Source: an optimization exercise on an open RTL-to-GDS flow (aim: small area, a short achievable clock period and few clock cycles). Production flows keep margins and buffers that such runs may drop. The RTL was checked by simulation tests, not by an equivalence proof against the original design. The series may have gaps, and a smaller design here may also do less where the tests do not look.

===== design/flow/constraint.sdc =====
create_clock -name core_clock -period 20.0 [get_ports {clk}]
set_input_delay 4.0000 -clock core_clock [delete_from_list [all_inputs] [get_ports {clk}]]
set_output_delay 4.0000 -clock core_clock [all_outputs]
set_load 0.01 [all_outputs]

===== design/flow/config.mk =====
export PLATFORM = sky130hd
export DESIGN_NAME = escape_time_mdbrot
export DESIGN_NICKNAME = escape_time_mdbrot
export VERILOG_FILES = /design/flow/design.v
export SDC_FILE = /design/flow/constraint.sdc
export NUM_CORES = 4
export LEC_CHECK = 0
export CAP_MARGIN = 20
export CORE_MARGIN = 2
export CORE_UTILIZATION = 40
export PLACE_DENSITY = 0.6
export SLEW_MARGIN = 20

===== design/flow/run.sh =====
#!/bin/bash
# synth_recipe.tcl (not shown) runs the flow's synth.tcl, then flattens the netlist and writes it again
# the make line also repeats each setting of config.mk as NAME=value (left out here)
make -C /OpenROAD-flow-scripts/flow DESIGN_CONFIG=/design/flow/config.mk WORK_HOME=/design/flow/orfs CLKGATE_MAP_FILE= SYNTH_SCRIPT=/design/flow/synth_recipe.tcl finish

===== design/flow/design.v =====
`timescale 1ns / 1ps
module qadd #(
	parameter Q = 15,
	parameter N = 32
	)
	(
    input [N-1:0] a,
    input [N-1:0] b,
    output [N-1:0] c
    );
reg [N-1:0] res;
assign c = res;
always @* begin
	if(a[N-1] == b[N-1]) begin						 
		res[N-2:0] = a[N-2:0] + b[N-2:0];		 
		res[N-1] = a[N-1];							 
		end												 
	else if(a[N-1] == 0 && b[N-1] == 1) begin		 
		if( a[N-2:0] > b[N-2:0] ) begin					 
			res[N-2:0] = a[N-2:0] - b[N-2:0];			 
			res[N-1] = 0;										 
			end
		else begin												 
			res[N-2:0] = b[N-2:0] - a[N-2:0];			 
			if (res[N-2:0] == 0)
				res[N-1] = 0;										 
			else
				res[N-1] = 1;										 
			end
		end
	else begin												 
		if( a[N-2:0] > b[N-2:0] ) begin					 
			res[N-2:0] = a[N-2:0] - b[N-2:0];			 
			if (res[N-2:0] == 0)
				res[N-1] = 0;										 
			else
				res[N-1] = 1;										 
			end
		else begin												 
			res[N-2:0] = b[N-2:0] - a[N-2:0];			 
			res[N-1] = 0;										 
			end
		end
	end
endmodule
`timescale 1ns / 1ps
module qmult #(
	parameter Q = 15,
	parameter N = 32
	)
	(
	 input			[N-1:0]	i_multiplicand,
	 input			[N-1:0]	i_multiplier,
	 output			[N-1:0]	o_result
	 );
	reg [2*N-1:0]	r_result;		 
	reg [N-1:0]		r_RetVal;
	assign o_result = r_RetVal;	 
	always @*	begin						 
		r_result = i_multiplicand[N-2:0] * i_multiplier[N-2:0];	 
		end
	always @* begin													 
		r_RetVal[N-1] = i_multiplicand[N-1] ^ i_multiplier[N-1];	 
		r_RetVal[N-2:0] = r_result[N-2+Q:Q];								 
		end
endmodule
module escape_time_mdbrot(input logic clk, input logic rst, input logic start,
                          input logic [12:0] max_iter, input logic [31:0] xmin, input logic [31:0] xmax, input logic [31:0] ymin, input logic [31:0] ymax, input logic [31:0] Xscale, input logic [31:0] Yscale,
                          output logic [7:0] vga_x, output logic [6:0] vga_y, output logic [2:0] vga_colour, output logic vga_plot,
                          output logic ready);
localparam MAXBITS = 32;
localparam FPBITS = 20;
localparam [1:0] S_START     = 2'd0;
localparam [1:0] S_PIXEL_ON  = 2'd1;
localparam [1:0] S_CALC_LOOP = 2'd2;
localparam [1:0] S_WAITSTATE = 2'd3;
localparam logic signed [MAXBITS - 1:0] four = 32'b0000_0000_0100_0000_0000_0000_0000_0000;
logic signed [MAXBITS - 1:0] x;
logic signed [MAXBITS - 1:0] y;
logic [1:0] pstate;
logic [14:0] iter;
logic signed [MAXBITS - 1:0] xm;
logic signed [MAXBITS - 1:0] ym;
logic signed [MAXBITS - 1:0] x_fp, y_fp;
assign x_fp = x << FPBITS;
assign y_fp = y << FPBITS;
logic signed [MAXBITS - 1:0] x_scaled1, y_scaled1, x_scaled, y_scaled;
qmult #(FPBITS, MAXBITS) x_mult_xscale_mod(x_fp, Xscale, x_scaled1);
qmult #(FPBITS, MAXBITS) y_mult_yscale_mod(y_fp, Yscale, y_scaled1);
qadd #(FPBITS, MAXBITS) xscaled_mod(x_scaled1, xmin, x_scaled);
qadd #(FPBITS, MAXBITS) yscaled_mod(y_scaled1, ymin, y_scaled);
logic signed [MAXBITS - 1:0] xm2, ym2, xm2_plus_ym2, zero_check;
qmult #(FPBITS, MAXBITS) xm2_mod(xm, xm, xm2);
qmult #(FPBITS, MAXBITS) ym2_mod(ym, ym, ym2);
qadd #(FPBITS, MAXBITS) xm2_plus_m2_mod(xm2, ym2, xm2_plus_ym2);
qadd #(FPBITS, MAXBITS) sub_comp_mod(xm2_plus_ym2, {1'b1, four[30:0]}, zero_check);
logic signed [MAXBITS - 1:0] xtemp1, xtemp;
qadd #(FPBITS, MAXBITS) xm2_sub_ym2_mod(xm2, {1'b1, ym2[30:0]}, xtemp1);  
qadd #(FPBITS, MAXBITS) xtemp_mod(xtemp1, x_scaled, xtemp);
logic signed [MAXBITS - 1:0] xm_mult_ym, _2_xm_ym_plus_yscaled;
qmult #(FPBITS, MAXBITS) xm_mult_ym_mod(xm, ym, xm_mult_ym);
logic signed [31:0] _2_xm_ym;
assign _2_xm_ym = {xm_mult_ym[31], xm_mult_ym[29:0], 1'b0};  
qadd #(FPBITS, MAXBITS) _2_xm_ym_plus_yscaled_mod(_2_xm_ym, y_scaled, _2_xm_ym_plus_yscaled);
always @(posedge clk) begin
     if (!rst)
          pstate <= S_START;
     else
          case (pstate)
               S_START: begin
                    x <= 32'd0;
                    y <= 32'd0;
                    xm <= {32{1'b0}};
                    ym <= {32{1'b0}};
                    iter <= 15'd0;
                    pstate <= start ? S_WAITSTATE : S_START;
               end
               S_PIXEL_ON: begin
                    if (y < 32'd119)
                         y <= y + 32'd1;
                    else begin
                         y <= 32'd0;
                         x <= x + 32'd1;
                    end
                    xm <= {32{1'b0}};
                    ym <= {32{1'b0}};
                    iter <= 15'd0;
                    pstate <= (x == 32'd159 && y == 32'd119) ? S_START : S_WAITSTATE;
               end
               S_WAITSTATE: pstate <= S_CALC_LOOP;
               S_CALC_LOOP: begin
                    if ((zero_check[31] == 1'b1) && iter < {2'b00, max_iter}) begin
                         ym <= _2_xm_ym_plus_yscaled;
                         xm <= xtemp;
                         iter <= iter + 15'd1;
                         pstate <= S_CALC_LOOP;
                    end else begin
                         pstate <= S_PIXEL_ON;
                    end
               end
               default: pstate <= S_START;
          endcase
end
assign ready = (pstate == S_START);
always_comb begin
          case(pstate)
               S_PIXEL_ON: begin
                    vga_x = x[7:0];
                    vga_y = y[6:0];
                    vga_colour = iter == {2'b00, max_iter} ? 3'd0 : iter[2:0];  
                    vga_plot = 1'd1;
               end
               default: begin
                    vga_x = 8'd0;
                    vga_y = 7'd0;
                    vga_colour = 3'd0;
                    vga_plot = 1'd0;
               end
          endcase
     end
endmodule

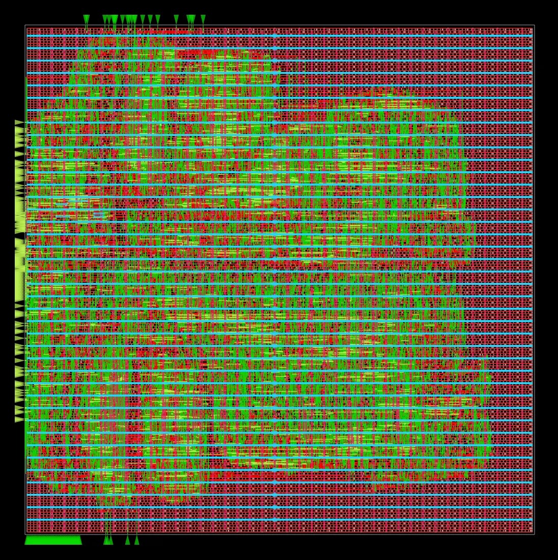
*Top view of the die, run 1*
final design utilization: 42.31%
Final Non-Filler Cells: 18.23k
I/O Pins: 228
WL final: 364800 µm

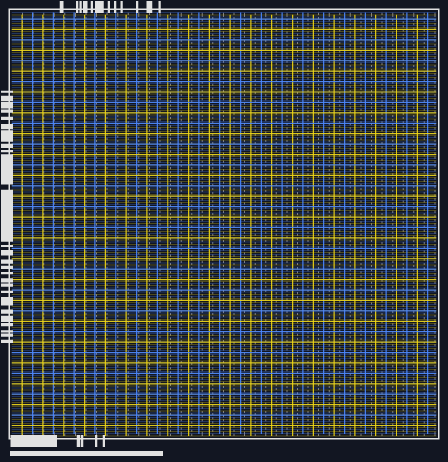
*Supply network, run 1*
The bar under the picture is 200 µm long. Pins as bars on the die edge. Tap cells in grey.
- VSS: yellow
- VDD: blue
- rows: 203
- signal pins: 228
- tap cells: 4100
- met1 rails: 204
- met4 straps: 40

==> impl_metrics.json, run 1 <==
{
  "status": "complete, no violations",
  "ys_warn_count": 3,
  "flops_and_latches": 145,
  "antenna_left": 0,
  "grt.total_usage_pct": 23.97,
  "place.port_buffers": 163,
  "reg2reg_from": "xm[15]$_SDFFCE_PN0P_",
  "grtUsageMet3_pct": 2.719,
  "ys_top_cells_by_area": "fa_1, ha_1, inv_1",
  "clock_skew_ps": 42.14,
  "drtIter0Drc": 6841,
  "gpl.final_weighted_congestion": 0.9667,
  "yosysTopAreaCell": "fa_1",
  "die_h_um": 558.5,
  "clk_latency_ps": 540,
  "hold_depth": 1,
  "reg2reg_depth": 46,
  "gr-usage-met1_pct": 33.54,
  "critPathSlowestCell": "a2111oi_0",
  "placed_cell_area_um2": 128700,
  "inv_count": 3233,
  "maxUsedRoutingLayer": "met5",
  "wl_met3_um": 22710,
  "cp_num_buf_inv": 5,
  "clk_share_pct": 0.4864,
  "top_usage_layer": "met2",
  "finalSetupViolations": 0,
  "grt_pass1_wl_um": 584100,
  "multi_input_area_um2": 103900,
  "use_met2_pct": 39.52,
  "tapCellCount": 4100,
  "core_area_um2": 305800,
  "drt-pass1-iter-count": 6,
  "min_to": "iter[0]$_SDFFCE_PN0P_",
  "synthTopCellsByCount": "inv_1, fa_1, nand2_1",
  "yosysSeqAreaShare_pct": 3.524,
  "synth_compound_area_share_pct": 9.538,
  "hold_viol": 0,
  "path_class": "primary input to flop",
  "hold_class": "flop to flop",
  "drv_slew": 0,
  "min_from": "iter[0]$_SDFFCE_PN0P_",
  "vias": 95580,
  "regArea_um2": 4334,
  "wl_met2_um": 171500,
  "synthAdderAreaFrac_pct": 54.36,
  "tns_ps": 0,
  "hpwl_um": 296600,
  "final.period_utilization_pct": 90.94,
  "tightest_slew_ps": 1363,
  "avgSynthCellArea_um2": 8.540,
  "synth_flop_cell": "edfxtp_1",
  "buf_share_pct": 2.451,
  "max_freq_mhz": 54.98,
  "layout_setup_ws_ps": 1812,
  "synth_top_area_share_pct": 42.74,
  "synth_edf_count": 143,
  "die-area_um2": 312000,
  "reg2reg_to": "xm[28]$_SDFFCE_PN0P_",
  "wl_per_cell_um": 20.02,
  "die_x_um": 558.5,
  "hold_ws_ps": 598.8,
  "largest_cell_class": "multi-input gates",
  "pre_cts_ws_ps": 1469,
  "cts_buffer_depth": 2,
  "initial_utilization_pct": 40.22,
  "multi_input_gates": 10350,
  "cts_tree": "yes",
  "final_layout_size_suffix_gt1_share_pct": 2.601,
  "syn_inst": 14400,
  "path_max_fanout": 18,
  "slew_headroom_pct": 8.494,
  "cp.depth": 48,
  "finalCriticalPeriod_ps": 18190,
  "seq-cell-share_pct": 3.350
}
Testbench counts for the RTL of run 1, summed over its fixed seeds: cycles 3,216,759.
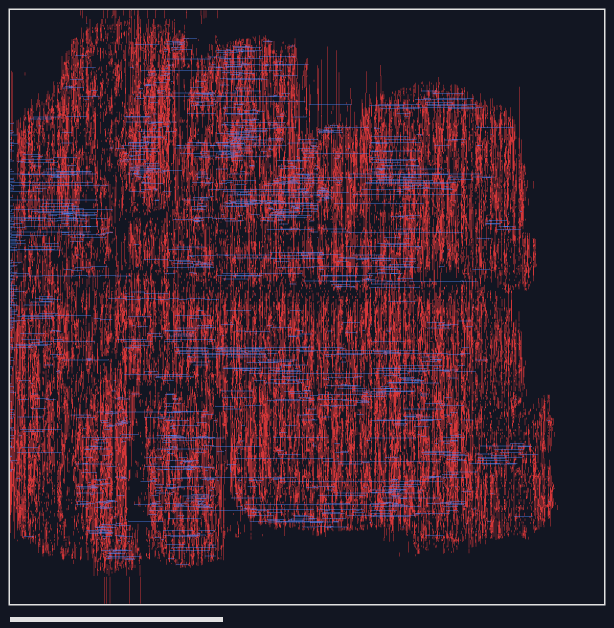
*Metal layers overlaid, run 1*
The bar under the picture is 200 µm long. Two of the layers only.
- metal 3: blue (wire length 22.7 mm)
- metal 2: red (wire length 171 mm)

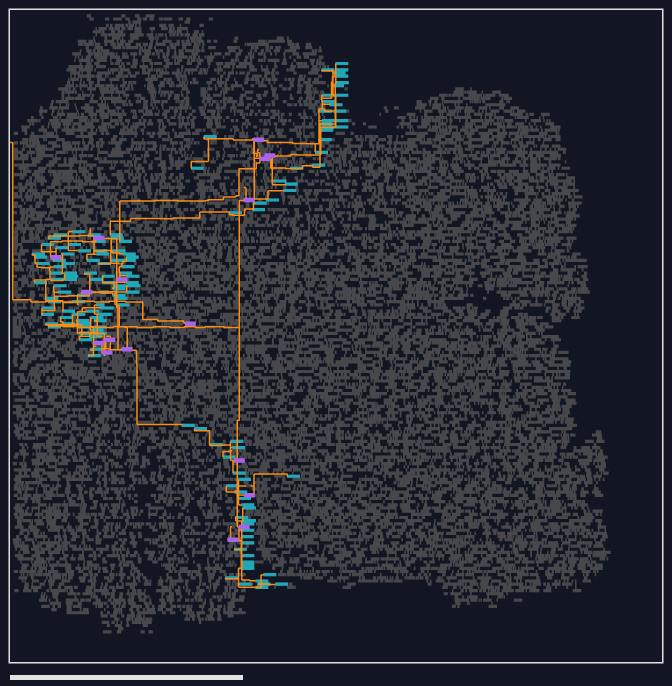
*Clock distribution, run 1*
The bar under the picture is 200 µm long.
- flip-flops: cyan (count 145)
- clock wires: orange (length 3650 µm)
- clock drivers: purple (count 17)
- routed clock nets: 18

### Placement by cell class, run 1

The bar under the picture is 200 µm long. Fill, decap, tap and diode cells in grey.
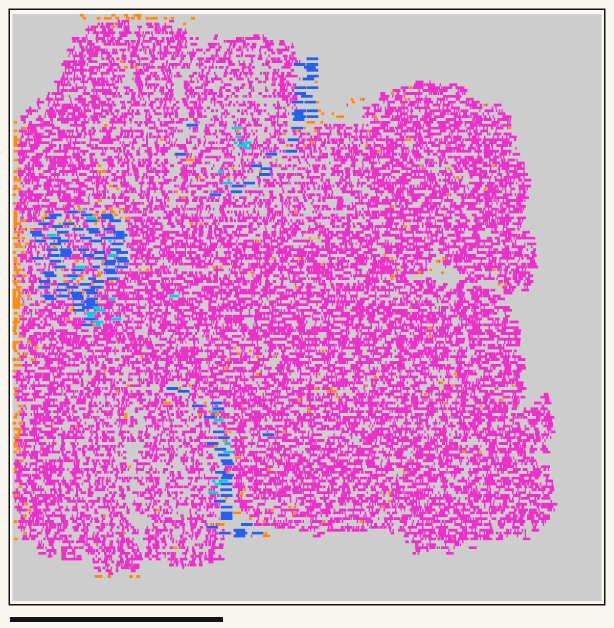

==> run 2: a larger rewrite; changed files in full <==
==> design/flow/design.v <==
`timescale 1ns / 1ps
module qadd #(
	parameter Q = 15,
	parameter N = 32
	)
	(
    input [N-1:0] a,
    input [N-1:0] b,
    output [N-1:0] c
    );
reg [N-1:0] res;
assign c = res;
always @* begin
	if(a[N-1] == b[N-1]) begin						 
		res[N-2:0] = a[N-2:0] + b[N-2:0];		 
		res[N-1] = a[N-1];							 
		end												 
	else if(a[N-1] == 0 && b[N-1] == 1) begin		 
		if( a[N-2:0] > b[N-2:0] ) begin					 
			res[N-2:0] = a[N-2:0] - b[N-2:0];			 
			res[N-1] = 0;										 
			end
		else begin												 
			res[N-2:0] = b[N-2:0] - a[N-2:0];			 
			if (res[N-2:0] == 0)
				res[N-1] = 0;										 
			else
				res[N-1] = 1;										 
			end
		end
	else begin												 
		if( a[N-2:0] > b[N-2:0] ) begin					 
			res[N-2:0] = a[N-2:0] - b[N-2:0];			 
			if (res[N-2:0] == 0)
				res[N-1] = 0;										 
			else
				res[N-1] = 1;										 
			end
		else begin												 
			res[N-2:0] = b[N-2:0] - a[N-2:0];			 
			res[N-1] = 0;										 
			end
		end
	end
endmodule
`timescale 1ns / 1ps
module qmult #(
	parameter Q = 15,
	parameter N = 32
	)
	(
	 input			[N-1:0]	i_multiplicand,
	 input			[N-1:0]	i_multiplier,
	 output			[N-1:0]	o_result
	 );
	reg [2*N-1:0]	r_result;		 
	reg [N-1:0]		r_RetVal;
	assign o_result = r_RetVal;	 
	always @*	begin						 
		r_result = i_multiplicand[N-2:0] * i_multiplier[N-2:0];	 
		end
	always @* begin													 
		r_RetVal[N-1] = i_multiplicand[N-1] ^ i_multiplier[N-1];	 
		r_RetVal[N-2:0] = r_result[N-2+Q:Q];								 
		end
endmodule
module escape_time_mdbrot(input logic clk, input logic rst, input logic start,
                          input logic [12:0] max_iter, input logic [31:0] xmin, input logic [31:0] xmax, input logic [31:0] ymin, input logic [31:0] ymax, input logic [31:0] Xscale, input logic [31:0] Yscale,
                          output logic [7:0] vga_x, output logic [6:0] vga_y, output logic [2:0] vga_colour, output logic vga_plot,
                          output logic ready);
localparam [1:0] S_IDLE = 2'd0;
localparam [1:0] S_INIT = 2'd1;
localparam [1:0] S_RUN  = 2'd2;
logic [1:0] state;
logic        xs_s, ys_s;           
logic [15:0] xs_m, ys_m;           
logic [12:0] mi_r;                 
logic        mi0, mi1;             
logic [24:0] gcx, gcy;             
logic [7:0]  gx;
logic [6:0]  gy;
logic        gdir;                 
logic        gval;                 
logic        v1, fin1;
logic [21:0] x1, y1;
logic [12:0] rem1;                 
logic [24:0] cx1, cy1;
logic [7:0]  px1;
logic [6:0]  py1;
logic        v2, fin2, sxy2;
logic [22:0] xx2, yy2;             
logic [21:0] xy2;                  
logic [12:0] rem2;
logic [24:0] cx2, cy2;
logic [7:0]  px2;
logic [6:0]  py2;
function automatic logic big25(input logic [24:0] v);
     big25 = (v[24:21] != 4'b0000) && (v[24:21] != 4'b1111);
endfunction
function automatic logic [42:0] square(input logic [20:0] a, input logic s);
     logic [42:0] acc;
     acc = {21'd0, a, s} & {43{s}};
     for (int i = 0; i < 21; i++) begin
          acc = acc + ((43'(a[i]) << (2 * i)) |
                       ((43'(a >> (i + 1)) & {43{a[i]}}) << (2 * i + 2)));
     end
     square = acc;
endfunction
logic        sx1, sy1;
logic [20:0] xa1, ya1;
logic [42:0] xxf, yyf;
logic [42:0] xyf;
assign sx1 = x1[21];
assign sy1 = y1[21];
assign xa1 = x1[20:0] ^ {21{sx1}};
assign ya1 = y1[20:0] ^ {21{sy1}};
assign xxf = square(xa1, sx1);
assign yyf = square(ya1, sy1);
assign xyf = 43'(xa1) * 43'(ya1) + (43'(xa1) & {43{sy1}}) + (43'(ya1) & {43{sx1}}) + 43'(sx1 & sy1);
always_ff @(posedge clk) begin
     xx2  <= xxf[42:20];
     yy2  <= yyf[42:20];
     xy2  <= xyf[41:20];
     sxy2 <= sx1 ^ sy1;
     fin2 <= fin1;
     rem2 <= rem1;
     cx2  <= cx1;
     cy2  <= cy1;
     px2  <= px1;
     py2  <= py1;
end
logic [23:0] mag2;
logic        esc, stop_now, fin_next, finish, take;
logic [24:0] xn, yn, xy2x;
assign mag2 = {1'b0, xx2} + {1'b0, yy2};
assign esc = mag2[23] | mag2[22];                     
assign stop_now = fin2 | esc;
assign xn = {2'b00, xx2} - {2'b00, yy2} + cx2;
assign xy2x = {2'b00, xy2, 1'b0};
assign yn = sxy2 ? cy2 - xy2x : cy2 + xy2x;
assign fin_next = (rem2 == 13'd1) | big25(xn) | big25(yn);
assign finish = v2 & (stop_now | fin_next);
assign take = gval & (state == S_RUN) & (~v2 | finish);
logic [2:0] dcol, col;
logic       maxed;
assign dcol = mi_r[2:0] - rem2[2:0];
assign col = dcol + (stop_now ? 3'd1 : 3'd2);
assign maxed = stop_now ? (rem2 == 13'd0) : (rem2 == 13'd1);
always_ff @(posedge clk) begin
     if (take) begin
          x1   <= gcx[21:0];
          y1   <= gcy[21:0];
          cx1  <= gcx;
          cy1  <= gcy;
          px1  <= gx;
          py1  <= gy;
          rem1 <= mi0 ? 13'd0 : mi_r;
          fin1 <= mi0 | mi1 | big25(gcx) | big25(gcy);
     end else begin
          x1   <= xn[21:0];
          y1   <= yn[21:0];
          cx1  <= cx2;
          cy1  <= cy2;
          px1  <= px2;
          py1  <= py2;
          rem1 <= rem2 - 13'd1;
          fin1 <= 1'b0;
     end
     vga_x      <= px2;
     vga_y      <= py2;
     vga_colour <= maxed ? 3'd0 : col;
end
always_ff @(posedge clk) begin
     if (!rst) begin
          v1       <= 1'b0;
          v2       <= 1'b0;
          vga_plot <= 1'b0;
     end else begin
          v1       <= take | (v2 & ~finish);
          v2       <= v1;
          vga_plot <= finish;
     end
end
logic        gwrap;
logic [24:0] gcx_a, gcy_a;
logic [23:0] gcx_b, gcy_b;
logic        gcx_s, gcy_s;
assign gwrap = gdir ? (gy == 7'd0) : (gy == 7'd119);
assign gcx_a = (state == S_INIT) ? 25'd0 : gcx;
assign gcx_b = (state == S_INIT) ? gcx[23:0] : {8'd0, xs_m};
assign gcx_s = (state == S_INIT) ? gcx[24] : xs_s;
assign gcy_a = (state == S_INIT) ? 25'd0 : gcy;
assign gcy_b = (state == S_INIT) ? gcy[23:0] : {8'd0, ys_m};
assign gcy_s = (state == S_INIT) ? gcy[24] : (ys_s ^ gdir);
logic [24:0] gcx_sum, gcy_sum;
assign gcx_sum = gcx_a + {gcx_s, gcx_b ^ {24{gcx_s}}} + 25'(gcx_s);
assign gcy_sum = gcy_a + {gcy_s, gcy_b ^ {24{gcy_s}}} + 25'(gcy_s);
always_ff @(posedge clk) begin
     if (!rst) begin
          state <= S_IDLE;
          ready <= 1'b1;
          gval  <= 1'b0;
     end else begin
          case (state)
               S_IDLE: begin
                    gval <= 1'b0;
                    if (start) begin
                         state <= S_INIT;
                         ready <= 1'b0;
                    end
               end
               S_INIT: begin
                    gval  <= 1'b1;
                    state <= S_RUN;
               end
               default: begin
                    if (take && gwrap && gx == 8'd159) gval <= 1'b0;
                    if (!gval && !v1 && !v2) begin
                         state <= S_IDLE;
                         ready <= 1'b1;
                    end
               end
          endcase
     end
end
always_ff @(posedge clk) begin
     case (state)
          S_IDLE: begin
               xs_s <= Xscale[31];
               xs_m <= Xscale[15:0];
               ys_s <= Yscale[31];
               ys_m <= Yscale[15:0];
               mi_r <= max_iter;
               gcx  <= {xmin[31], 1'b0, xmin[22:0]};
               gcy  <= {ymin[31], 1'b0, ymin[22:0]};
               gx   <= 8'd0;
               gy   <= 7'd0;
               gdir <= 1'b0;
          end
          S_INIT: begin
               mi0  <= (mi_r == 13'd0);
               mi1  <= (mi_r == 13'd1);
               mi_r <= mi_r - 13'd1;
               gcx  <= gcx_sum;
               gcy  <= gcy_sum;
          end
          default: begin
               if (take) begin
                    if (gwrap) begin
                         gx   <= gx + 8'd1;
                         gdir <= ~gdir;
                         gcx  <= gcx_sum;
                    end else begin
                         gy   <= gdir ? gy - 7'd1 : gy + 7'd1;
                         gcy  <= gcy_sum;
                    end
               end
          end
     endcase
end
endmodule
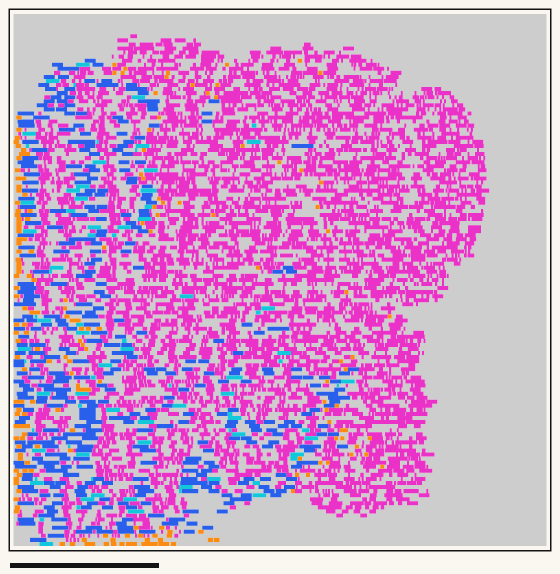
*Placement by cell class, run 2*
The bar under the picture is 100 µm long. Fill, decap, tap and diode cells in grey.
- flops: blue (cells 410; share of their area 17%)
- combinational and other logic: magenta (cells 4712; share of their area 76%)
- other buffers and delay cells: orange (cells 187; share of their area 3.2%)
- clock drivers and dummy loads: cyan (cells 82; share of their area 2.8%)

==> run 2 against run 1 <==
  * Global-route usage down 4.4 points
  * Cell area down 57%
  * Worst hold slack worse by 280 ps
  * Clock skew up 23 ps
  * Setup slack better by 7400 ps
  * Sequential share of layout area up 13 points
  * Critical path depth down 20
  * Final cell count down 61%
  * Largest cell class unchanged
==> impl_metrics.json, run 2 <==
{
  "finalCriticalPeriod_ps": 10820,
  "cp_num_buf_inv": 6,
  "gr-usage-met1_pct": 27.14,
  "layout_setup_ws_ps": 9185,
  "wl_met2_um": 58430,
  "tns_ps": 0,
  "hpwl_um": 93580,
  "synth_compound_area_share_pct": 6.542,
  "reg2reg_to": "xy2[21]$_DFF_P_",
  "grtUsageMet3_pct": 2.291,
  "stdcell_count": 7054,
  "hold_ws_ps": 319.5,
  "cts_tree": "yes",
  "vias": 35510,
  "core_area_um2": 127200,
  "min_from": "cx1[6]$_DFF_P_",
  "ys_top_cells_by_area": "fa_1, ha_1, dfxtp_1",
  "place.port_buffers": 117,
  "max_freq_mhz": 92.46,
  "flops_and_latches": 410,
  "synthAdderAreaFrac_pct": 43.97,
  "grt.total_usage_pct": 19.52,
  "critPathSlowestCell": "dfxtp_2",
  "status": "complete, no violations",
  "multi_input_area_um2": 37510,
  "wl_per_cell_um": 17.61,
  "drv_slew": 0,
  "final_layout_size_suffix_gt1_share_pct": 13.00,
  "seq-cell-share_pct": 16.83,
  "placed_cell_area_um2": 54060,
  "largest_cell_class": "multi-input gates",
  "clock_skew_ps": 64.78,
  "clk_share_pct": 2.738,
  "gpl.final_weighted_congestion": 0.8432,
  "reg2reg_from": "x1[21]$_DFF_P_",
  "syn_inst": 5345,
  "drt-pass1-iter-count": 5,
  "yosysSeqAreaShare_pct": 18.29,
  "regArea_um2": 9361,
  "maxUsedRoutingLayer": "met5",
  "cts_buffer_depth": 3,
  "hold_viol": 0
}
Testbench counts for the RTL of run 2, summed over its fixed seeds: cycles 2,630,833.
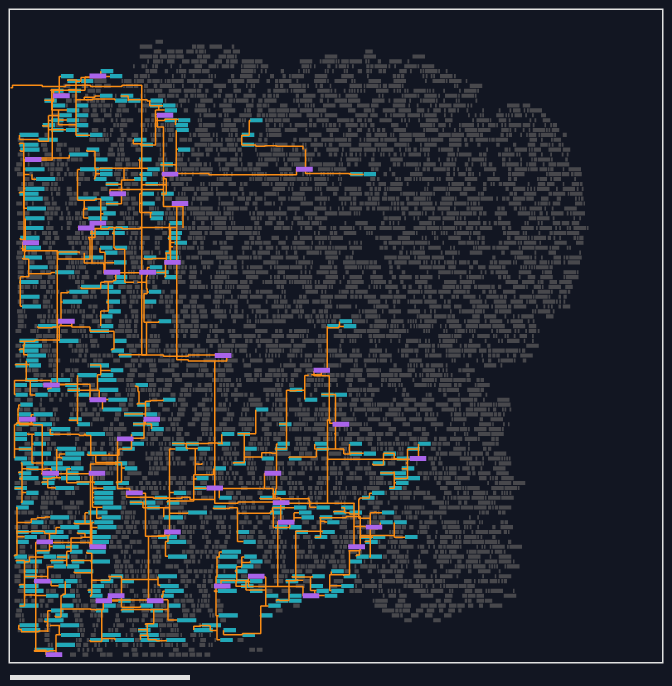
*Clock distribution, run 2*
The bar under the picture is 100 µm long.
- flip-flops: cyan (count 410)
- clock drivers: purple (count 44)
- clock wires: orange (length 5890 µm)
- routed clock nets: 45

### Metal layers overlaid, run 2

The bar under the picture is 100 µm long. Two of the layers only.
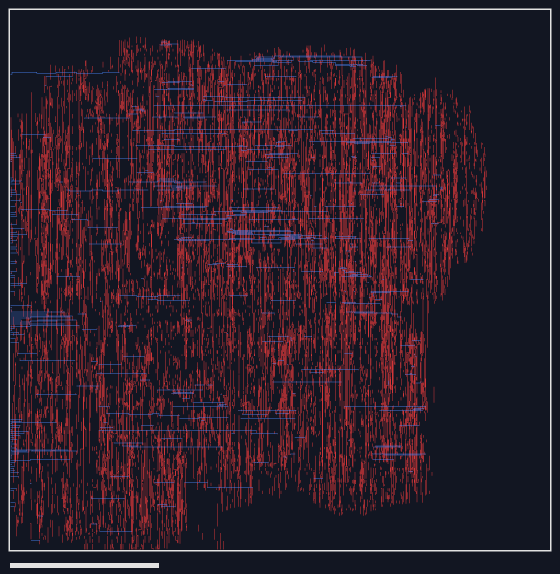

## Run 3: large edit since run 2, in outline
design/flow/design.v: 261 -> 1502 lines; modules unchanged: 1
  mfa: new, 4 lines
  mha: new, 4 lines
  sq22: new, 386 lines
  mul22: new, 885 lines
  escape_time_mdbrot: edited, 195 -> 178 lines
  removed: qmult
==> module mfa as of run 3 <==
module mfa(input a, input b, input c, output s, output co);
assign s = a ^ b ^ c;
assign co = (a & b) | (a & c) | (b & c);
endmodule
==> module escape_time_mdbrot as of run 3 <==
module escape_time_mdbrot(input logic clk, input logic rst, input logic start,
                          input logic [12:0] max_iter, input logic [31:0] xmin, input logic [31:0] xmax, input logic [31:0] ymin, input logic [31:0] ymax, input logic [31:0] Xscale, input logic [31:0] Yscale,
                          output logic [7:0] vga_x, output logic [6:0] vga_y, output logic [2:0] vga_colour, output logic vga_plot,
                          output logic ready);
localparam [1:0] S_IDLE = 2'd0;
localparam [1:0] S_INIT = 2'd1;
localparam [1:0] S_RUN  = 2'd2;
logic [1:0] state;
logic        xs_s, ys_s;           
logic [15:0] xs_m, ys_m;           
logic [12:0] mi_r;                 
logic        mi0, mi1;             
logic [24:0] gcx, gcy;             
logic [7:0]  gx;
logic [6:0]  gy;
logic        gdir;                 
logic        gval;                 
logic        v1, fin1;
logic [21:0] x1, y1;
logic [12:0] rem1;                 
logic [24:0] cx1, cy1;
logic [7:0]  px1;
logic [6:0]  py1;
logic        v2, fin2;
logic [22:0] xx2, yy2;             
logic [23:0] xy2;                  
logic [12:0] rem2;
logic [24:0] cx2, cy2;
logic [7:0]  px2;
logic [6:0]  py2;
function automatic logic big25(input logic [24:0] v);
     big25 = (v[24:21] != 4'b0000) && (v[24:21] != 4'b1111);
endfunction
logic [23:0] xxf, yyf, xyf;
sq22  sq_x (.x(x1), .q(xxf));
sq22  sq_y (.x(y1), .q(yyf));
mul22 mul_xy (.x(x1), .y(y1), .q(xyf));
always_ff @(posedge clk) begin
     xx2  <= xxf[22:0];
     yy2  <= yyf[22:0];
     xy2  <= xyf;
     fin2 <= fin1;
     rem2 <= rem1;
     cx2  <= cx1;
     cy2  <= cy1;
     px2  <= px1;
     py2  <= py1;
end
logic [23:0] mag2;
logic        esc, stop_now, fin_next, finish, take;
logic [24:0] xn, yn, xy2x;
assign mag2 = {1'b0, xx2} + {1'b0, yy2};
assign esc = mag2[23] | mag2[22];                     
assign stop_now = fin2 | esc;
assign xn = {2'b00, xx2} - {2'b00, yy2} + cx2;
assign xy2x = {xy2, 1'b0};
assign yn = cy2 + xy2x;
assign fin_next = (rem2 == 13'd1) | big25(xn) | big25(yn);
assign finish = v2 & (stop_now | fin_next);
assign take = gval & (state == S_RUN) & (~v2 | finish);
logic [2:0] dcol, col;
logic       maxed;
assign dcol = mi_r[2:0] - rem2[2:0];
assign col = dcol + (stop_now ? 3'd1 : 3'd2);
assign maxed = stop_now ? (rem2 == 13'd0) : (rem2 == 13'd1);
always_ff @(posedge clk) begin
     if (take) begin
          x1   <= gcx[21:0];
          y1   <= gcy[21:0];
          cx1  <= gcx;
          cy1  <= gcy;
          px1  <= gx;
          py1  <= gy;
          rem1 <= mi0 ? 13'd0 : mi_r;
          fin1 <= mi0 | mi1 | big25(gcx) | big25(gcy);
     end else begin
          x1   <= xn[21:0];
          y1   <= yn[21:0];
          cx1  <= cx2;
          cy1  <= cy2;
          px1  <= px2;
          py1  <= py2;
          rem1 <= rem2 - 13'd1;
          fin1 <= 1'b0;
     end
     vga_x      <= px2;
     vga_y      <= py2;
     vga_colour <= maxed ? 3'd0 : col;
end
always_ff @(posedge clk) begin
     if (!rst) begin
          v1       <= 1'b0;
          v2       <= 1'b0;
          vga_plot <= 1'b0;
     end else begin
          v1       <= take | (v2 & ~finish);
          v2       <= v1;
          vga_plot <= finish;
     end
end
logic        gwrap;
logic [24:0] gcx_a, gcy_a;
logic [23:0] gcx_b, gcy_b;
logic        gcx_s, gcy_s;
assign gwrap = gdir ? (gy == 7'd0) : (gy == 7'd119);
assign gcx_a = (state == S_INIT) ? 25'd0 : gcx;
assign gcx_b = (state == S_INIT) ? gcx[23:0] : {8'd0, xs_m};
assign gcx_s = (state == S_INIT) ? gcx[24] : xs_s;
assign gcy_a = (state == S_INIT) ? 25'd0 : gcy;
assign gcy_b = (state == S_INIT) ? gcy[23:0] : {8'd0, ys_m};
assign gcy_s = (state == S_INIT) ? gcy[24] : (ys_s ^ gdir);
logic [24:0] gcx_sum, gcy_sum;
assign gcx_sum = gcx_a + {gcx_s, gcx_b ^ {24{gcx_s}}} + 25'(gcx_s);
assign gcy_sum = gcy_a + {gcy_s, gcy_b ^ {24{gcy_s}}} + 25'(gcy_s);
always_ff @(posedge clk) begin
     if (!rst) begin
          state <= S_IDLE;
          ready <= 1'b1;
          gval  <= 1'b0;
     end else begin
          case (state)
               S_IDLE: begin
                    gval <= 1'b0;
                    if (start) begin
                         state <= S_INIT;
                         ready <= 1'b0;
                    end
               end
               S_INIT: begin
                    gval  <= 1'b1;
                    state <= S_RUN;
               end
               default: begin
                    if (take && gwrap && gx == 8'd159) gval <= 1'b0;
                    if (!gval && !v1 && !v2) begin
                         state <= S_IDLE;
                         ready <= 1'b1;
                    end
               end
          endcase
     end
end
always_ff @(posedge clk) begin
     case (state)
          S_IDLE: begin
               xs_s <= Xscale[31];
               xs_m <= Xscale[15:0];
               ys_s <= Yscale[31];
               ys_m <= Yscale[15:0];
               mi_r <= max_iter;
               gcx  <= {xmin[31], 1'b0, xmin[22:0]};
               gcy  <= {ymin[31], 1'b0, ymin[22:0]};
               gx   <= 8'd0;
               gy   <= 7'd0;
               gdir <= 1'b0;
          end
          S_INIT: begin
               mi0  <= (mi_r == 13'd0);
               mi1  <= (mi_r == 13'd1);
               mi_r <= mi_r - 13'd1;
               gcx  <= gcx_sum;
               gcy  <= gcy_sum;
          end
          default: begin
               if (take) begin
                    if (gwrap) begin
                         gx   <= gx + 8'd1;
                         gdir <= ~gdir;
                         gcx  <= gcx_sum;
                    end else begin
                         gy   <= gdir ? gy - 7'd1 : gy + 7'd1;
                         gcy  <= gcy_sum;
                    end
               end
          end
     endcase
end
endmodule
==> module mha as of run 3 <==
module mha(input a, input b, output s, output co);
assign s = a ^ b;
assign co = a & b;
endmodule
--- a/design/flow/config.mk
+++ b/design/flow/config.mk
@@ -11,2 +11,3 @@
 export PLACE_DENSITY = 0.6
 export SLEW_MARGIN = 20
+export SYNTH_HIERARCHICAL = 1
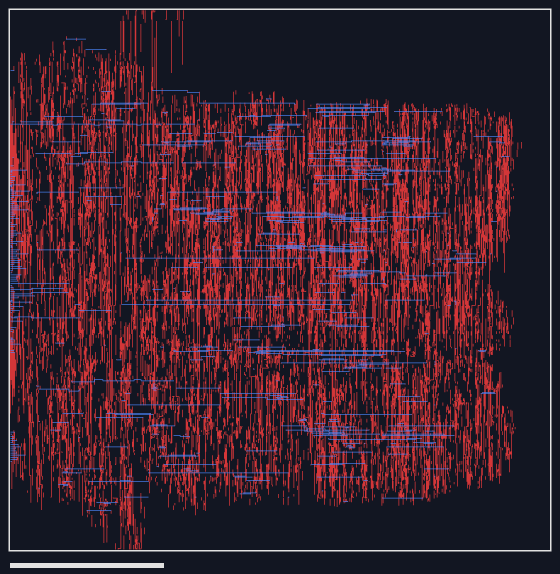
*Metal layers overlaid, run 3*
The bar under the picture is 100 µm long. Two of the layers only.
- metal 3: blue (wire length 7310 µm)
- metal 2: red (wire length 62.6 mm)

==> run 3 against run 2 <==
  * Core utilization barely moved
  * Cell area is 6.1% lower
  * Wire length grew 6.6%
  * Clock skew decreased by 24 ps
  * Critical path type unchanged
  * Highest routed layer unchanged
==> impl_metrics.json, run 3 <==
{
  "status": "complete, no violations",
  "n_clock_buffer": 58,
  "hold_viol": 0,
  "largest_cell_class": "multi-input gates",
  "grtUsageMet3_pct": 2.927,
  "hold_class": "flop to flop",
  "cpPeakStageDelay_ps": 680,
  "min_from": "cx1[18]$_DFF_P_",
  "critPathSlowestCell": "buf_4",
  "placed_cell_area_um2": 50710,
  "place.port_buffers": 117,
  "tapCellCount": 1612,
  "hpwl_um": 92140,
  "max_freq_mhz": 130.2,
  "path_max_fanout": 50,
  "cts_buffer_depth": 3,
  "use_met2_pct": 36.62,
  "gr-usage-met1_pct": 30.74,
  "drt-pass1-iter-count": 5,
  "cp_num_buf_inv": 3,
  "wl_per_cell_um": 21.16,
  "gpl.final_weighted_congestion": 0.8805,
  "maxUsedRoutingLayer": "met5",
  "wl_met1_um": 59450,
  "reg2reg_from": "yy2[2]$_DFF_P_",
  "wl_met3_um": 7308,
  "cp-startpoint": "yy2[2]$_DFF_P_",
  "finalCriticalPeriod_ps": 7683,
  "utilization_pct": 43.72,
  "layout_setup_ws_ps": 12320,
  "cts_tree": "yes",
  "tns_ps": 0,
  "antenna_found_initial": 8,
  "flops_and_latches": 411,
  "final_layout_size_suffix_gt1_share_pct": 6.616,
  "clk_latency_ps": 600,
  "nFillCells": 11390,
  "regArea_um2": 9382,
  "clock_skew_ps": 40.97,
  "crit_path_end": "gy[0]$_SDFFCE_PP0P_",
  "path_class": "flop to flop",
  "clk_share_pct": 2.910,
  "rrSetupSlack_ps": 12320,
  "area_growth_pct": 8.831,
  "n_all_buffers": 186,
  "numPlacedInstances": 6172,
  "reg2reg_to": "gy[0]$_SDFFCE_PP0P_",
  "nets": 5912,
  "h-tree-depth": 2,
  "wl_met2_um": 62560,
  "vias": 34110,
  "hold_ws_ps": 304.0,
  "arrival_ps": 7910,
  "stdcell_count": 6259,
  "syn_inst": 4632,
  "core_area_um2": 119500,
  "startpoint_type": "flop",
  "layout_commonest_cell": "and2_1",
  "seq-cell-share_pct": 17.96,
  "drc": 0,
  "drv_slew": 0,
  "cp.depth": 25,
  "min_to": "cx2[18]$_DFF_P_",
  "multi_input_area_um2": 37270,
  "initial_utilization_pct": 40.17,
  "grt.total_usage_pct": 22.14
}
Testbench counts for the RTL of run 3, summed over its fixed seeds: cycles 2,630,833.
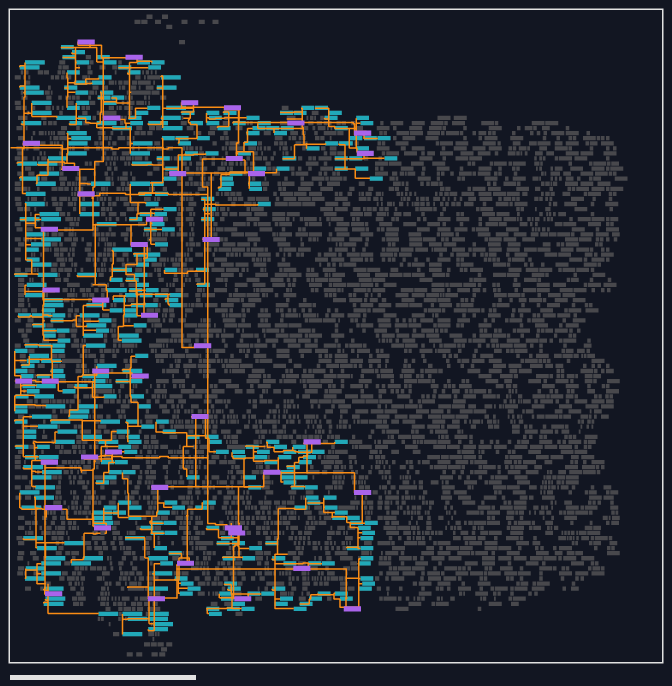
*Clock distribution, run 3*
The bar under the picture is 100 µm long.
- clock wires: orange (length 5670 µm)
- flip-flops: cyan (count 411)
- clock drivers: purple (count 44)
- routed clock nets: 45

### Supply network, run 3

The bar under the picture is 100 µm long. Pins as bars on the die edge. Tap cells in grey.
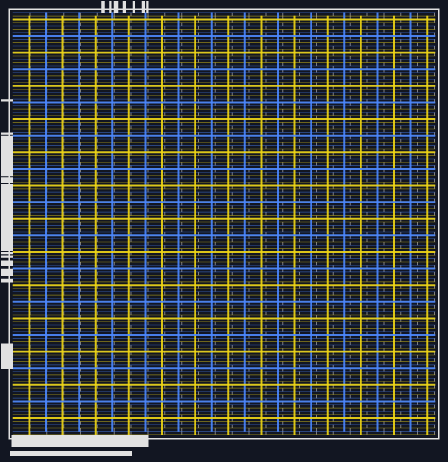

## Run 4: large edit since run 3, in outline
design/flow/design.v: 1502 -> 2087 lines; modules unchanged: 3
  mbenc: new, 5 lines
  mbpp: new, 3 lines
  sqcs: new, 428 lines
  mulcs: new, 1017 lines
  xnew: new, 191 lines
  ynew: new, 52 lines
  escape: new, 144 lines
  escape_time_mdbrot: edited, 178 -> 194 lines
  removed: sq22, mul22
==> module escape_time_mdbrot as of run 4 <==
module escape_time_mdbrot(input logic clk, input logic rst, input logic start,
                          input logic [12:0] max_iter, input logic [31:0] xmin, input logic [31:0] xmax, input logic [31:0] ymin, input logic [31:0] ymax, input logic [31:0] Xscale, input logic [31:0] Yscale,
                          output logic [7:0] vga_x, output logic [6:0] vga_y, output logic [2:0] vga_colour, output logic vga_plot,
                          output logic ready);
localparam [1:0] S_IDLE = 2'd0;
localparam [1:0] S_INIT = 2'd1;
localparam [1:0] S_RUN  = 2'd2;
logic [1:0] state;
logic        xs_s, ys_s;           
logic [15:0] xs_m, ys_m;           
logic [12:0] mi_r;                 
logic        mi0, mi1, mi2;        
logic [24:0] gcx, gcy;             
logic [7:0]  gx;
logic [6:0]  gy;
logic        gdir;                 
logic        gval;                 
logic        v1, fin1, last1;
logic [21:0] x1, y1;
logic        sx1, sy1;
logic [20:0] ax1, ay1;
logic [12:0] rem1;                 
logic [24:0] cx1, cy1;
logic [7:0]  px1;
logic [6:0]  py1;
logic        v2, fin2, last2;
logic [22:0] xxa2, xxb2, yya2, yyb2;    
logic        xxc2, yyc2;
logic [23:0] xya2, xyb2;                
logic        xyc2;
logic [12:0] rem2;
logic [24:0] cx2, cy2;
logic [7:0]  px2;
logic [6:0]  py2;
function automatic logic big25(input logic [24:0] v);
     big25 = (v[24:21] != 4'b0000) && (v[24:21] != 4'b1111);
endfunction
logic [22:0] xxa, xxb, yya, yyb;
logic        xxc, yyc, xyc;
logic [23:0] xya, xyb;
sqcs  sq_x   (.a(ax1), .s(sx1), .ha(xxa), .hb(xxb), .c(xxc));
sqcs  sq_y   (.a(ay1), .s(sy1), .ha(yya), .hb(yyb), .c(yyc));
mulcs mul_xy (.x(x1), .y(y1), .ha(xya), .hb(xyb), .c(xyc));
always_ff @(posedge clk) begin
     xxa2  <= xxa;
     xxb2  <= xxb;
     xxc2  <= xxc;
     yya2  <= yya;
     yyb2  <= yyb;
     yyc2  <= yyc;
     xya2  <= xya;
     xyb2  <= xyb;
     xyc2  <= xyc;
     fin2  <= fin1;
     last2 <= last1;
     rem2  <= rem1;
     cx2   <= cx1;
     cy2   <= cy1;
     px2   <= px1;
     py2   <= py1;
end
logic        esc, stop, take;
logic [24:0] xn, yn;
escape esc_t (.xa(xxa2), .xb(xxb2), .xc(xxc2), .ya(yya2), .yb(yyb2), .yc(yyc2), .esc(esc));
xnew   xn_a  (.xa(xxa2), .xb(xxb2), .xc(xxc2), .ya(yya2), .yb(yyb2), .yc(yyc2), .cx(cx2), .q(xn));
ynew   yn_a  (.cy(cy2), .pa(xya2), .pb(xyb2), .pc(xyc2), .q(yn));
assign stop = v2 & (fin2 | esc | last2);
assign take = gval & (state == S_RUN) & (~v2 | stop);
logic [2:0] col;
assign col = mi_r[2:0] + 3'd1 - rem2[2:0];
always_ff @(posedge clk) begin
     if (take) begin
          x1    <= gcx[21:0];
          y1    <= gcy[21:0];
          sx1   <= gcx[21];
          sy1   <= gcy[21];
          ax1   <= gcx[20:0] ^ {21{gcx[21]}};
          ay1   <= gcy[20:0] ^ {21{gcy[21]}};
          cx1   <= gcx;
          cy1   <= gcy;
          px1   <= gx;
          py1   <= gy;
          rem1  <= mi0 ? 13'd0 : mi_r;
          fin1  <= mi0 | mi1 | big25(gcx) | big25(gcy);
          last1 <= mi2;
     end else begin
          x1    <= xn[21:0];
          y1    <= yn[21:0];
          sx1   <= xn[21];
          sy1   <= yn[21];
          ax1   <= xn[20:0] ^ {21{xn[21]}};
          ay1   <= yn[20:0] ^ {21{yn[21]}};
          cx1   <= cx2;
          cy1   <= cy2;
          px1   <= px2;
          py1   <= py2;
          rem1  <= rem2 - 13'd1;
          fin1  <= big25(xn) | big25(yn);
          last1 <= (rem2 == 13'd2);
     end
     vga_x      <= px2;
     vga_y      <= py2;
     vga_colour <= ((~fin2 & ~esc) | rem2 == 13'd0) ? 3'd0 : col;
end
always_ff @(posedge clk) begin
     if (!rst) begin
          v1       <= 1'b0;
          v2       <= 1'b0;
          vga_plot <= 1'b0;
     end else begin
          v1       <= take | (v2 & ~stop);
          v2       <= v1;
          vga_plot <= stop;
     end
end
logic        gwrap;
logic [24:0] gcx_a, gcy_a;
logic [23:0] gcx_b, gcy_b;
logic        gcx_s, gcy_s;
assign gwrap = gdir ? (gy == 7'd0) : (gy == 7'd119);
assign gcx_a = (state == S_INIT) ? 25'd0 : gcx;
assign gcx_b = (state == S_INIT) ? gcx[23:0] : {8'd0, xs_m};
assign gcx_s = (state == S_INIT) ? gcx[24] : xs_s;
assign gcy_a = (state == S_INIT) ? 25'd0 : gcy;
assign gcy_b = (state == S_INIT) ? gcy[23:0] : {8'd0, ys_m};
assign gcy_s = (state == S_INIT) ? gcy[24] : (ys_s ^ gdir);
logic [24:0] gcx_sum, gcy_sum;
assign gcx_sum = gcx_a + {gcx_s, gcx_b ^ {24{gcx_s}}} + 25'(gcx_s);
assign gcy_sum = gcy_a + {gcy_s, gcy_b ^ {24{gcy_s}}} + 25'(gcy_s);
always_ff @(posedge clk) begin
     if (!rst) begin
          state <= S_IDLE;
          ready <= 1'b1;
          gval  <= 1'b0;
     end else begin
          case (state)
               S_IDLE: begin
                    gval <= 1'b0;
                    if (start) begin
                         state <= S_INIT;
                         ready <= 1'b0;
                    end
               end
               S_INIT: begin
                    gval  <= 1'b1;
                    state <= S_RUN;
               end
               default: begin
                    if (take && gwrap && gx == 8'd159) gval <= 1'b0;
                    if (!gval && !v1 && !v2) begin
                         state <= S_IDLE;
                         ready <= 1'b1;
                    end
               end
          endcase
     end
end
always_ff @(posedge clk) begin
     case (state)
          S_IDLE: begin
               xs_s <= Xscale[31];
               xs_m <= Xscale[15:0];
               ys_s <= Yscale[31];
               ys_m <= Yscale[15:0];
               mi_r <= max_iter;
               gcx  <= {xmin[31], 1'b0, xmin[22:0]};
               gcy  <= {ymin[31], 1'b0, ymin[22:0]};
               gx   <= 8'd0;
               gy   <= 7'd0;
               gdir <= 1'b0;
          end
          S_INIT: begin
               mi0  <= (mi_r == 13'd0);
               mi1  <= (mi_r == 13'd1);
               mi2  <= (mi_r == 13'd2);
               mi_r <= mi_r - 13'd1;
               gcx  <= gcx_sum;
               gcy  <= gcy_sum;
          end
          default: begin
               if (take) begin
                    if (gwrap) begin
                         gx   <= gx + 8'd1;
                         gdir <= ~gdir;
                         gcx  <= gcx_sum;
                    end else begin
                         gy   <= gdir ? gy - 7'd1 : gy + 7'd1;
                         gcy  <= gcy_sum;
                    end
               end
          end
     endcase
end
endmodule
==> module ynew as of run 4 <==
module ynew(input [24:0] cy, input [23:0] pa, input [23:0] pb, input pc, output [24:0] q);
wire [23:0] cyh = cy[24:1];
wire yn_s0, yn_c0;
mha u_yn_1(.a(cyh[0]), .b(pa[0]), .s(yn_s0), .co(yn_c0));
wire yn_s1, yn_c1;
mfa u_yn_2(.a(cyh[1]), .b(pa[1]), .c(pb[1]), .s(yn_s1), .co(yn_c1));
wire yn_s2, yn_c2;
mfa u_yn_3(.a(cyh[2]), .b(pa[2]), .c(pb[2]), .s(yn_s2), .co(yn_c2));
wire yn_s3, yn_c3;
mfa u_yn_4(.a(cyh[3]), .b(pa[3]), .c(pb[3]), .s(yn_s3), .co(yn_c3));
wire yn_s4, yn_c4;
mfa u_yn_5(.a(cyh[4]), .b(pa[4]), .c(pb[4]), .s(yn_s4), .co(yn_c4));
wire yn_s5, yn_c5;
mfa u_yn_6(.a(cyh[5]), .b(pa[5]), .c(pb[5]), .s(yn_s5), .co(yn_c5));
wire yn_s6, yn_c6;
mfa u_yn_7(.a(cyh[6]), .b(pa[6]), .c(pb[6]), .s(yn_s6), .co(yn_c6));
wire yn_s7, yn_c7;
mfa u_yn_8(.a(cyh[7]), .b(pa[7]), .c(pb[7]), .s(yn_s7), .co(yn_c7));
wire yn_s8, yn_c8;
mfa u_yn_9(.a(cyh[8]), .b(pa[8]), .c(pb[8]), .s(yn_s8), .co(yn_c8));
wire yn_s9, yn_c9;
mfa u_yn_10(.a(cyh[9]), .b(pa[9]), .c(pb[9]), .s(yn_s9), .co(yn_c9));
wire yn_s10, yn_c10;
mfa u_yn_11(.a(cyh[10]), .b(pa[10]), .c(pb[10]), .s(yn_s10), .co(yn_c10));
wire yn_s11, yn_c11;
mfa u_yn_12(.a(cyh[11]), .b(pa[11]), .c(pb[11]), .s(yn_s11), .co(yn_c11));
wire yn_s12, yn_c12;
mfa u_yn_13(.a(cyh[12]), .b(pa[12]), .c(pb[12]), .s(yn_s12), .co(yn_c12));
wire yn_s13, yn_c13;
mfa u_yn_14(.a(cyh[13]), .b(pa[13]), .c(pb[13]), .s(yn_s13), .co(yn_c13));
wire yn_s14, yn_c14;
mfa u_yn_15(.a(cyh[14]), .b(pa[14]), .c(pb[14]), .s(yn_s14), .co(yn_c14));
wire yn_s15, yn_c15;
mfa u_yn_16(.a(cyh[15]), .b(pa[15]), .c(pb[15]), .s(yn_s15), .co(yn_c15));
wire yn_s16, yn_c16;
mfa u_yn_17(.a(cyh[16]), .b(pa[16]), .c(pb[16]), .s(yn_s16), .co(yn_c16));
wire yn_s17, yn_c17;
mfa u_yn_18(.a(cyh[17]), .b(pa[17]), .c(pb[17]), .s(yn_s17), .co(yn_c17));
wire yn_s18, yn_c18;
mfa u_yn_19(.a(cyh[18]), .b(pa[18]), .c(pb[18]), .s(yn_s18), .co(yn_c18));
wire yn_s19, yn_c19;
mfa u_yn_20(.a(cyh[19]), .b(pa[19]), .c(pb[19]), .s(yn_s19), .co(yn_c19));
wire yn_s20, yn_c20;
mfa u_yn_21(.a(cyh[20]), .b(pa[20]), .c(pb[20]), .s(yn_s20), .co(yn_c20));
wire yn_s21, yn_c21;
mfa u_yn_22(.a(cyh[21]), .b(pa[21]), .c(pb[21]), .s(yn_s21), .co(yn_c21));
wire yn_s22, yn_c22;
mfa u_yn_23(.a(cyh[22]), .b(pa[22]), .c(pb[22]), .s(yn_s22), .co(yn_c22));
wire yn_s23, yn_c23;
mfa u_yn_24(.a(cyh[23]), .b(pa[23]), .c(pb[23]), .s(yn_s23), .co(yn_c23));
assign q = {{yn_s23, yn_s22, yn_s21, yn_s20, yn_s19, yn_s18, yn_s17, yn_s16, yn_s15, yn_s14, yn_s13, yn_s12, yn_s11, yn_s10, yn_s9, yn_s8, yn_s7, yn_s6, yn_s5, yn_s4, yn_s3, yn_s2, yn_s1, yn_s0} + {yn_c22, yn_c21, yn_c20, yn_c19, yn_c18, yn_c17, yn_c16, yn_c15, yn_c14, yn_c13, yn_c12, yn_c11, yn_c10, yn_c9, yn_c8, yn_c7, yn_c6, yn_c5, yn_c4, yn_c3, yn_c2, yn_c1, yn_c0, pb[0]} + {23'd0, pc}, cy[0]};
endmodule
==> module mbenc as of run 4 <==
module mbenc(input y1, input y0, input ym, output one, output two, output neg);
assign one = y0 ^ ym;
assign two = (y1 & ~y0 & ~ym) | (~y1 & y0 & ym);
assign neg = y1;
endmodule
==> module mbpp as of run 4 <==
module mbpp(input one, input two, input neg, input a, input b, output p);
assign p = ((one & a) | (two & b)) ^ neg;
endmodule
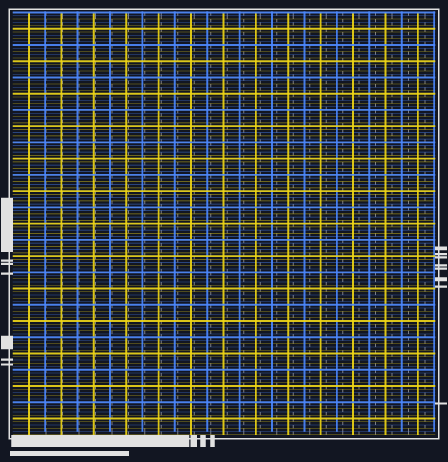
*Supply network, run 4*
The bar under the picture is 100 µm long. Pins as bars on the die edge. Tap cells in grey.
- VDD: blue
- VSS: yellow
- signal pins: 228
- met4 straps: 26
- met5 straps: 26
- tap cells: 1650

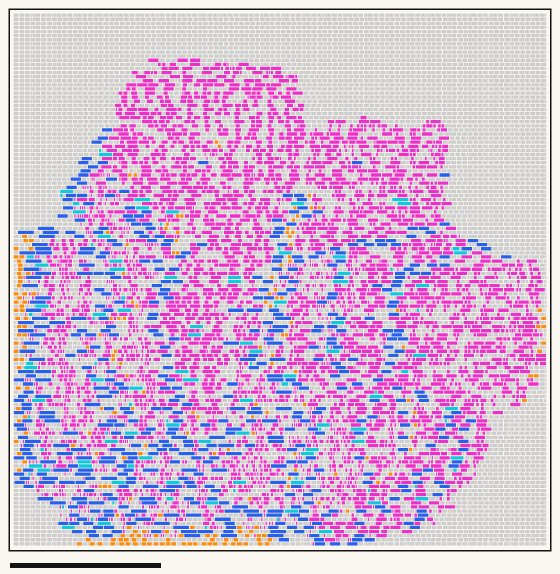
*Placement by cell class, run 4*
The bar under the picture is 100 µm long. Fill, decap, tap and diode cells in grey.
- combinational and other logic: magenta (cells 3769; share of their area 70%)
- flops: blue (cells 530; share of their area 22%)
- clock drivers and dummy loads: cyan (cells 112; share of their area 4.0%)
- other buffers and delay cells: orange (cells 210; share of their area 3.6%)

==> run 4 against run 3 <==
  * Global-route usage shrank 1.4 points
  * Non-clock buffer count up 24
  * Maximum frequency rose by 18%
  * Synthesized area increased by 4.6%
  * Clock skew increased by 6.0 ps
  * Critical path depth decreased by 10
  * Final cell count up 0.21%
  * Cell area increased by 4.6%
  * Largest cell class unchanged
==> impl_metrics.json, run 4 <==
{
  "nets": 5817,
  "layout_setup_ws_ps": 13490,
  "cts_buffer_depth": 3,
  "flops_and_latches": 530,
  "hold_ws_ps": 314.8,
  "clk_latency_ps": 670,
  "nFillCells": 11730,
  "placed_cell_area_um2": 52560,
  "n_clock_buffer": 83,
  "reg2reg_to": "ay1[3]$_DFF_P_",
  "clock_skew_ps": 46.93,
  "wl_met1_um": 59070,
  "min_to": "cy2[19]$_DFF_P_",
  "wl_met2_um": 60860,
  "layout_commonest_cell": "fa_1",
  "grt.total_usage_pct": 20.78,
  "stdcell_count": 6272,
  "syn_inst": 4612,
  "gpl.final_weighted_congestion": 0.8867,
  "cpPeakStageDelay_ps": 750,
  "vias": 33340,
  "reg2reg_from": "xxa2[13]$_DFF_P_",
  "utilization_pct": 43.69,
  "seq-cell-share_pct": 21.56,
  "tapCellCount": 1650,
  "min_from": "cy1[19]$_DFF_P_",
  "cp-startpoint": "xxa2[13]$_DFF_P_",
  "clk_share_pct": 3.821,
  "place.port_buffers": 117,
  "hold_class": "flop to flop",
  "largest_cell_class": "multi-input gates",
  "crit_path_end": "ay1[3]$_DFF_P_",
  "multi_input_area_um2": 36500,
  "finalCriticalPeriod_ps": 6505,
  "antenna_found_initial": 4,
  "wl_met3_um": 7486,
  "drc": 0,
  "final_layout_size_suffix_gt1_share_pct": 11.51,
  "wl_per_cell_um": 20.72,
  "h-tree-depth": 2,
  "gr-usage-met1_pct": 28.87,
  "rrSetupSlack_ps": 13490,
  "initial_utilization_pct": 40.16,
  "regArea_um2": 11780,
  "path_class": "flop to flop",
  "arrival_ps": 6870,
  "status": "complete, no violations",
  "use_met2_pct": 34.04,
  "critPathSlowestCell": "buf_4",
  "hpwl_um": 93980,
  "numPlacedInstances": 6159,
  "cp_num_buf_inv": 2,
  "drv_slew": 0,
  "core_area_um2": 125100
}
Testbench counts for the RTL of run 4, summed over its fixed seeds: cycles 2,717,180.
### Clock distribution, run 4

The bar under the picture is 100 µm long.
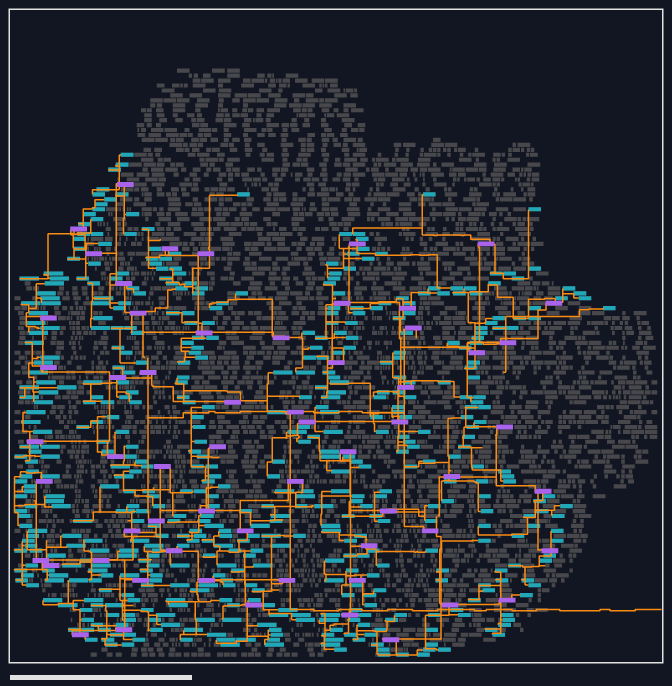

## Run 5: what changed since run 4
--- a/design/flow/design.v
+++ b/design/flow/design.v
@@ -487,8 +487,7 @@
 assign ha = {1'b0, sq_c209, sq_s209, sq_s208, sq_s207, sq_s206, sq_s205, sq_s204, sq_s203, sq_s202, sq_s201, sq_s200, sq_s199, sq_s198, sq_s197, sq_s196, sq_s195, sq_s194, sq_s193, sq_s192, sq_s191, sq_s190, sq_s189};
 assign hb = {1'b0, 1'b0, sq_c208, sq_c207, sq_c206, sq_c205, sq_c204, sq_c203, sq_c202, sq_c201, sq_c200, sq_c199, sq_c198, sq_c197, sq_c196, sq_c195, sq_c194, sq_c193, sq_c192, sq_c191, sq_c190, sq_c189, sq_c188};
 endmodule
-module mulcs(input [21:0] x, input [21:0] y, output [23:0] ha, output [23:0] hb, output c);
-wire neg = x[21] ^ y[21];
+module mulcs(input [21:0] x, input [21:0] y, input neg, output [23:0] ha, output [23:0] hb, output c);
 wire bo0, bt0, bn0;
 mbenc u_benc0(.y1(y[1]), .y0(y[0]), .ym(1'b0), .one(bo0), .two(bt0), .neg(bn0));
 wire bp0_0;
@@ -1908,10 +1907,8 @@
 logic [6:0]  gy;
 logic        gdir;                 
 logic        gval;                 
-logic        v1, fin1, last1;
+logic        v1, fresh1, fin1, last1, neg1;
 logic [21:0] x1, y1;
-logic        sx1, sy1;
-logic [20:0] ax1, ay1;
 logic [12:0] rem1;                 
 logic [24:0] cx1, cy1;
 logic [7:0]  px1;
@@ -1928,12 +1925,32 @@
 function automatic logic big25(input logic [24:0] v);
      big25 = (v[24:21] != 4'b0000) && (v[24:21] != 4'b1111);
 endfunction
+logic        gwrap, glast;
+logic [24:0] gcx_a, gcy_a;
+logic [23:0] gcx_b, gcy_b;
+logic        gcx_s, gcy_s;
+logic [24:0] gcx_sum, gcy_sum, gcx_nx, gcy_nx;
+assign gwrap = gdir ? (gy == 7'd0) : (gy == 7'd119);
+assign glast = gwrap & (gx == 8'd159);
+assign gcx_a = (state == S_INIT) ? 25'd0 : gcx;
+assign gcx_b = (state == S_INIT) ? gcx[23:0] : {8'd0, xs_m};
+assign gcx_s = (state == S_INIT) ? gcx[24] : xs_s;
+assign gcy_a = (state == S_INIT) ? 25'd0 : gcy;
+assign gcy_b = (state == S_INIT) ? gcy[23:0] : {8'd0, ys_m};
+assign gcy_s = (state == S_INIT) ? gcy[24] : (ys_s ^ gdir);
+assign gcx_sum = gcx_a + {gcx_s, gcx_b ^ {24{gcx_s}}} + 25'(gcx_s);
+assign gcy_sum = gcy_a + {gcy_s, gcy_b ^ {24{gcy_s}}} + 25'(gcy_s);
+assign gcx_nx = gwrap ? gcx_sum : gcx;
+assign gcy_nx = gwrap ? gcy : gcy_sum;
+logic [20:0] ax1, ay1;
+assign ax1 = x1[20:0] ^ {21{x1[21]}};
+assign ay1 = y1[20:0] ^ {21{y1[21]}};
 logic [22:0] xxa, xxb, yya, yyb;
 logic        xxc, yyc, xyc;
 logic [23:0] xya, xyb;
-sqcs  sq_x   (.a(ax1), .s(sx1), .ha(xxa), .hb(xxb), .c(xxc));
-sqcs  sq_y   (.a(ay1), .s(sy1), .ha(yya), .hb(yyb), .c(yyc));
-mulcs mul_xy (.x(x1), .y(y1), .ha(xya), .hb(xyb), .c(xyc));
+sqcs  sq_x   (.a(ax1), .s(x1[21]), .ha(xxa), .hb(xxb), .c(xxc));
+sqcs  sq_y   (.a(ay1), .s(y1[21]), .ha(yya), .hb(yyb), .c(yyc));
+mulcs mul_xy (.x(x1), .y(y1), .neg(neg1), .ha(xya), .hb(xyb), .c(xyc));
 always_ff @(posedge clk) begin
      xxa2  <= xxa;
      xxb2  <= xxb;
@@ -1944,53 +1961,51 @@
      xya2  <= xya;
      xyb2  <= xyb;
      xyc2  <= xyc;
-     fin2  <= fin1;
-     last2 <= last1;
-     rem2  <= rem1;
-     cx2   <= cx1;
-     cy2   <= cy1;
-     px2   <= px1;
-     py2   <= py1;
+     if (fresh1) begin
+          fin2  <= mi0 | mi1 | big25(gcx) | big25(gcy);
+          last2 <= mi2;
+          rem2  <= mi0 ? 13'd0 : mi_r;
+          cx2   <= gcx;
+          cy2   <= gcy;
+          px2   <= gx;
+          py2   <= gy;
+     end else begin
+          fin2  <= fin1;
+          last2 <= last1;
+          rem2  <= rem1;
+          cx2   <= cx1;
+          cy2   <= cy1;
+          px2   <= px1;
+          py2   <= py1;
+     end
 end
-logic        esc, stop, take;
+logic        esc, stop, avail, take;
 logic [24:0] xn, yn;
 escape esc_t (.xa(xxa2), .xb(xxb2), .xc(xxc2), .ya(yya2), .yb(yyb2), .yc(yyc2), .esc(esc));
 xnew   xn_a  (.xa(xxa2), .xb(xxb2), .xc(xxc2), .ya(yya2), .yb(yyb2), .yc(yyc2), .cx(cx2), .q(xn));
 ynew   yn_a  (.cy(cy2), .pa(xya2), .pb(xyb2), .pc(xyc2), .q(yn));
 assign stop = v2 & (fin2 | esc | last2);
-assign take = gval & (state == S_RUN) & (~v2 | stop);
+assign avail = (state == S_RUN) & gval & ~(fresh1 & glast);
+assign take = avail & (~v2 | stop);
 logic [2:0] col;
 assign col = mi_r[2:0] + 3'd1 - rem2[2:0];
 always_ff @(posedge clk) begin
      if (take) begin
-          x1    <= gcx[21:0];
-          y1    <= gcy[21:0];
-          sx1   <= gcx[21];
-          sy1   <= gcy[21];
-          ax1   <= gcx[20:0] ^ {21{gcx[21]}};
-          ay1   <= gcy[20:0] ^ {21{gcy[21]}};
-          cx1   <= gcx;
-          cy1   <= gcy;
-          px1   <= gx;
-          py1   <= gy;
-          rem1  <= mi0 ? 13'd0 : mi_r;
-          fin1  <= mi0 | mi1 | big25(gcx) | big25(gcy);
-          last1 <= mi2;
+          x1   <= fresh1 ? gcx_nx[21:0] : gcx[21:0];
+          y1   <= fresh1 ? gcy_nx[21:0] : gcy[21:0];
+          neg1 <= fresh1 ? (gcx_nx[21] ^ gcy_nx[21]) : (gcx[21] ^ gcy[21]);
      end else begin
-          x1    <= xn[21:0];
-          y1    <= yn[21:0];
-          sx1   <= xn[21];
-          sy1   <= yn[21];
-          ax1   <= xn[20:0] ^ {21{xn[21]}};
-          ay1   <= yn[20:0] ^ {21{yn[21]}};
-          cx1   <= cx2;
-          cy1   <= cy2;
-          px1   <= px2;
-          py1   <= py2;
-          rem1  <= rem2 - 13'd1;
-          fin1  <= big25(xn) | big25(yn);
-          last1 <= (rem2 == 13'd2);
+          x1   <= xn[21:0];
+          y1   <= yn[21:0];
+          neg1 <= xn[21] ^ yn[21];
      end
+     rem1       <= rem2 - 13'd1;
+     fin1       <= big25(xn) | big25(yn);
+     last1      <= (rem2 == 13'd2);
+     cx1        <= cx2;
+     cy1        <= cy2;
+     px1        <= px2;
+     py1        <= py2;
      vga_x      <= px2;
      vga_y      <= py2;
      vga_colour <= ((~fin2 & ~esc) | rem2 == 13'd0) ? 3'd0 : col;
@@ -1999,27 +2014,15 @@
      if (!rst) begin
           v1       <= 1'b0;
           v2       <= 1'b0;
+          fresh1   <= 1'b0;
           vga_plot <= 1'b0;
      end else begin
           v1       <= take | (v2 & ~stop);
           v2       <= v1;
+          fresh1   <= take;
           vga_plot <= stop;
      end
 end
-logic        gwrap;
-logic [24:0] gcx_a, gcy_a;
-logic [23:0] gcx_b, gcy_b;
-logic        gcx_s, gcy_s;
-assign gwrap = gdir ? (gy == 7'd0) : (gy == 7'd119);
-assign gcx_a = (state == S_INIT) ? 25'd0 : gcx;
-assign gcx_b = (state == S_INIT) ? gcx[23:0] : {8'd0, xs_m};
-assign gcx_s = (state == S_INIT) ? gcx[24] : xs_s;
-assign gcy_a = (state == S_INIT) ? 25'd0 : gcy;
-assign gcy_b = (state == S_INIT) ? gcy[23:0] : {8'd0, ys_m};
-assign gcy_s = (state == S_INIT) ? gcy[24] : (ys_s ^ gdir);
-logic [24:0] gcx_sum, gcy_sum;
-assign gcx_sum = gcx_a + {gcx_s, gcx_b ^ {24{gcx_s}}} + 25'(gcx_s);
-assign gcy_sum = gcy_a + {gcy_s, gcy_b ^ {24{gcy_s}}} + 25'(gcy_s);
 always_ff @(posedge clk) begin
      if (!rst) begin
           state <= S_IDLE;
@@ -2039,7 +2042,7 @@
                     state <= S_RUN;
                end
                default: begin
-                    if (take && gwrap && gx == 8'd159) gval <= 1'b0;
+                    if (fresh1 && glast) gval <= 1'b0;
                     if (!gval && !v1 && !v2) begin
                          state <= S_IDLE;
                          ready <= 1'b1;
@@ -2071,14 +2074,14 @@
                gcy  <= gcy_sum;
           end
           default: begin
-               if (take) begin
+               if (fresh1) begin
+                    gcx <= gcx_nx;
+                    gcy <= gcy_nx;
                     if (gwrap) begin
                          gx   <= gx + 8'd1;
                          gdir <= ~gdir;
-                         gcx  <= gcx_sum;
                     end else begin
                          gy   <= gdir ? gy - 7'd1 : gy + 7'd1;
-                         gcy  <= gcy_sum;
                     end
                end
           end
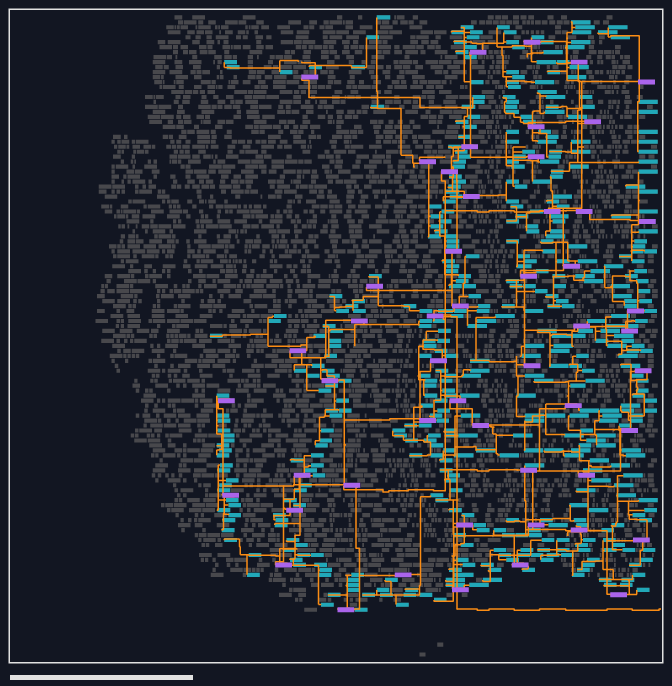
*Clock distribution, run 5*
The bar under the picture is 100 µm long.
- clock wires: orange (length 6960 µm)
- flip-flops: cyan (count 475)
- clock drivers: purple (count 52)
- routed clock nets: 53

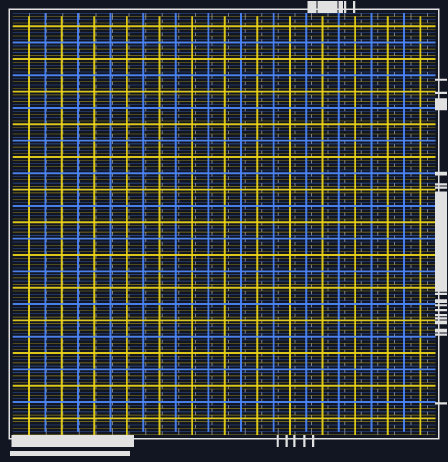
*Supply network, run 5*
The bar under the picture is 100 µm long. Pins as bars on the die edge. Tap cells in grey.
- VDD: blue
- VSS: yellow
- signal pins: 228
- met4 straps: 25

==> run 5 against run 4 <==
  * Synthesized cell count is 2.4% lower
  * Register-to-register slack improved by 310 ps
  * Critical path type unchanged
  * Non-clock buffer count increased by 13
  * Highest routed layer is now met5
  * Via count is 0.52% lower
  * Worst hold slack improved by 11 ps
==> impl_metrics.json, run 5 <==
{
  "num_rows": 129,
  "use_met2_pct": 33.36,
  "finalCriticalPeriod_ps": 6194,
  "reg2reg_from": "y1[21]$_DFF_P_",
  "grt_setup_unrepaired": "false",
  "arrival_ps": 6630,
  "synth_top_area_share_pct": 28.03,
  "gr-total-overflow": 0,
  "core_area_um2": 123500,
  "grt.total_usage_pct": 20.98,
  "h-tree-depth": 2,
  "status": "complete, no violations",
  "min_to": "py1[1]$_DFF_P_",
  "buf_share_pct": 3.652,
  "placed_cell_area_um2": 52120,
  "wl_met1_um": 61840,
  "hold_class": "flop to flop",
  "vias": 33170,
  "wl_per_cell_um": 21.46,
  "cp-startpoint": "y1[21]$_DFF_P_",
  "flops_and_latches": 475,
  "critPathSlowestCell": "dfxtp_4",
  "ys_ff_latch": 475,
  "largest_cell_class": "multi-input gates",
  "min_from": "py2[1]$_DFF_P_",
  "stdcell_count": 6148,
  "critical_path.top_delay_family": "adder cells",
  "n_clock_buffer": 76,
  "gr-usage-met1_pct": 30.11,
  "tapCellCount": 1637,
  "syn_inst": 4502,
  "multi_input_area_um2": 37010,
  "nFillCells": 11690,
  "antenna_left": 0,
  "hpwl_um": 94080,
  "wl_met2_um": 59530,
  "startpoint_type": "flop",
  "path_class": "flop to flop",
  "place.port_buffers": 117,
  "initial_utilization_pct": 40.19,
  "numPlacedInstances": 6054,
  "final_layout_size_suffix_gt1_share_pct": 13.17,
  "grt_pass1_wl_um": 208400,
  "cts_buffer_depth": 3,
  "clock_skew_ps": 28.92,
  "layout_setup_ws_ps": 13810,
  "synth_compound_area_share_pct": 13.71,
  "antenna_found_initial": 1,
  "utilization_pct": 43.62,
  "layout_commonest_cell": "fa_1",
  "nets": 5717,
  "crit_path_end": "yyc2$_DFF_P_",
  "gpl.final_weighted_congestion": 0.8472,
  "drc": 0,
  "drv_slew": 0,
  "seq-cell-share_pct": 19.86,
  "reg2reg_to": "yyc2$_DFF_P_",
  "clk_share_pct": 3.194,
  "hold_ws_ps": 326.1,
  "regArea_um2": 10700,
  "cp_num_buf_inv": 2,
  "cpPeakStageDelay_ps": 720,
  "rrSetupSlack_ps": 13810,
  "wl_met3_um": 7928
}
Testbench counts for the RTL of run 5, summed over its fixed seeds: cycles 2,717,180.
### Placement by cell class, run 5

The bar under the picture is 100 µm long. Fill, decap, tap and diode cells in grey.
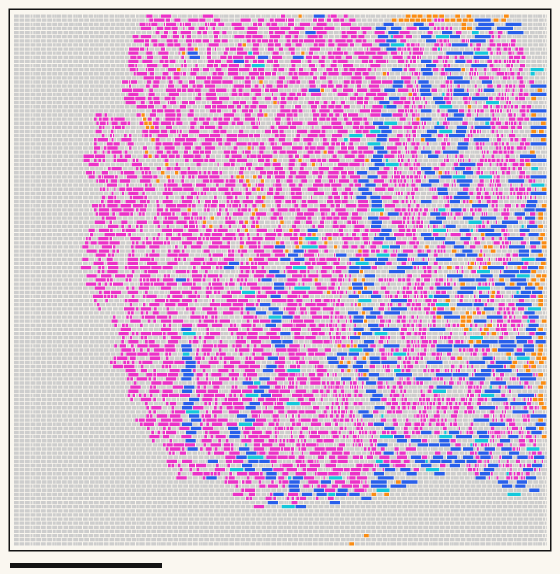

## Run 6: what changed since run 5
--- a/design/flow/design.v
+++ b/design/flow/design.v
@@ -1909,11 +1909,13 @@
 logic        gval;                 
 logic        v1, fresh1, fin1, last1, neg1;
 logic [21:0] x1, y1;
+logic [21:0] xs1, ys1;             
 logic [12:0] rem1;                 
 logic [24:0] cx1, cy1;
 logic [7:0]  px1;
 logic [6:0]  py1;
-logic        v2, fin2, last2;
+logic        v2, fin2, last2, per2;
+logic [21:0] xs2, ys2;
 logic [22:0] xxa2, xxb2, yya2, yyb2;    
 logic        xxc2, yyc2;
 logic [23:0] xya2, xyb2;                
@@ -1951,7 +1953,13 @@
 sqcs  sq_x   (.a(ax1), .s(x1[21]), .ha(xxa), .hb(xxb), .c(xxc));
 sqcs  sq_y   (.a(ay1), .s(y1[21]), .ha(yya), .hb(yyb), .c(yyc));
 mulcs mul_xy (.x(x1), .y(y1), .neg(neg1), .ha(xya), .hb(xyb), .c(xyc));
+logic match, save;
+assign match = ~fresh1 & (x1 == xs1) & (y1 == ys1);
+assign save = fresh1 | (rem1[1:0] == 2'd0);
 always_ff @(posedge clk) begin
+     per2  <= match;
+     xs2   <= save ? x1 : xs1;
+     ys2   <= save ? y1 : ys1;
      xxa2  <= xxa;
      xxb2  <= xxb;
      xxc2  <= xxc;
@@ -1984,7 +1992,7 @@
 escape esc_t (.xa(xxa2), .xb(xxb2), .xc(xxc2), .ya(yya2), .yb(yyb2), .yc(yyc2), .esc(esc));
 xnew   xn_a  (.xa(xxa2), .xb(xxb2), .xc(xxc2), .ya(yya2), .yb(yyb2), .yc(yyc2), .cx(cx2), .q(xn));
 ynew   yn_a  (.cy(cy2), .pa(xya2), .pb(xyb2), .pc(xyc2), .q(yn));
-assign stop = v2 & (fin2 | esc | last2);
+assign stop = v2 & (fin2 | esc | last2 | per2);
 assign avail = (state == S_RUN) & gval & ~(fresh1 & glast);
 assign take = avail & (~v2 | stop);
 logic [2:0] col;
@@ -2002,6 +2010,8 @@
      rem1       <= rem2 - 13'd1;
      fin1       <= big25(xn) | big25(yn);
      last1      <= (rem2 == 13'd2);
+     xs1        <= xs2;
+     ys1        <= ys2;
      cx1        <= cx2;
      cy1        <= cy2;
      px1        <= px2;
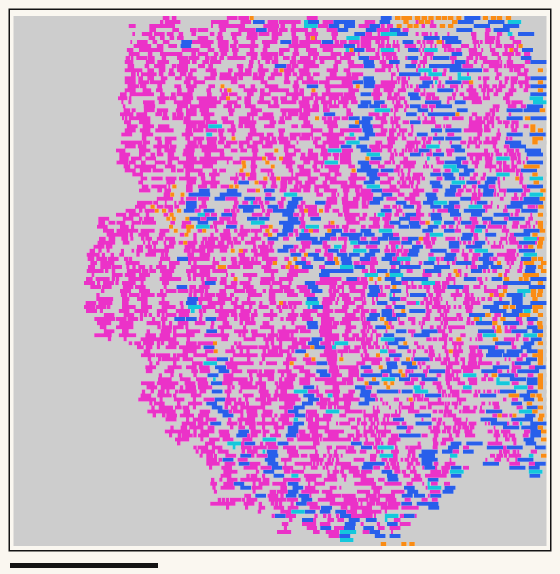
*Placement by cell class, run 6*
The bar under the picture is 100 µm long. Fill, decap, tap and diode cells in grey.
- flops: blue (cells 564; share of their area 23%)
- clock drivers and dummy loads: cyan (cells 112; share of their area 3.8%)
- other buffers and delay cells: orange (cells 233; share of their area 3.7%)
- combinational and other logic: magenta (cells 3844; share of their area 70%)

==> run 6 against run 5 <==
  * Final cell count grew 5.7%
  * Critical path type unchanged
  * Sequential share of layout area is 2.0 points higher
  * Wire length rose by 7.2%
  * Highest routed layer unchanged
  * Critical endpoint is now y1[21]$_DFF_P_
==> impl_metrics.json, run 6 <==
{
  "status": "complete, no violations",
  "critical_path.top_delay_family": "compound AO/OA/AOI/OAI gates",
  "cp-startpoint": "state[1]$_SDFFE_PN0P_",
  "cp_num_buf_inv": 1,
  "wl_met1_um": 66930,
  "regArea_um2": 12480,
  "flops_and_latches": 564,
  "min_from": "py2[2]$_DFF_P_",
  "grt_setup_unrepaired": "false",
  "h-tree-depth": 2,
  "multi_input_area_um2": 37930,
  "gr-usage-met1_pct": 30.51,
  "hold_class": "flop to flop",
  "num_rows": 132,
  "n_clock_buffer": 84,
  "synth_top_area_share_pct": 26.58,
  "place.port_buffers": 117,
  "reg2reg_from": "state[1]$_SDFFE_PN0P_",
  "layout_commonest_cell": "fa_1",
  "reg2reg_to": "y1[21]$_DFF_P_",
  "hold_ws_ps": 322.8,
  "drc": 0,
  "buf_share_pct": 3.572,
  "utilization_pct": 44.09,
  "antenna_found_initial": 2,
  "finalCriticalPeriod_ps": 6204,
  "syn_inst": 4722,
  "grt.total_usage_pct": 21.16,
  "hpwl_um": 99480,
  "numPlacedInstances": 6383,
  "rrSetupSlack_ps": 13800,
  "wl_met2_um": 63550,
  "clock_skew_ps": 44.15,
  "arrival_ps": 6760,
  "tapCellCount": 1742,
  "cts_buffer_depth": 3,
  "core_area_um2": 129600,
  "grt_pass1_wl_um": 223700,
  "critPathSlowestCell": "dfxtp_2",
  "vias": 35110,
  "nets": 5948,
  "ys_ff_latch": 564,
  "ys_types": 102,
  "drv_slew": 0,
  "largest_cell_class": "multi-input gates",
  "final_layout_size_suffix_gt1_share_pct": 14.26,
  "wl_met3_um": 7747,
  "gr-total-overflow": 0,
  "layout_setup_ws_ps": 13800,
  "startpoint_type": "flop",
  "crit_path_end": "y1[21]$_DFF_P_"
}
Testbench counts for the RTL of run 6, summed over its fixed seeds: cycles 2,352,101.
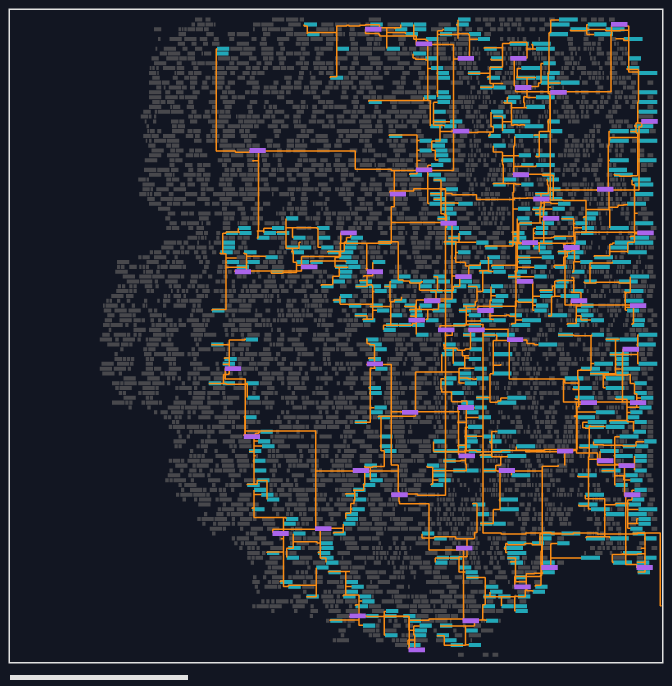
*Clock distribution, run 6*
The bar under the picture is 100 µm long.
- clock wires: orange (length 8200 µm)
- flip-flops: cyan (count 564)
- clock drivers: purple (count 59)
- routed clock nets: 60

### Top view of the die, run 6

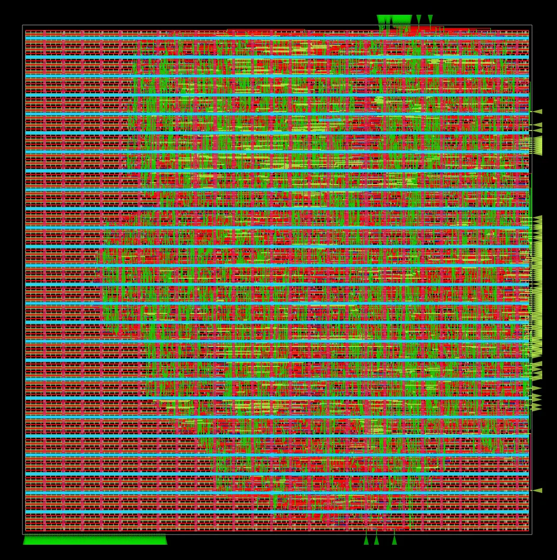

--- run 7: outline of the changes from run 6 ---
design/flow/design.v: 2100 -> 2582 lines; modules unchanged: 5
  mbsel: new, 3 lines
  mxor: new, 3 lines
  sqcs: edited, 428 -> 388 lines
  mulcs: edited, 1016 -> 1522 lines
  xnew: edited, 191 -> 197 lines
  escape: edited, 144 -> 150 lines
  escape_time_mdbrot: edited, 208 -> 209 lines
  removed: mbpp
==> module escape_time_mdbrot as of run 7 <==
module escape_time_mdbrot(input logic clk, input logic rst, input logic start,
                          input logic [12:0] max_iter, input logic [31:0] xmin, input logic [31:0] xmax, input logic [31:0] ymin, input logic [31:0] ymax, input logic [31:0] Xscale, input logic [31:0] Yscale,
                          output logic [7:0] vga_x, output logic [6:0] vga_y, output logic [2:0] vga_colour, output logic vga_plot,
                          output logic ready);
localparam [1:0] S_IDLE = 2'd0;
localparam [1:0] S_INIT = 2'd1;
localparam [1:0] S_RUN  = 2'd2;
logic [1:0] state;
logic       init;                  
logic        xs_s, ys_s;           
logic [15:0] xs_m, ys_m;           
logic [12:0] mi_r;                 
logic        mi0, mi1, mi2;        
logic [24:0] gcx, gcy;             
logic [7:0]  gx;
logic [6:0]  gy;
logic        gdir;                 
logic        gval;                 
logic        v1, fresh1, fin1, last1, neg1;
logic [21:0] x1, y1;
logic [21:0] xs1, ys1;             
logic [12:0] rem1;                 
logic [24:0] cx1, cy1;
logic [7:0]  px1;
logic [6:0]  py1;
logic        v2, fin2, last2, per2;
logic [21:0] xs2, ys2;
logic [23:0] xxa2, xxb2, yya2, yyb2;    
logic        xxc2, yyc2;
logic [23:0] xya2, xyb2;                
logic        xyc2;
logic [12:0] rem2;
logic [24:0] cx2, cy2;
logic [7:0]  px2;
logic [6:0]  py2;
function automatic logic big25(input logic [24:0] v);
     big25 = (v[24:21] != 4'b0000) && (v[24:21] != 4'b1111);
endfunction
logic        gwrap, glast;
logic [24:0] gcx_a, gcy_a;
logic [23:0] gcx_b, gcy_b;
logic        gcx_s, gcy_s;
logic [24:0] gcx_sum, gcy_sum, gcx_nx, gcy_nx;
assign gwrap = gdir ? (gy == 7'd0) : (gy == 7'd119);
assign glast = gwrap & (gx == 8'd159);
assign gcx_a = init ? 25'd0 : gcx;
assign gcx_b = init ? gcx[23:0] : {8'd0, xs_m};
assign gcx_s = init ? gcx[24] : xs_s;
assign gcy_a = init ? 25'd0 : gcy;
assign gcy_b = init ? gcy[23:0] : {8'd0, ys_m};
assign gcy_s = init ? gcy[24] : (ys_s ^ gdir);
assign gcx_sum = gcx_a + {gcx_s, gcx_b ^ {24{gcx_s}}} + 25'(gcx_s);
assign gcy_sum = gcy_a + {gcy_s, gcy_b ^ {24{gcy_s}}} + 25'(gcy_s);
assign gcx_nx = gwrap ? gcx_sum : gcx;
assign gcy_nx = gwrap ? gcy : gcy_sum;
logic [23:0] xxa, xxb, yya, yyb;
logic        xxc, yyc, xyc;
logic [23:0] xya, xyb;
sqcs  sq_x   (.x(x1), .ha(xxa), .hb(xxb), .c(xxc));
sqcs  sq_y   (.x(y1), .ha(yya), .hb(yyb), .c(yyc));
mulcs mul_xy (.x(x1), .y(y1), .neg(neg1), .ha(xya), .hb(xyb), .c(xyc));
logic match, save;
assign match = ~fresh1 & (x1 == xs1) & (y1 == ys1);
assign save = fresh1 | (rem1[1:0] == 2'd0);
always_ff @(posedge clk) begin
     per2  <= match;
     xs2   <= save ? x1 : xs1;
     ys2   <= save ? y1 : ys1;
     xxa2  <= xxa;
     xxb2  <= xxb;
     xxc2  <= xxc;
     yya2  <= yya;
     yyb2  <= yyb;
     yyc2  <= yyc;
     xya2  <= xya;
     xyb2  <= xyb;
     xyc2  <= xyc;
     if (fresh1) begin
          fin2  <= mi0 | mi1 | big25(gcx) | big25(gcy);
          last2 <= mi2;
          rem2  <= mi0 ? 13'd0 : mi_r;
          cx2   <= gcx;
          cy2   <= gcy;
          px2   <= gx;
          py2   <= gy;
     end else begin
          fin2  <= fin1;
          last2 <= last1;
          rem2  <= rem1;
          cx2   <= cx1;
          cy2   <= cy1;
          px2   <= px1;
          py2   <= py1;
     end
end
logic        esc, stop, avail, take;
logic [24:0] xn, yn;
escape esc_t (.xa(xxa2), .xb(xxb2), .xc(xxc2), .ya(yya2), .yb(yyb2), .yc(yyc2), .esc(esc));
xnew   xn_a  (.xa(xxa2), .xb(xxb2), .xc(xxc2), .ya(yya2), .yb(yyb2), .yc(yyc2), .cx(cx2), .q(xn));
ynew   yn_a  (.cy(cy2), .pa(xya2), .pb(xyb2), .pc(xyc2), .q(yn));
assign stop = v2 & (fin2 | esc | last2 | per2);
assign avail = (state == S_RUN) & gval & ~(fresh1 & glast);
assign take = avail & (~v2 | stop);
logic [2:0] col;
assign col = mi_r[2:0] + 3'd1 - rem2[2:0];
always_ff @(posedge clk) begin
     if (take) begin
          x1   <= fresh1 ? gcx_nx[21:0] : gcx[21:0];
          y1   <= fresh1 ? gcy_nx[21:0] : gcy[21:0];
          neg1 <= fresh1 ? (gcx_nx[21] ^ gcy_nx[21]) : (gcx[21] ^ gcy[21]);
     end else begin
          x1   <= xn[21:0];
          y1   <= yn[21:0];
          neg1 <= xn[21] ^ yn[21];
     end
     rem1       <= rem2 - 13'd1;
     fin1       <= big25(xn) | big25(yn);
     last1      <= (rem2 == 13'd2);
     xs1        <= xs2;
     ys1        <= ys2;
     cx1        <= cx2;
     cy1        <= cy2;
     px1        <= px2;
     py1        <= py2;
     vga_colour <= ((~fin2 & ~esc) | rem2 == 13'd0) ? 3'd0 : col;
end
always_ff @(posedge clk) begin
     if (!rst) begin
          v1       <= 1'b0;
          v2       <= 1'b0;
          fresh1   <= 1'b0;
          vga_plot <= 1'b0;
     end else begin
          v1       <= take | (v2 & ~stop);
          v2       <= v1;
          fresh1   <= take;
          vga_plot <= stop;
     end
end
assign vga_x = px1;
assign vga_y = py1;
always_ff @(posedge clk) begin
     if (!rst) begin
          state <= S_IDLE;
          init  <= 1'b0;
          ready <= 1'b1;
          gval  <= 1'b0;
     end else begin
          case (state)
               S_IDLE: begin
                    gval <= 1'b0;
                    if (start) begin
                         state <= S_INIT;
                         init  <= 1'b1;
                         ready <= 1'b0;
                    end
               end
               S_INIT: begin
                    init  <= 1'b0;
                    gval  <= 1'b1;
                    state <= S_RUN;
               end
               default: begin
                    if (fresh1 && glast) gval <= 1'b0;
                    if (!gval && !v1 && !v2) begin
                         state <= S_IDLE;
                         ready <= 1'b1;
                    end
               end
          endcase
     end
end
always_ff @(posedge clk) begin
     case (state)
          S_IDLE: begin
               xs_s <= Xscale[31];
               xs_m <= Xscale[15:0];
               ys_s <= Yscale[31];
               ys_m <= Yscale[15:0];
               mi_r <= max_iter;
               gcx  <= {xmin[31], 1'b0, xmin[22:0]};
               gcy  <= {ymin[31], 1'b0, ymin[22:0]};
               gx   <= 8'd0;
               gy   <= 7'd0;
               gdir <= 1'b0;
          end
          S_INIT: begin
               mi0  <= (mi_r == 13'd0);
               mi1  <= (mi_r == 13'd1);
               mi2  <= (mi_r == 13'd2);
               mi_r <= mi_r - 13'd1;
               gcx  <= gcx_sum;
               gcy  <= gcy_sum;
          end
          default: begin
               if (fresh1) begin
                    gcx <= gcx_nx;
                    gcy <= gcy_nx;
                    if (gwrap) begin
                         gx   <= gx + 8'd1;
                         gdir <= ~gdir;
                    end else begin
                         gy   <= gdir ? gy - 7'd1 : gy + 7'd1;
                    end
               end
          end
     endcase
end
endmodule
==> module mbsel as of run 7 <==
module mbsel(input one, input two, input a, input b, output p);
assign p = (one & a) | (two & b);
endmodule
==> module mxor as of run 7 <==
module mxor(input a, input b, output p);
assign p = a ^ b;
endmodule
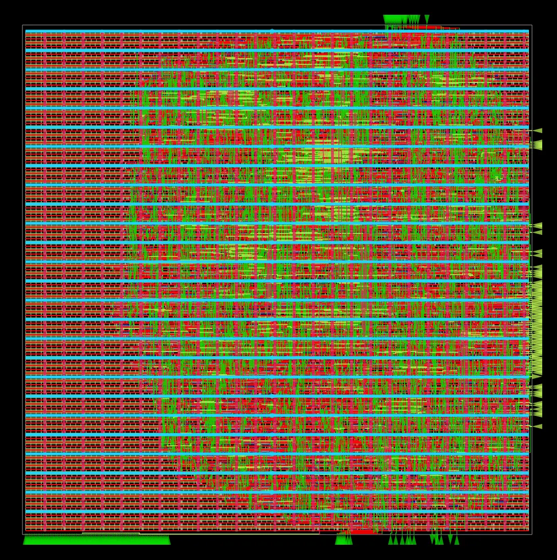
*Top view of the die, run 7*
WL final: 143300 µm
die height: 360.7 µm
final design utilization: 44.04%
Die Area: 130100 µm²
Non-Filler Cell Area, Final: 55440 µm²

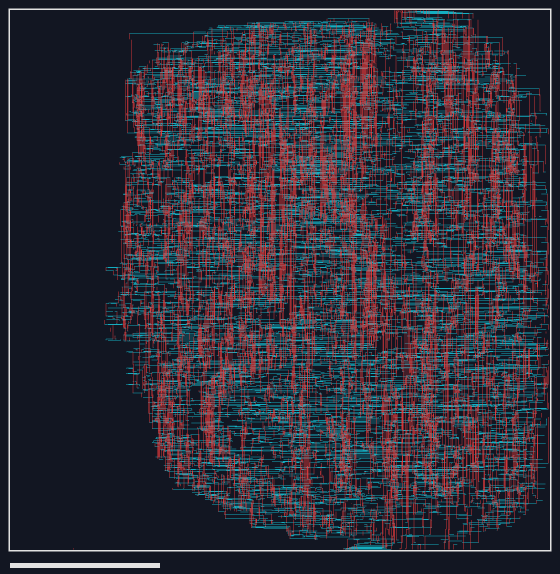
*Metal layers overlaid, run 7*
The bar under the picture is 100 µm long. Two of the layers only.
- metal 1: cyan (wire length 65.4 mm)
- metal 2: red (wire length 65.9 mm)

==> run 7 against run 6 <==
  * Setup slack improved by 52 ps
  * Die area decreased by 2.7%
==> impl_metrics.json, run 7 <==
{
  "status": "complete, no violations",
  "ys_types": 106,
  "final_layout_size_suffix_gt1_share_pct": 8.652,
  "layout_commonest_cell": "fa_1",
  "syn_inst": 4676,
  "grt.total_usage_pct": 22.13,
  "critPathSlowestCell": "buf_4",
  "core_area_um2": 125900,
  "cp-startpoint": "y1[5]$_DFF_P_",
  "arrival_ps": 6760,
  "gr-total-overflow": 0,
  "clock_skew_ps": 43.92,
  "flops_and_latches": 569,
  "n_clock_buffer": 79,
  "hold_ws_ps": 313.7,
  "grt_setup_unrepaired": "false",
  "cts_buffer_depth": 3,
  "ys_ff_latch": 569,
  "num_rows": 130,
  "antenna_found_initial": 3,
  "numPlacedInstances": 6235,
  "vias": 35080,
  "wl_met2_um": 65860,
  "synth_top_area_share_pct": 27.57,
  "grt_pass1_wl_um": 223000,
  "wl_met1_um": 65350,
  "gr-usage-met1_pct": 30.56,
  "hold_class": "flop to flop",
  "nets": 5862,
  "tapCellCount": 1650,
  "critical_path.top_delay_family": "adder cells",
  "h-tree-depth": 3,
  "place.port_buffers": 117,
  "largest_cell_class": "multi-input gates",
  "cp_num_buf_inv": 2,
  "min_from": "xs2[14]$_DFF_P_"
}
Testbench counts for the RTL of run 7, summed over its fixed seeds: cycles 2,352,101.
### Clock distribution, run 7

The bar under the picture is 100 µm long.
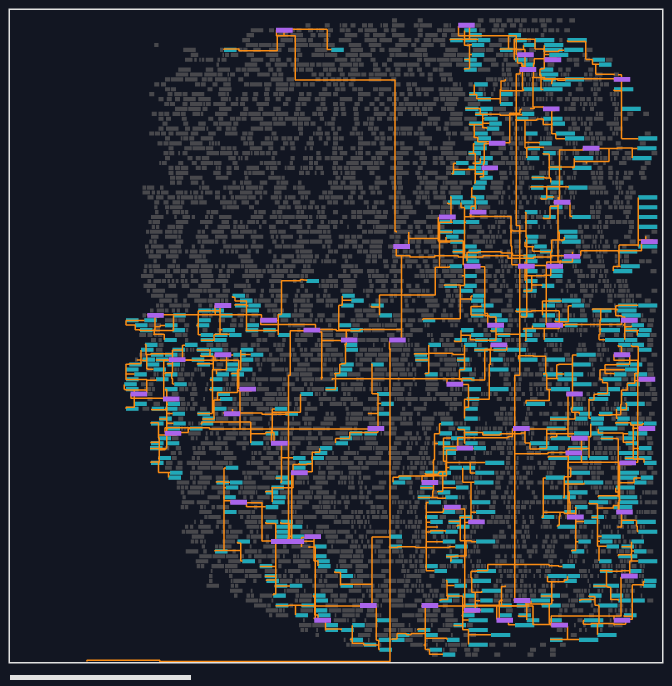

## Run 8: what changed since run 7
--- a/design/flow/design.v
+++ b/design/flow/design.v
@@ -450,7 +450,7 @@
 assign ha = {1'b0, ~(x[20] & x[21]), ~(x[19] & x[21]), sq_s189, sq_s188, sq_s187, sq_s186, sq_s185, sq_s184, sq_s183, sq_s182, sq_s181, sq_s180, sq_s179, sq_s178, sq_s177, sq_s176, sq_s175, sq_s174, sq_s173, sq_s172, sq_s171, sq_s170, sq_s169};
 assign hb = {1'b0, x[21], sq_c189, sq_c188, sq_c187, sq_c186, sq_c185, sq_c184, sq_c183, sq_c182, sq_c181, sq_c180, sq_c179, sq_c178, sq_c177, sq_c176, sq_c175, sq_c174, sq_c173, sq_c172, sq_c171, sq_c170, sq_c169, sq_c168};
 endmodule
-module mulcs(input [21:0] x, input [21:0] y, input neg, output [23:0] ha, output [23:0] hb, output c);
+module mulcs(input [21:0] x, input [21:0] y, input neg, output [23:0] ha, output [23:0] hb, output [19:0] la, output [19:0] lb);
 wire bo0, bt0, bn0;
 mbenc u_benc0(.y1(y[1]), .y0(y[0]), .ym(1'b0), .one(bo0), .two(bt0), .neg(bn0));
 wire bp0_0;
@@ -1965,10 +1965,8 @@
 mfa u_mul_239(.a(~bp9_22), .b(bp10_20), .c(mul_c197), .s(mul_s238), .co(mul_c238));
 wire mul_s239, mul_c239;
 mha u_mul_240(.a(bp10_21), .b(1'b1), .s(mul_s239), .co(mul_c239));
-wire [19:0] lo_a = {mul_s217, mul_s216, mul_s215, mul_s214, mul_s213, mul_s212, mul_s211, mul_s210, mul_s209, mul_s208, mul_s207, mul_s206, mul_s205, mul_s204, mul_s203, mul_s202, mul_s201, mul_s200, mul_s199, mul_s198};
-wire [19:0] lo_b = {mul_c216, mul_c215, mul_c214, mul_c213, mul_c212, mul_c211, mul_c210, mul_c209, mul_c208, mul_c207, mul_c206, mul_c205, mul_c204, mul_c203, mul_c202, mul_c201, mul_c200, mul_c199, mul_c198, neg};
-wire [20:0] lo = {1'b0, lo_a} + {1'b0, lo_b};
-assign c = lo[20];
+assign la = {mul_s217, mul_s216, mul_s215, mul_s214, mul_s213, mul_s212, mul_s211, mul_s210, mul_s209, mul_s208, mul_s207, mul_s206, mul_s205, mul_s204, mul_s203, mul_s202, mul_s201, mul_s200, mul_s199, mul_s198};
+assign lb = {mul_c216, mul_c215, mul_c214, mul_c213, mul_c212, mul_c211, mul_c210, mul_c209, mul_c208, mul_c207, mul_c206, mul_c205, mul_c204, mul_c203, mul_c202, mul_c201, mul_c200, mul_c199, mul_c198, neg};
 assign ha = {1'b1, ~bp10_22, mul_s239, mul_s238, mul_s237, mul_s236, mul_s235, mul_s234, mul_s233, mul_s232, mul_s231, mul_s230, mul_s229, mul_s228, mul_s227, mul_s226, mul_s225, mul_s224, mul_s223, mul_s222, mul_s221, mul_s220, mul_s219, mul_s218};
 assign hb = {1'b0, mul_c239, mul_c238, mul_c237, mul_c236, mul_c235, mul_c234, mul_c233, mul_c232, mul_c231, mul_c230, mul_c229, mul_c228, mul_c227, mul_c226, mul_c225, mul_c224, mul_c223, mul_c222, mul_c221, mul_c220, mul_c219, mul_c218, mul_c217};
 endmodule
@@ -2169,8 +2167,10 @@
 mfa u_xn_97(.a(xn_s71), .b(xn_c46), .c(xn_c70), .s(xn_s96), .co(xn_c96));
 assign q = {xn_s96, xn_s95, xn_s94, xn_s93, xn_s92, xn_s91, xn_s90, xn_s89, xn_s88, xn_s87, xn_s86, xn_s85, xn_s84, xn_s83, xn_s82, xn_s81, xn_s80, xn_s79, xn_s78, xn_s77, xn_s76, xn_s75, xn_s74, xn_s73, xn_s72} + {xn_c95, xn_c94, xn_c93, xn_c92, xn_c91, xn_c90, xn_c89, xn_c88, xn_c87, xn_c86, xn_c85, xn_c84, xn_c83, xn_c82, xn_c81, xn_c80, xn_c79, xn_c78, xn_c77, xn_c76, xn_c75, xn_c74, xn_c73, xn_c72, yc} + {24'd0, xc};
 endmodule
-module ynew(input [24:0] cy, input [23:0] pa, input [23:0] pb, input pc, output [24:0] q);
+module ynew(input [24:0] cy, input [23:0] pa, input [23:0] pb, input [19:0] la, input [19:0] lb, output [24:0] q);
 wire [23:0] cyh = cy[24:1];
+wire [20:0] lo = {1'b0, la} + {1'b0, lb};
+wire pc = lo[20];
 wire yn_s0, yn_c0;
 mha u_yn_1(.a(cyh[0]), .b(pa[0]), .s(yn_s0), .co(yn_c0));
 wire yn_s1, yn_c1;
@@ -2401,7 +2401,7 @@
 logic [23:0] xxa2, xxb2, yya2, yyb2;    
 logic        xxc2, yyc2;
 logic [23:0] xya2, xyb2;                
-logic        xyc2;
+logic [19:0] xyla2, xylb2;              
 logic [12:0] rem2;
 logic [24:0] cx2, cy2;
 logic [7:0]  px2;
@@ -2427,11 +2427,12 @@
 assign gcx_nx = gwrap ? gcx_sum : gcx;
 assign gcy_nx = gwrap ? gcy : gcy_sum;
 logic [23:0] xxa, xxb, yya, yyb;
-logic        xxc, yyc, xyc;
+logic        xxc, yyc;
 logic [23:0] xya, xyb;
+logic [19:0] xyla, xylb;
 sqcs  sq_x   (.x(x1), .ha(xxa), .hb(xxb), .c(xxc));
 sqcs  sq_y   (.x(y1), .ha(yya), .hb(yyb), .c(yyc));
-mulcs mul_xy (.x(x1), .y(y1), .neg(neg1), .ha(xya), .hb(xyb), .c(xyc));
+mulcs mul_xy (.x(x1), .y(y1), .neg(neg1), .ha(xya), .hb(xyb), .la(xyla), .lb(xylb));
 logic match, save;
 assign match = ~fresh1 & (x1 == xs1) & (y1 == ys1);
 assign save = fresh1 | (rem1[1:0] == 2'd0);
@@ -2447,7 +2448,8 @@
      yyc2  <= yyc;
      xya2  <= xya;
      xyb2  <= xyb;
-     xyc2  <= xyc;
+     xyla2 <= xyla;
+     xylb2 <= xylb;
      if (fresh1) begin
           fin2  <= mi0 | mi1 | big25(gcx) | big25(gcy);
           last2 <= mi2;
@@ -2470,7 +2472,7 @@
 logic [24:0] xn, yn;
 escape esc_t (.xa(xxa2), .xb(xxb2), .xc(xxc2), .ya(yya2), .yb(yyb2), .yc(yyc2), .esc(esc));
 xnew   xn_a  (.xa(xxa2), .xb(xxb2), .xc(xxc2), .ya(yya2), .yb(yyb2), .yc(yyc2), .cx(cx2), .q(xn));
-ynew   yn_a  (.cy(cy2), .pa(xya2), .pb(xyb2), .pc(xyc2), .q(yn));
+ynew   yn_a  (.cy(cy2), .pa(xya2), .pb(xyb2), .la(xyla2), .lb(xylb2), .q(yn));
 assign stop = v2 & (fin2 | esc | last2 | per2);
 assign avail = (state == S_RUN) & gval & ~(fresh1 & glast);
 assign take = avail & (~v2 | stop);
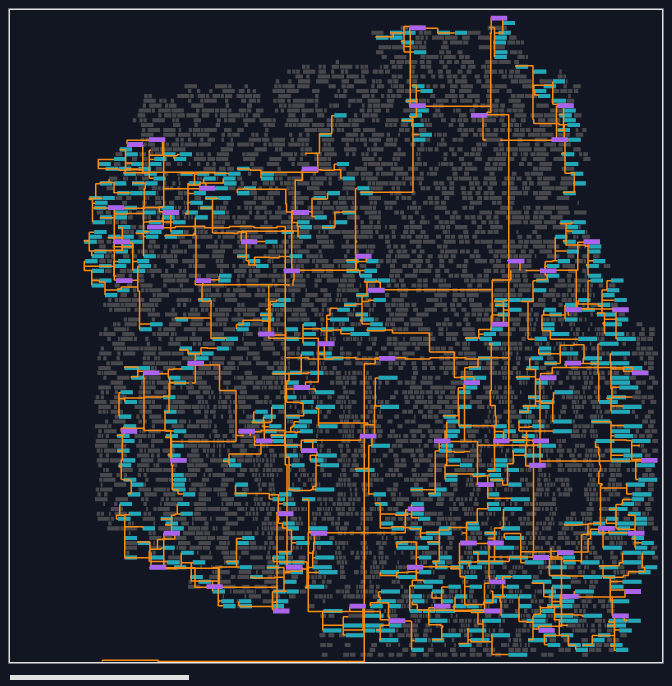
*Clock distribution, run 8*
The bar under the picture is 100 µm long.
- clock drivers: purple (count 73)
- clock wires: orange (length 9320 µm)
- flip-flops: cyan (count 608)
- routed clock nets: 74
- flops lie: widely spread

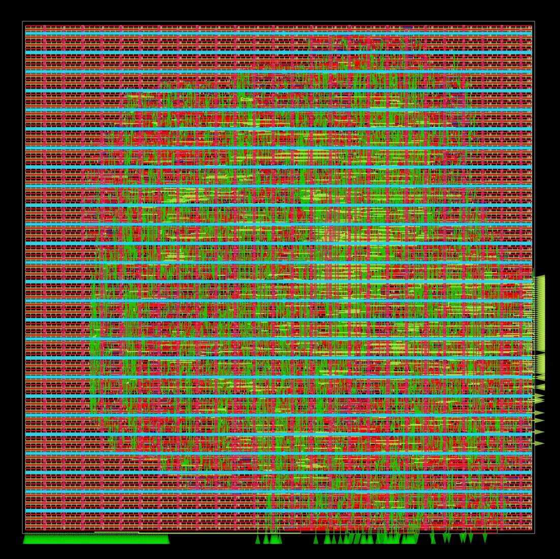
*Top view of the die, run 8*
Final Non-Filler Cells: 6512
WL final: 143800 µm
Non-Filler Cell Area, Final: 56630 µm²
Die Area: 133200 µm²
die height: 365.0 µm

==> run 8 against run 7 <==
  * Register-to-register slack better by 80 ps
  * Synthesized area rose by 2.4%
  * Non-clock buffer count shrank 8
  * Global-route usage decreased by 0.42 points
  * Critical path type unchanged
  * Largest cell class unchanged
==> impl_metrics.json, run 8 <==
{
  "clkSlewWorstSetupHoldPaths_ps": 60,
  "hold_class": "flop to flop",
  "cp-startpoint": "xxa2[3]$_DFF_P_",
  "cp_num_buf_inv": 1,
  "finalSetupViolations": 0,
  "syn_inst": 4772,
  "h-tree-depth": 3,
  "n_clock_buffer": 107,
  "tapCellCount": 1742,
  "maxCapViolations": 0,
  "hold_depth": 0,
  "vias": 35660,
  "flops_and_latches": 608,
  "endpoint_kind": "flop",
  "grt.total_usage_pct": 21.71,
  "cp.depth": 16,
  "clock_skew_ps": 59.90,
  "place.port_buffers": 117,
  "antenna_found_initial": 6,
  "synth_top_area_share_pct": 26.92,
  "num_rows": 132,
  "critPathSlowestCell": "nor4_1",
  "final_cell_mix": "fa_1, dfxtp_1, and2_1, xor2_1, nand2_1",
  "grt_pass1_wl_um": 222400,
  "ys_types": 108,
  "grt_setup_unrepaired": "false",
  "startpoint_type": "flop",
  "cts_buffer_depth": 3,
  "gr-total-overflow": 0,
  "min_from": "ys2[11]$_DFF_P_",
  "critical_path.top_delay_family": "adder cells",
  "cts_setup_buffers": 0,
  "post-synth-top-count-cell": "fa_1",
  "core_area_um2": 129500,
  "final_layout_size_suffix_gt1_share_pct": 8.664,
  "largest_cell_class": "multi-input gates",
  "wl_met2_um": 66740,
  "hold_ws_ps": 287.6,
  "ys_ff_latch": 608,
  "wl_met1_um": 62590,
  "gr-usage-met1_pct": 29.00,
  "drv_slew": 0,
  "cts-resized-gates": 0,
  "status": "complete, no violations",
  "numPlacedInstances": 6373,
  "layout_commonest_cell": "fa_1",
  "wl_met3_um": 9766,
  "utilization_pct": 43.74,
  "layout_setup_ws_ps": 13930,
  "arrival_ps": 6560,
  "nets": 5914,
  "synthAdderAreaFrac_pct": 34.10,
  "synth_compound_area_share_pct": 12.37
}
Testbench counts for the RTL of run 8, summed over its fixed seeds: cycles 2,352,101.
### Placement by cell class, run 8

The bar under the picture is 100 µm long. Fill, decap, tap and diode cells in grey.
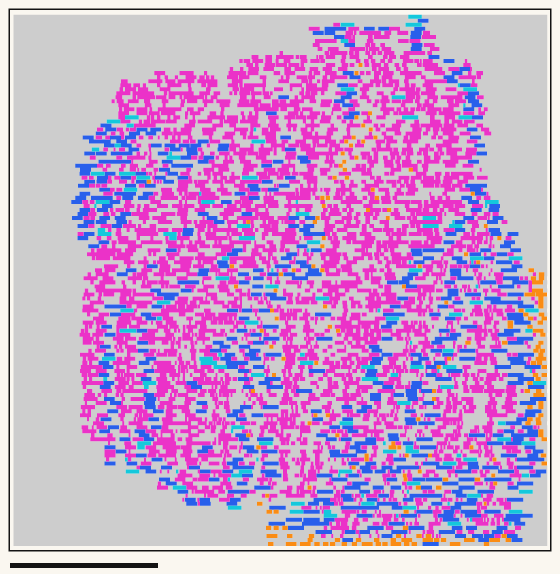

## Run 9: what changed since run 8
--- a/design/flow/config.mk
+++ b/design/flow/config.mk
@@ -7,7 +7,7 @@
 export LEC_CHECK = 0
 export CAP_MARGIN = 20
 export CORE_MARGIN = 2
-export CORE_UTILIZATION = 40
-export PLACE_DENSITY = 0.6
+export CORE_UTILIZATION = 65
+export PLACE_DENSITY = 0.75
 export SLEW_MARGIN = 20
 export SYNTH_HIERARCHICAL = 1
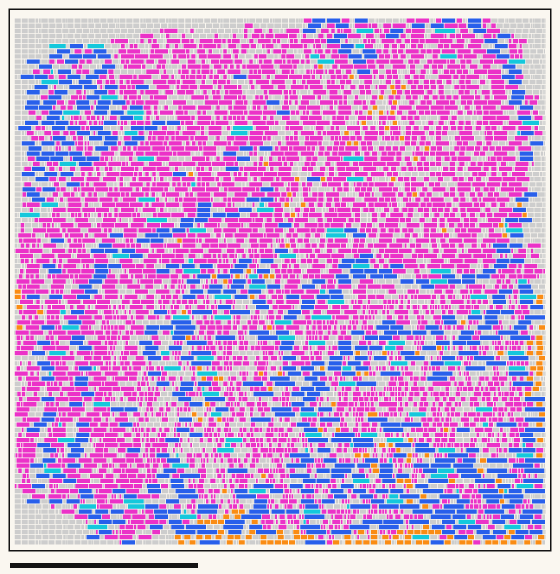
*Placement by cell class, run 9*
The bar under the picture is 100 µm long. Fill, decap, tap and diode cells in grey.
- clock drivers and dummy loads: cyan (cells 125; share of their area 4.6%)
- combinational and other logic: magenta (cells 3817; share of their area 68%)
- other buffers and delay cells: orange (cells 198; share of their area 3.3%)
- flops: blue (cells 608; share of their area 25%)

==> run 9 against run 8 <==
  * Still clean on timing, DRC and antenna
  * Sequential cell count unchanged
  * Sequential share of layout area up 0.36 points
  * Core utilization rose by 27 points
  * Worst hold slack improved by 33 ps
  * Non-clock buffer count fell by 8
  * Synthesized area unchanged
  * Maximum frequency increased by 4.4%
  * Die area decreased by 38%
  * Critical path type unchanged
  * Critical endpoint is now neg1$_DFF_P_
==> impl_metrics.json, run 9 <==
{
  "drc": 0,
  "core_area_um2": 79130,
  "rrSetupSlack_ps": 14190,
  "cts_setup_buffers": 0,
  "yosysTopAreaCell": "fa_1",
  "layout_commonest_cell": "fa_1",
  "flops_and_latches": 608,
  "synthAdderAreaFrac_pct": 34.10,
  "post-synth-top-count-cell": "fa_1",
  "startpoint_type": "flop",
  "tapCellCount": 1050,
  "drv_slew": 0,
  "n_clock_buffer": 92,
  "final_cell_mix": "fa_1, dfxtp_1, and2_1, xor2_1, nand2_1",
  "cp_num_buf_inv": 1,
  "gr-usage-met1_pct": 43.52,
  "critical_path.top_delay_family": "adder cells",
  "min_to": "xs1[0]$_DFF_P_",
  "hold_class": "flop to flop",
  "clock_sinks": 608,
  "ys_ff_latch": 608,
  "cp-startpoint": "xxa2[3]$_DFF_P_",
  "gr-total-overflow": 0,
  "maxCapViolations": 0,
  "wl_met1_um": 55060,
  "tns_ps": 0,
  "wl_met2_um": 64760,
  "tightest_slew_ps": 1119,
  "final_cell_area_um2": 55700,
  "top_usage_layer": "met2",
  "path_class": "flop to flop",
  "crit_path_end": "neg1$_DFF_P_",
  "grt_setup_unrepaired": "false",
  "wl_met3_um": 9578,
  "final_layout_size_suffix_gt1_share_pct": 8.214,
  "arrival_ps": 6270,
  "cts-resized-gates": 0,
  "clock_skew_ps": 38.01,
  "grt.total_usage_pct": 33.15,
  "cts_tree": "yes",
  "ys_async_sr_fraction_pct": 0,
  "syn_inst": 4772,
  "vias": 35920,
  "hold_depth": 0,
  "use_met2_pct": 55.20,
  "route.final.wire_length_um": 134800,
  "status": "complete, no violations",
  "layout_setup_ws_ps": 14190,
  "clkSlewWorstSetupHoldPaths_ps": 60,
  "ys_types": 108,
  "finalCriticalPeriod_ps": 5811,
  "hold_ws_ps": 320.7,
  "yosysSeqAreaShare_pct": 25.58,
  "antenna_found_initial": 3,
  "synth_top_area_share_pct": 26.92,
  "largest_cell_class": "multi-input gates",
  "critPathSlowestCell": "nor4_1",
  "place.port_buffers": 117,
  "max_freq_mhz": 172.1,
  "diodes": 2,
  "synth_compound_area_share_pct": 12.37,
  "cp.depth": 16,
  "nets": 5902,
  "postCtsHoldBufs": 0,
  "critical_path_required_ps": 20460,
  "numPlacedInstances": 5672,
  "clk_share_pct": 4.500,
  "pre_cts_ws_ps": 14260,
  "synthesis.area_um2": 52120,
  "cts_buffer_depth": 3,
  "min_from": "xs2[0]$_DFF_P_",
  "drtIter0Drc": 2864,
  "gpl.final_weighted_congestion": 0.9370,
  "inv_count": 126,
  "root_buffer": "clkbuf_16",
  "finalSetupViolations": 0,
  "initial_utilization_pct": 65.87,
  "endpoint_kind": "flop",
  "h-tree-depth": 3,
  "slew_headroom_pct": 25.37,
  "grt_pass1_wl_um": 211400
}
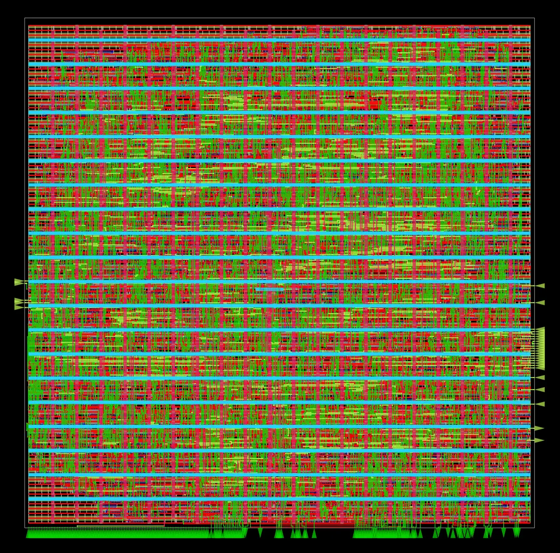
*Top view of the die, run 9*
final design utilization: 70.39%
die height: 287.2 µm
row count: 103
Final Non-Filler Cells: 5800
Die Area: 82470 µm²

### Clock distribution, run 9

The bar under the picture is 100 µm long.
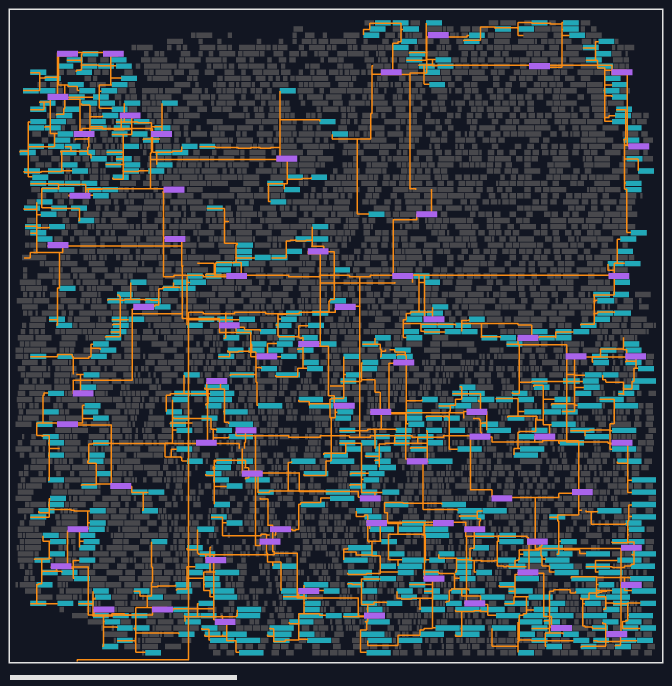

## Run 10: what changed since run 9
--- a/design/flow/design.v
+++ b/design/flow/design.v
@@ -2384,6 +2384,7 @@
 logic [15:0] xs_m, ys_m;           
 logic [12:0] mi_r;                 
 logic        mi0, mi1, mi2;        
+logic [12:0] mim1;                 
 logic [24:0] gcx, gcy;             
 logic [7:0]  gx;
 logic [6:0]  gy;
@@ -2453,7 +2454,7 @@
      if (fresh1) begin
           fin2  <= mi0 | mi1 | big25(gcx) | big25(gcy);
           last2 <= mi2;
-          rem2  <= mi0 ? 13'd0 : mi_r;
+          rem2  <= mi0 ? 13'd0 : mim1;
           cx2   <= gcx;
           cy2   <= gcy;
           px2   <= gx;
@@ -2473,11 +2474,11 @@
 escape esc_t (.xa(xxa2), .xb(xxb2), .xc(xxc2), .ya(yya2), .yb(yyb2), .yc(yyc2), .esc(esc));
 xnew   xn_a  (.xa(xxa2), .xb(xxb2), .xc(xxc2), .ya(yya2), .yb(yyb2), .yc(yyc2), .cx(cx2), .q(xn));
 ynew   yn_a  (.cy(cy2), .pa(xya2), .pb(xyb2), .la(xyla2), .lb(xylb2), .q(yn));
-assign stop = v2 & (fin2 | esc | last2 | per2);
+assign stop = v2 & (fin2 | last2 | per2);
 assign avail = (state == S_RUN) & gval & ~(fresh1 & glast);
 assign take = avail & (~v2 | stop);
 logic [2:0] col;
-assign col = mi_r[2:0] + 3'd1 - rem2[2:0];
+assign col = mi_r[2:0] - rem2[2:0];
 always_ff @(posedge clk) begin
      if (take) begin
           x1   <= fresh1 ? gcx_nx[21:0] : gcx[21:0];
@@ -2488,8 +2489,8 @@
           y1   <= yn[21:0];
           neg1 <= xn[21] ^ yn[21];
      end
-     rem1       <= rem2 - 13'd1;
-     fin1       <= big25(xn) | big25(yn);
+     rem1       <= esc ? rem2 : rem2 - 13'd1;
+     fin1       <= esc | big25(xn) | big25(yn);
      last1      <= (rem2 == 13'd2);
      xs1        <= xs2;
      ys1        <= ys2;
@@ -2497,7 +2498,7 @@
      cy1        <= cy2;
      px1        <= px2;
      py1        <= py2;
-     vga_colour <= ((~fin2 & ~esc) | rem2 == 13'd0) ? 3'd0 : col;
+     vga_colour <= ((fin2 | esc) & rem2 != 13'd0) ? col : 3'd0;
 end
 always_ff @(posedge clk) begin
      if (!rst) begin
@@ -2545,14 +2546,20 @@
           endcase
      end
 end
+assign mim1 = mi_r - 13'd1;
+assign mi0 = (mi_r == 13'd0);
+assign mi1 = (mi_r == 13'd1);
+assign mi2 = (mi_r == 13'd2);
+always_ff @(posedge clk) begin
+     xs_s <= Xscale[31];
+     xs_m <= Xscale[15:0];
+     ys_s <= Yscale[31];
+     ys_m <= Yscale[15:0];
+     mi_r <= max_iter;
+end
 always_ff @(posedge clk) begin
      case (state)
           S_IDLE: begin
-               xs_s <= Xscale[31];
-               xs_m <= Xscale[15:0];
-               ys_s <= Yscale[31];
-               ys_m <= Yscale[15:0];
-               mi_r <= max_iter;
                gcx  <= {xmin[31], 1'b0, xmin[22:0]};
                gcy  <= {ymin[31], 1'b0, ymin[22:0]};
                gx   <= 8'd0;
@@ -2560,10 +2567,6 @@
                gdir <= 1'b0;
           end
           S_INIT: begin
-               mi0  <= (mi_r == 13'd0);
-               mi1  <= (mi_r == 13'd1);
-               mi2  <= (mi_r == 13'd2);
-               mi_r <= mi_r - 13'd1;
                gcx  <= gcx_sum;
                gcy  <= gcy_sum;
           end
--- a/design/flow/config.mk
+++ b/design/flow/config.mk
@@ -7,7 +7,7 @@
 export LEC_CHECK = 0
 export CAP_MARGIN = 20
 export CORE_MARGIN = 2
-export CORE_UTILIZATION = 65
-export PLACE_DENSITY = 0.75
+export CORE_UTILIZATION = 40
+export PLACE_DENSITY = 0.6
 export SLEW_MARGIN = 20
 export SYNTH_HIERARCHICAL = 1
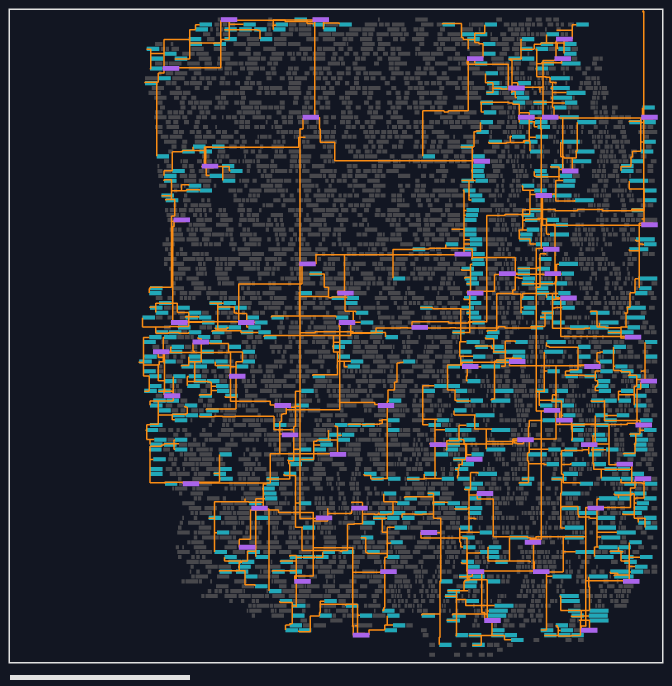
*Clock distribution, run 10*
The bar under the picture is 100 µm long.
- flip-flops: cyan (count 605)
- clock wires: orange (length 9320 µm)
- clock drivers: purple (count 68)
- flops lie: widely spread

==> run 10 against run 9 <==
  * Still clean
  * Worst hold slack lost 15 ps
  * Synthesized cell count down 0.73%
  * Setup slack better by 170 ps
  * Sequential cell count down 3
  * First-iteration DRC count is 13% lower
  * Via count is 2.9% lower
  * Clock skew shrank 7.8 ps
  * Core utilization decreased by 27 points
  * Global-route usage fell by 12 points
  * Die area is 60% higher
==> impl_metrics.json, run 10 <==
{
  "status": "complete, no violations",
  "hold_depth": 0,
  "cp.depth": 10,
  "critPathSlowestCell": "xor2_1",
  "cts_buffer_depth": 3,
  "finalCriticalPeriod_ps": 5645,
  "clock_skew_ps": 30.22,
  "maxCapViolations": 0,
  "antenna_found_initial": 4,
  "cts-resized-gates": 0,
  "ys_async_sr_fraction_pct": 0,
  "hold_ws_ps": 305.5,
  "min_from": "ys2[12]$_DFF_P_",
  "num_rows": 131,
  "utilization_pct": 43.76,
  "hold_class": "flop to flop",
  "cts_setup_buffers": 0,
  "startpoint_type": "flop",
  "diodes": 4,
  "rrSetupSlack_ps": 14350,
  "drc": 0,
  "min_to": "ys1[12]$_DFF_P_",
  "clk_share_pct": 4.168,
  "synthesis.area_um2": 51560,
  "cts_tree": "yes",
  "n_clock_buffer": 88,
  "initial_utilization_pct": 40.38,
  "synth_top_area_share_pct": 27.26,
  "wl_met2_um": 64690,
  "layout_commonest_cell": "fa_1",
  "largest_cell_class": "multi-input gates",
  "clkSlewWorstSetupHoldPaths_ps": 70,
  "critical_path.top_delay_family": "adder cells",
  "vias": 34890,
  "final_cell_area_um2": 55870,
  "ys_ff_latch": 605,
  "final_layout_size_suffix_gt1_share_pct": 8.685,
  "post-synth-top-count-cell": "fa_1",
  "critical_path_required_ps": 20530,
  "h-tree-depth": 3,
  "core_area_um2": 127700,
  "crit_path_end": "xyla2[18]$_DFF_P_",
  "endpoint_kind": "flop",
  "synth_compound_area_share_pct": 12.57,
  "root_buffer": "clkbuf_16",
  "gpl.final_weighted_congestion": 0.8764,
  "path_class": "flop to flop",
  "syn_inst": 4737,
  "grt_setup_unrepaired": "false",
  "drtIter0Drc": 2482,
  "tightest_slew_ps": 1162,
  "numPlacedInstances": 6261,
  "tns_ps": 0,
  "wl_met3_um": 8591,
  "tapCellCount": 1662
}
Testbench counts for the RTL of run 10, summed over its fixed seeds: cycles 2,373,874.
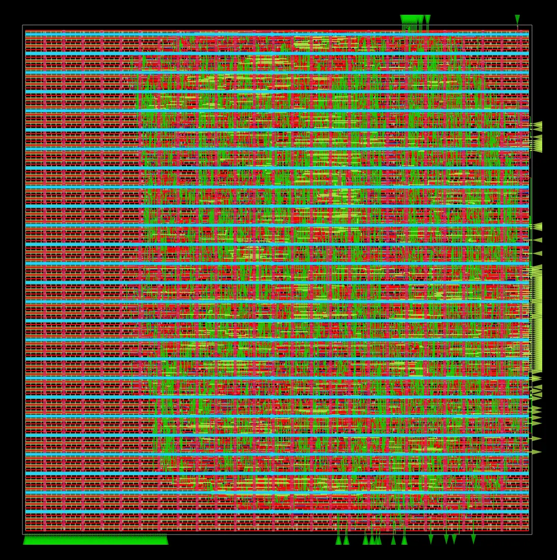
*Top view of the die, run 10*
WL final: 140100 µm
Final Non-Filler Cells: 6387
die height: 363.0 µm
Die Area: 131800 µm²

static timing again, ports no longer ideal:
In the flow no input, the clock included, has a driving cell. The finished layouts below were timed again as built, in two steps. Step 1 (the two cells are an assumption about what drives the block):
set clk [get_ports {clk}]
set_driving_cell -lib_cell sky130_fd_sc_hd__clkbuf_16 $clk
set_driving_cell -lib_cell sky130_fd_sc_hd__buf_2 [delete_from_list [all_inputs] $clk]
Step 2 times the ports against the registers' clock, not the clock port: input delays grow and output delays shrink by t, the midpoint of the rising clock arrivals with the driver on. Slacks: no drivers / after step 1 / after step 2; pairs: no drivers / after step 1.
run	t (ns)	slack for setup (ns)	hold slack, ns	worst setup path at the end
run 1	0.585	1.812 / 1.860 / 1.275	0.599 / 0.599 / 0.599	input to register
run 2	0.645	9.185 / 9.185 / 9.185	0.320 / 0.320 / 0.320	register to register
run 3	0.643	12.317 / 12.317 / 12.317	0.304 / 0.304 / 0.304	register to register
run 4	0.728	13.495 / 13.495 / 13.495	0.315 / 0.315 / 0.315	register to register
run 5	0.673	13.806 / 13.806 / 13.806	0.326 / 0.326 / 0.326	register to register
run 6	0.717	13.796 / 13.796 / 13.796	0.323 / 0.323 / 0.323	register to register
run 7	0.736	13.849 / 13.849 / 13.849	0.314 / 0.314 / 0.314	register to register
run 8	0.738	13.931 / 13.931 / 13.931	0.288 / 0.288 / 0.288	register to register
run 9	0.696	14.189 / 14.189 / 14.189	0.321 / 0.321 / 0.321	register to register
run 10	0.730	14.355 / 14.306 / 14.355	0.306 / 0.306 / 0.306	register to register
After both steps every run listed still meets setup and hold. The setup slack of run 1, which loses most, moves by +0.048 ns with the drivers and by -0.537 ns with both steps.
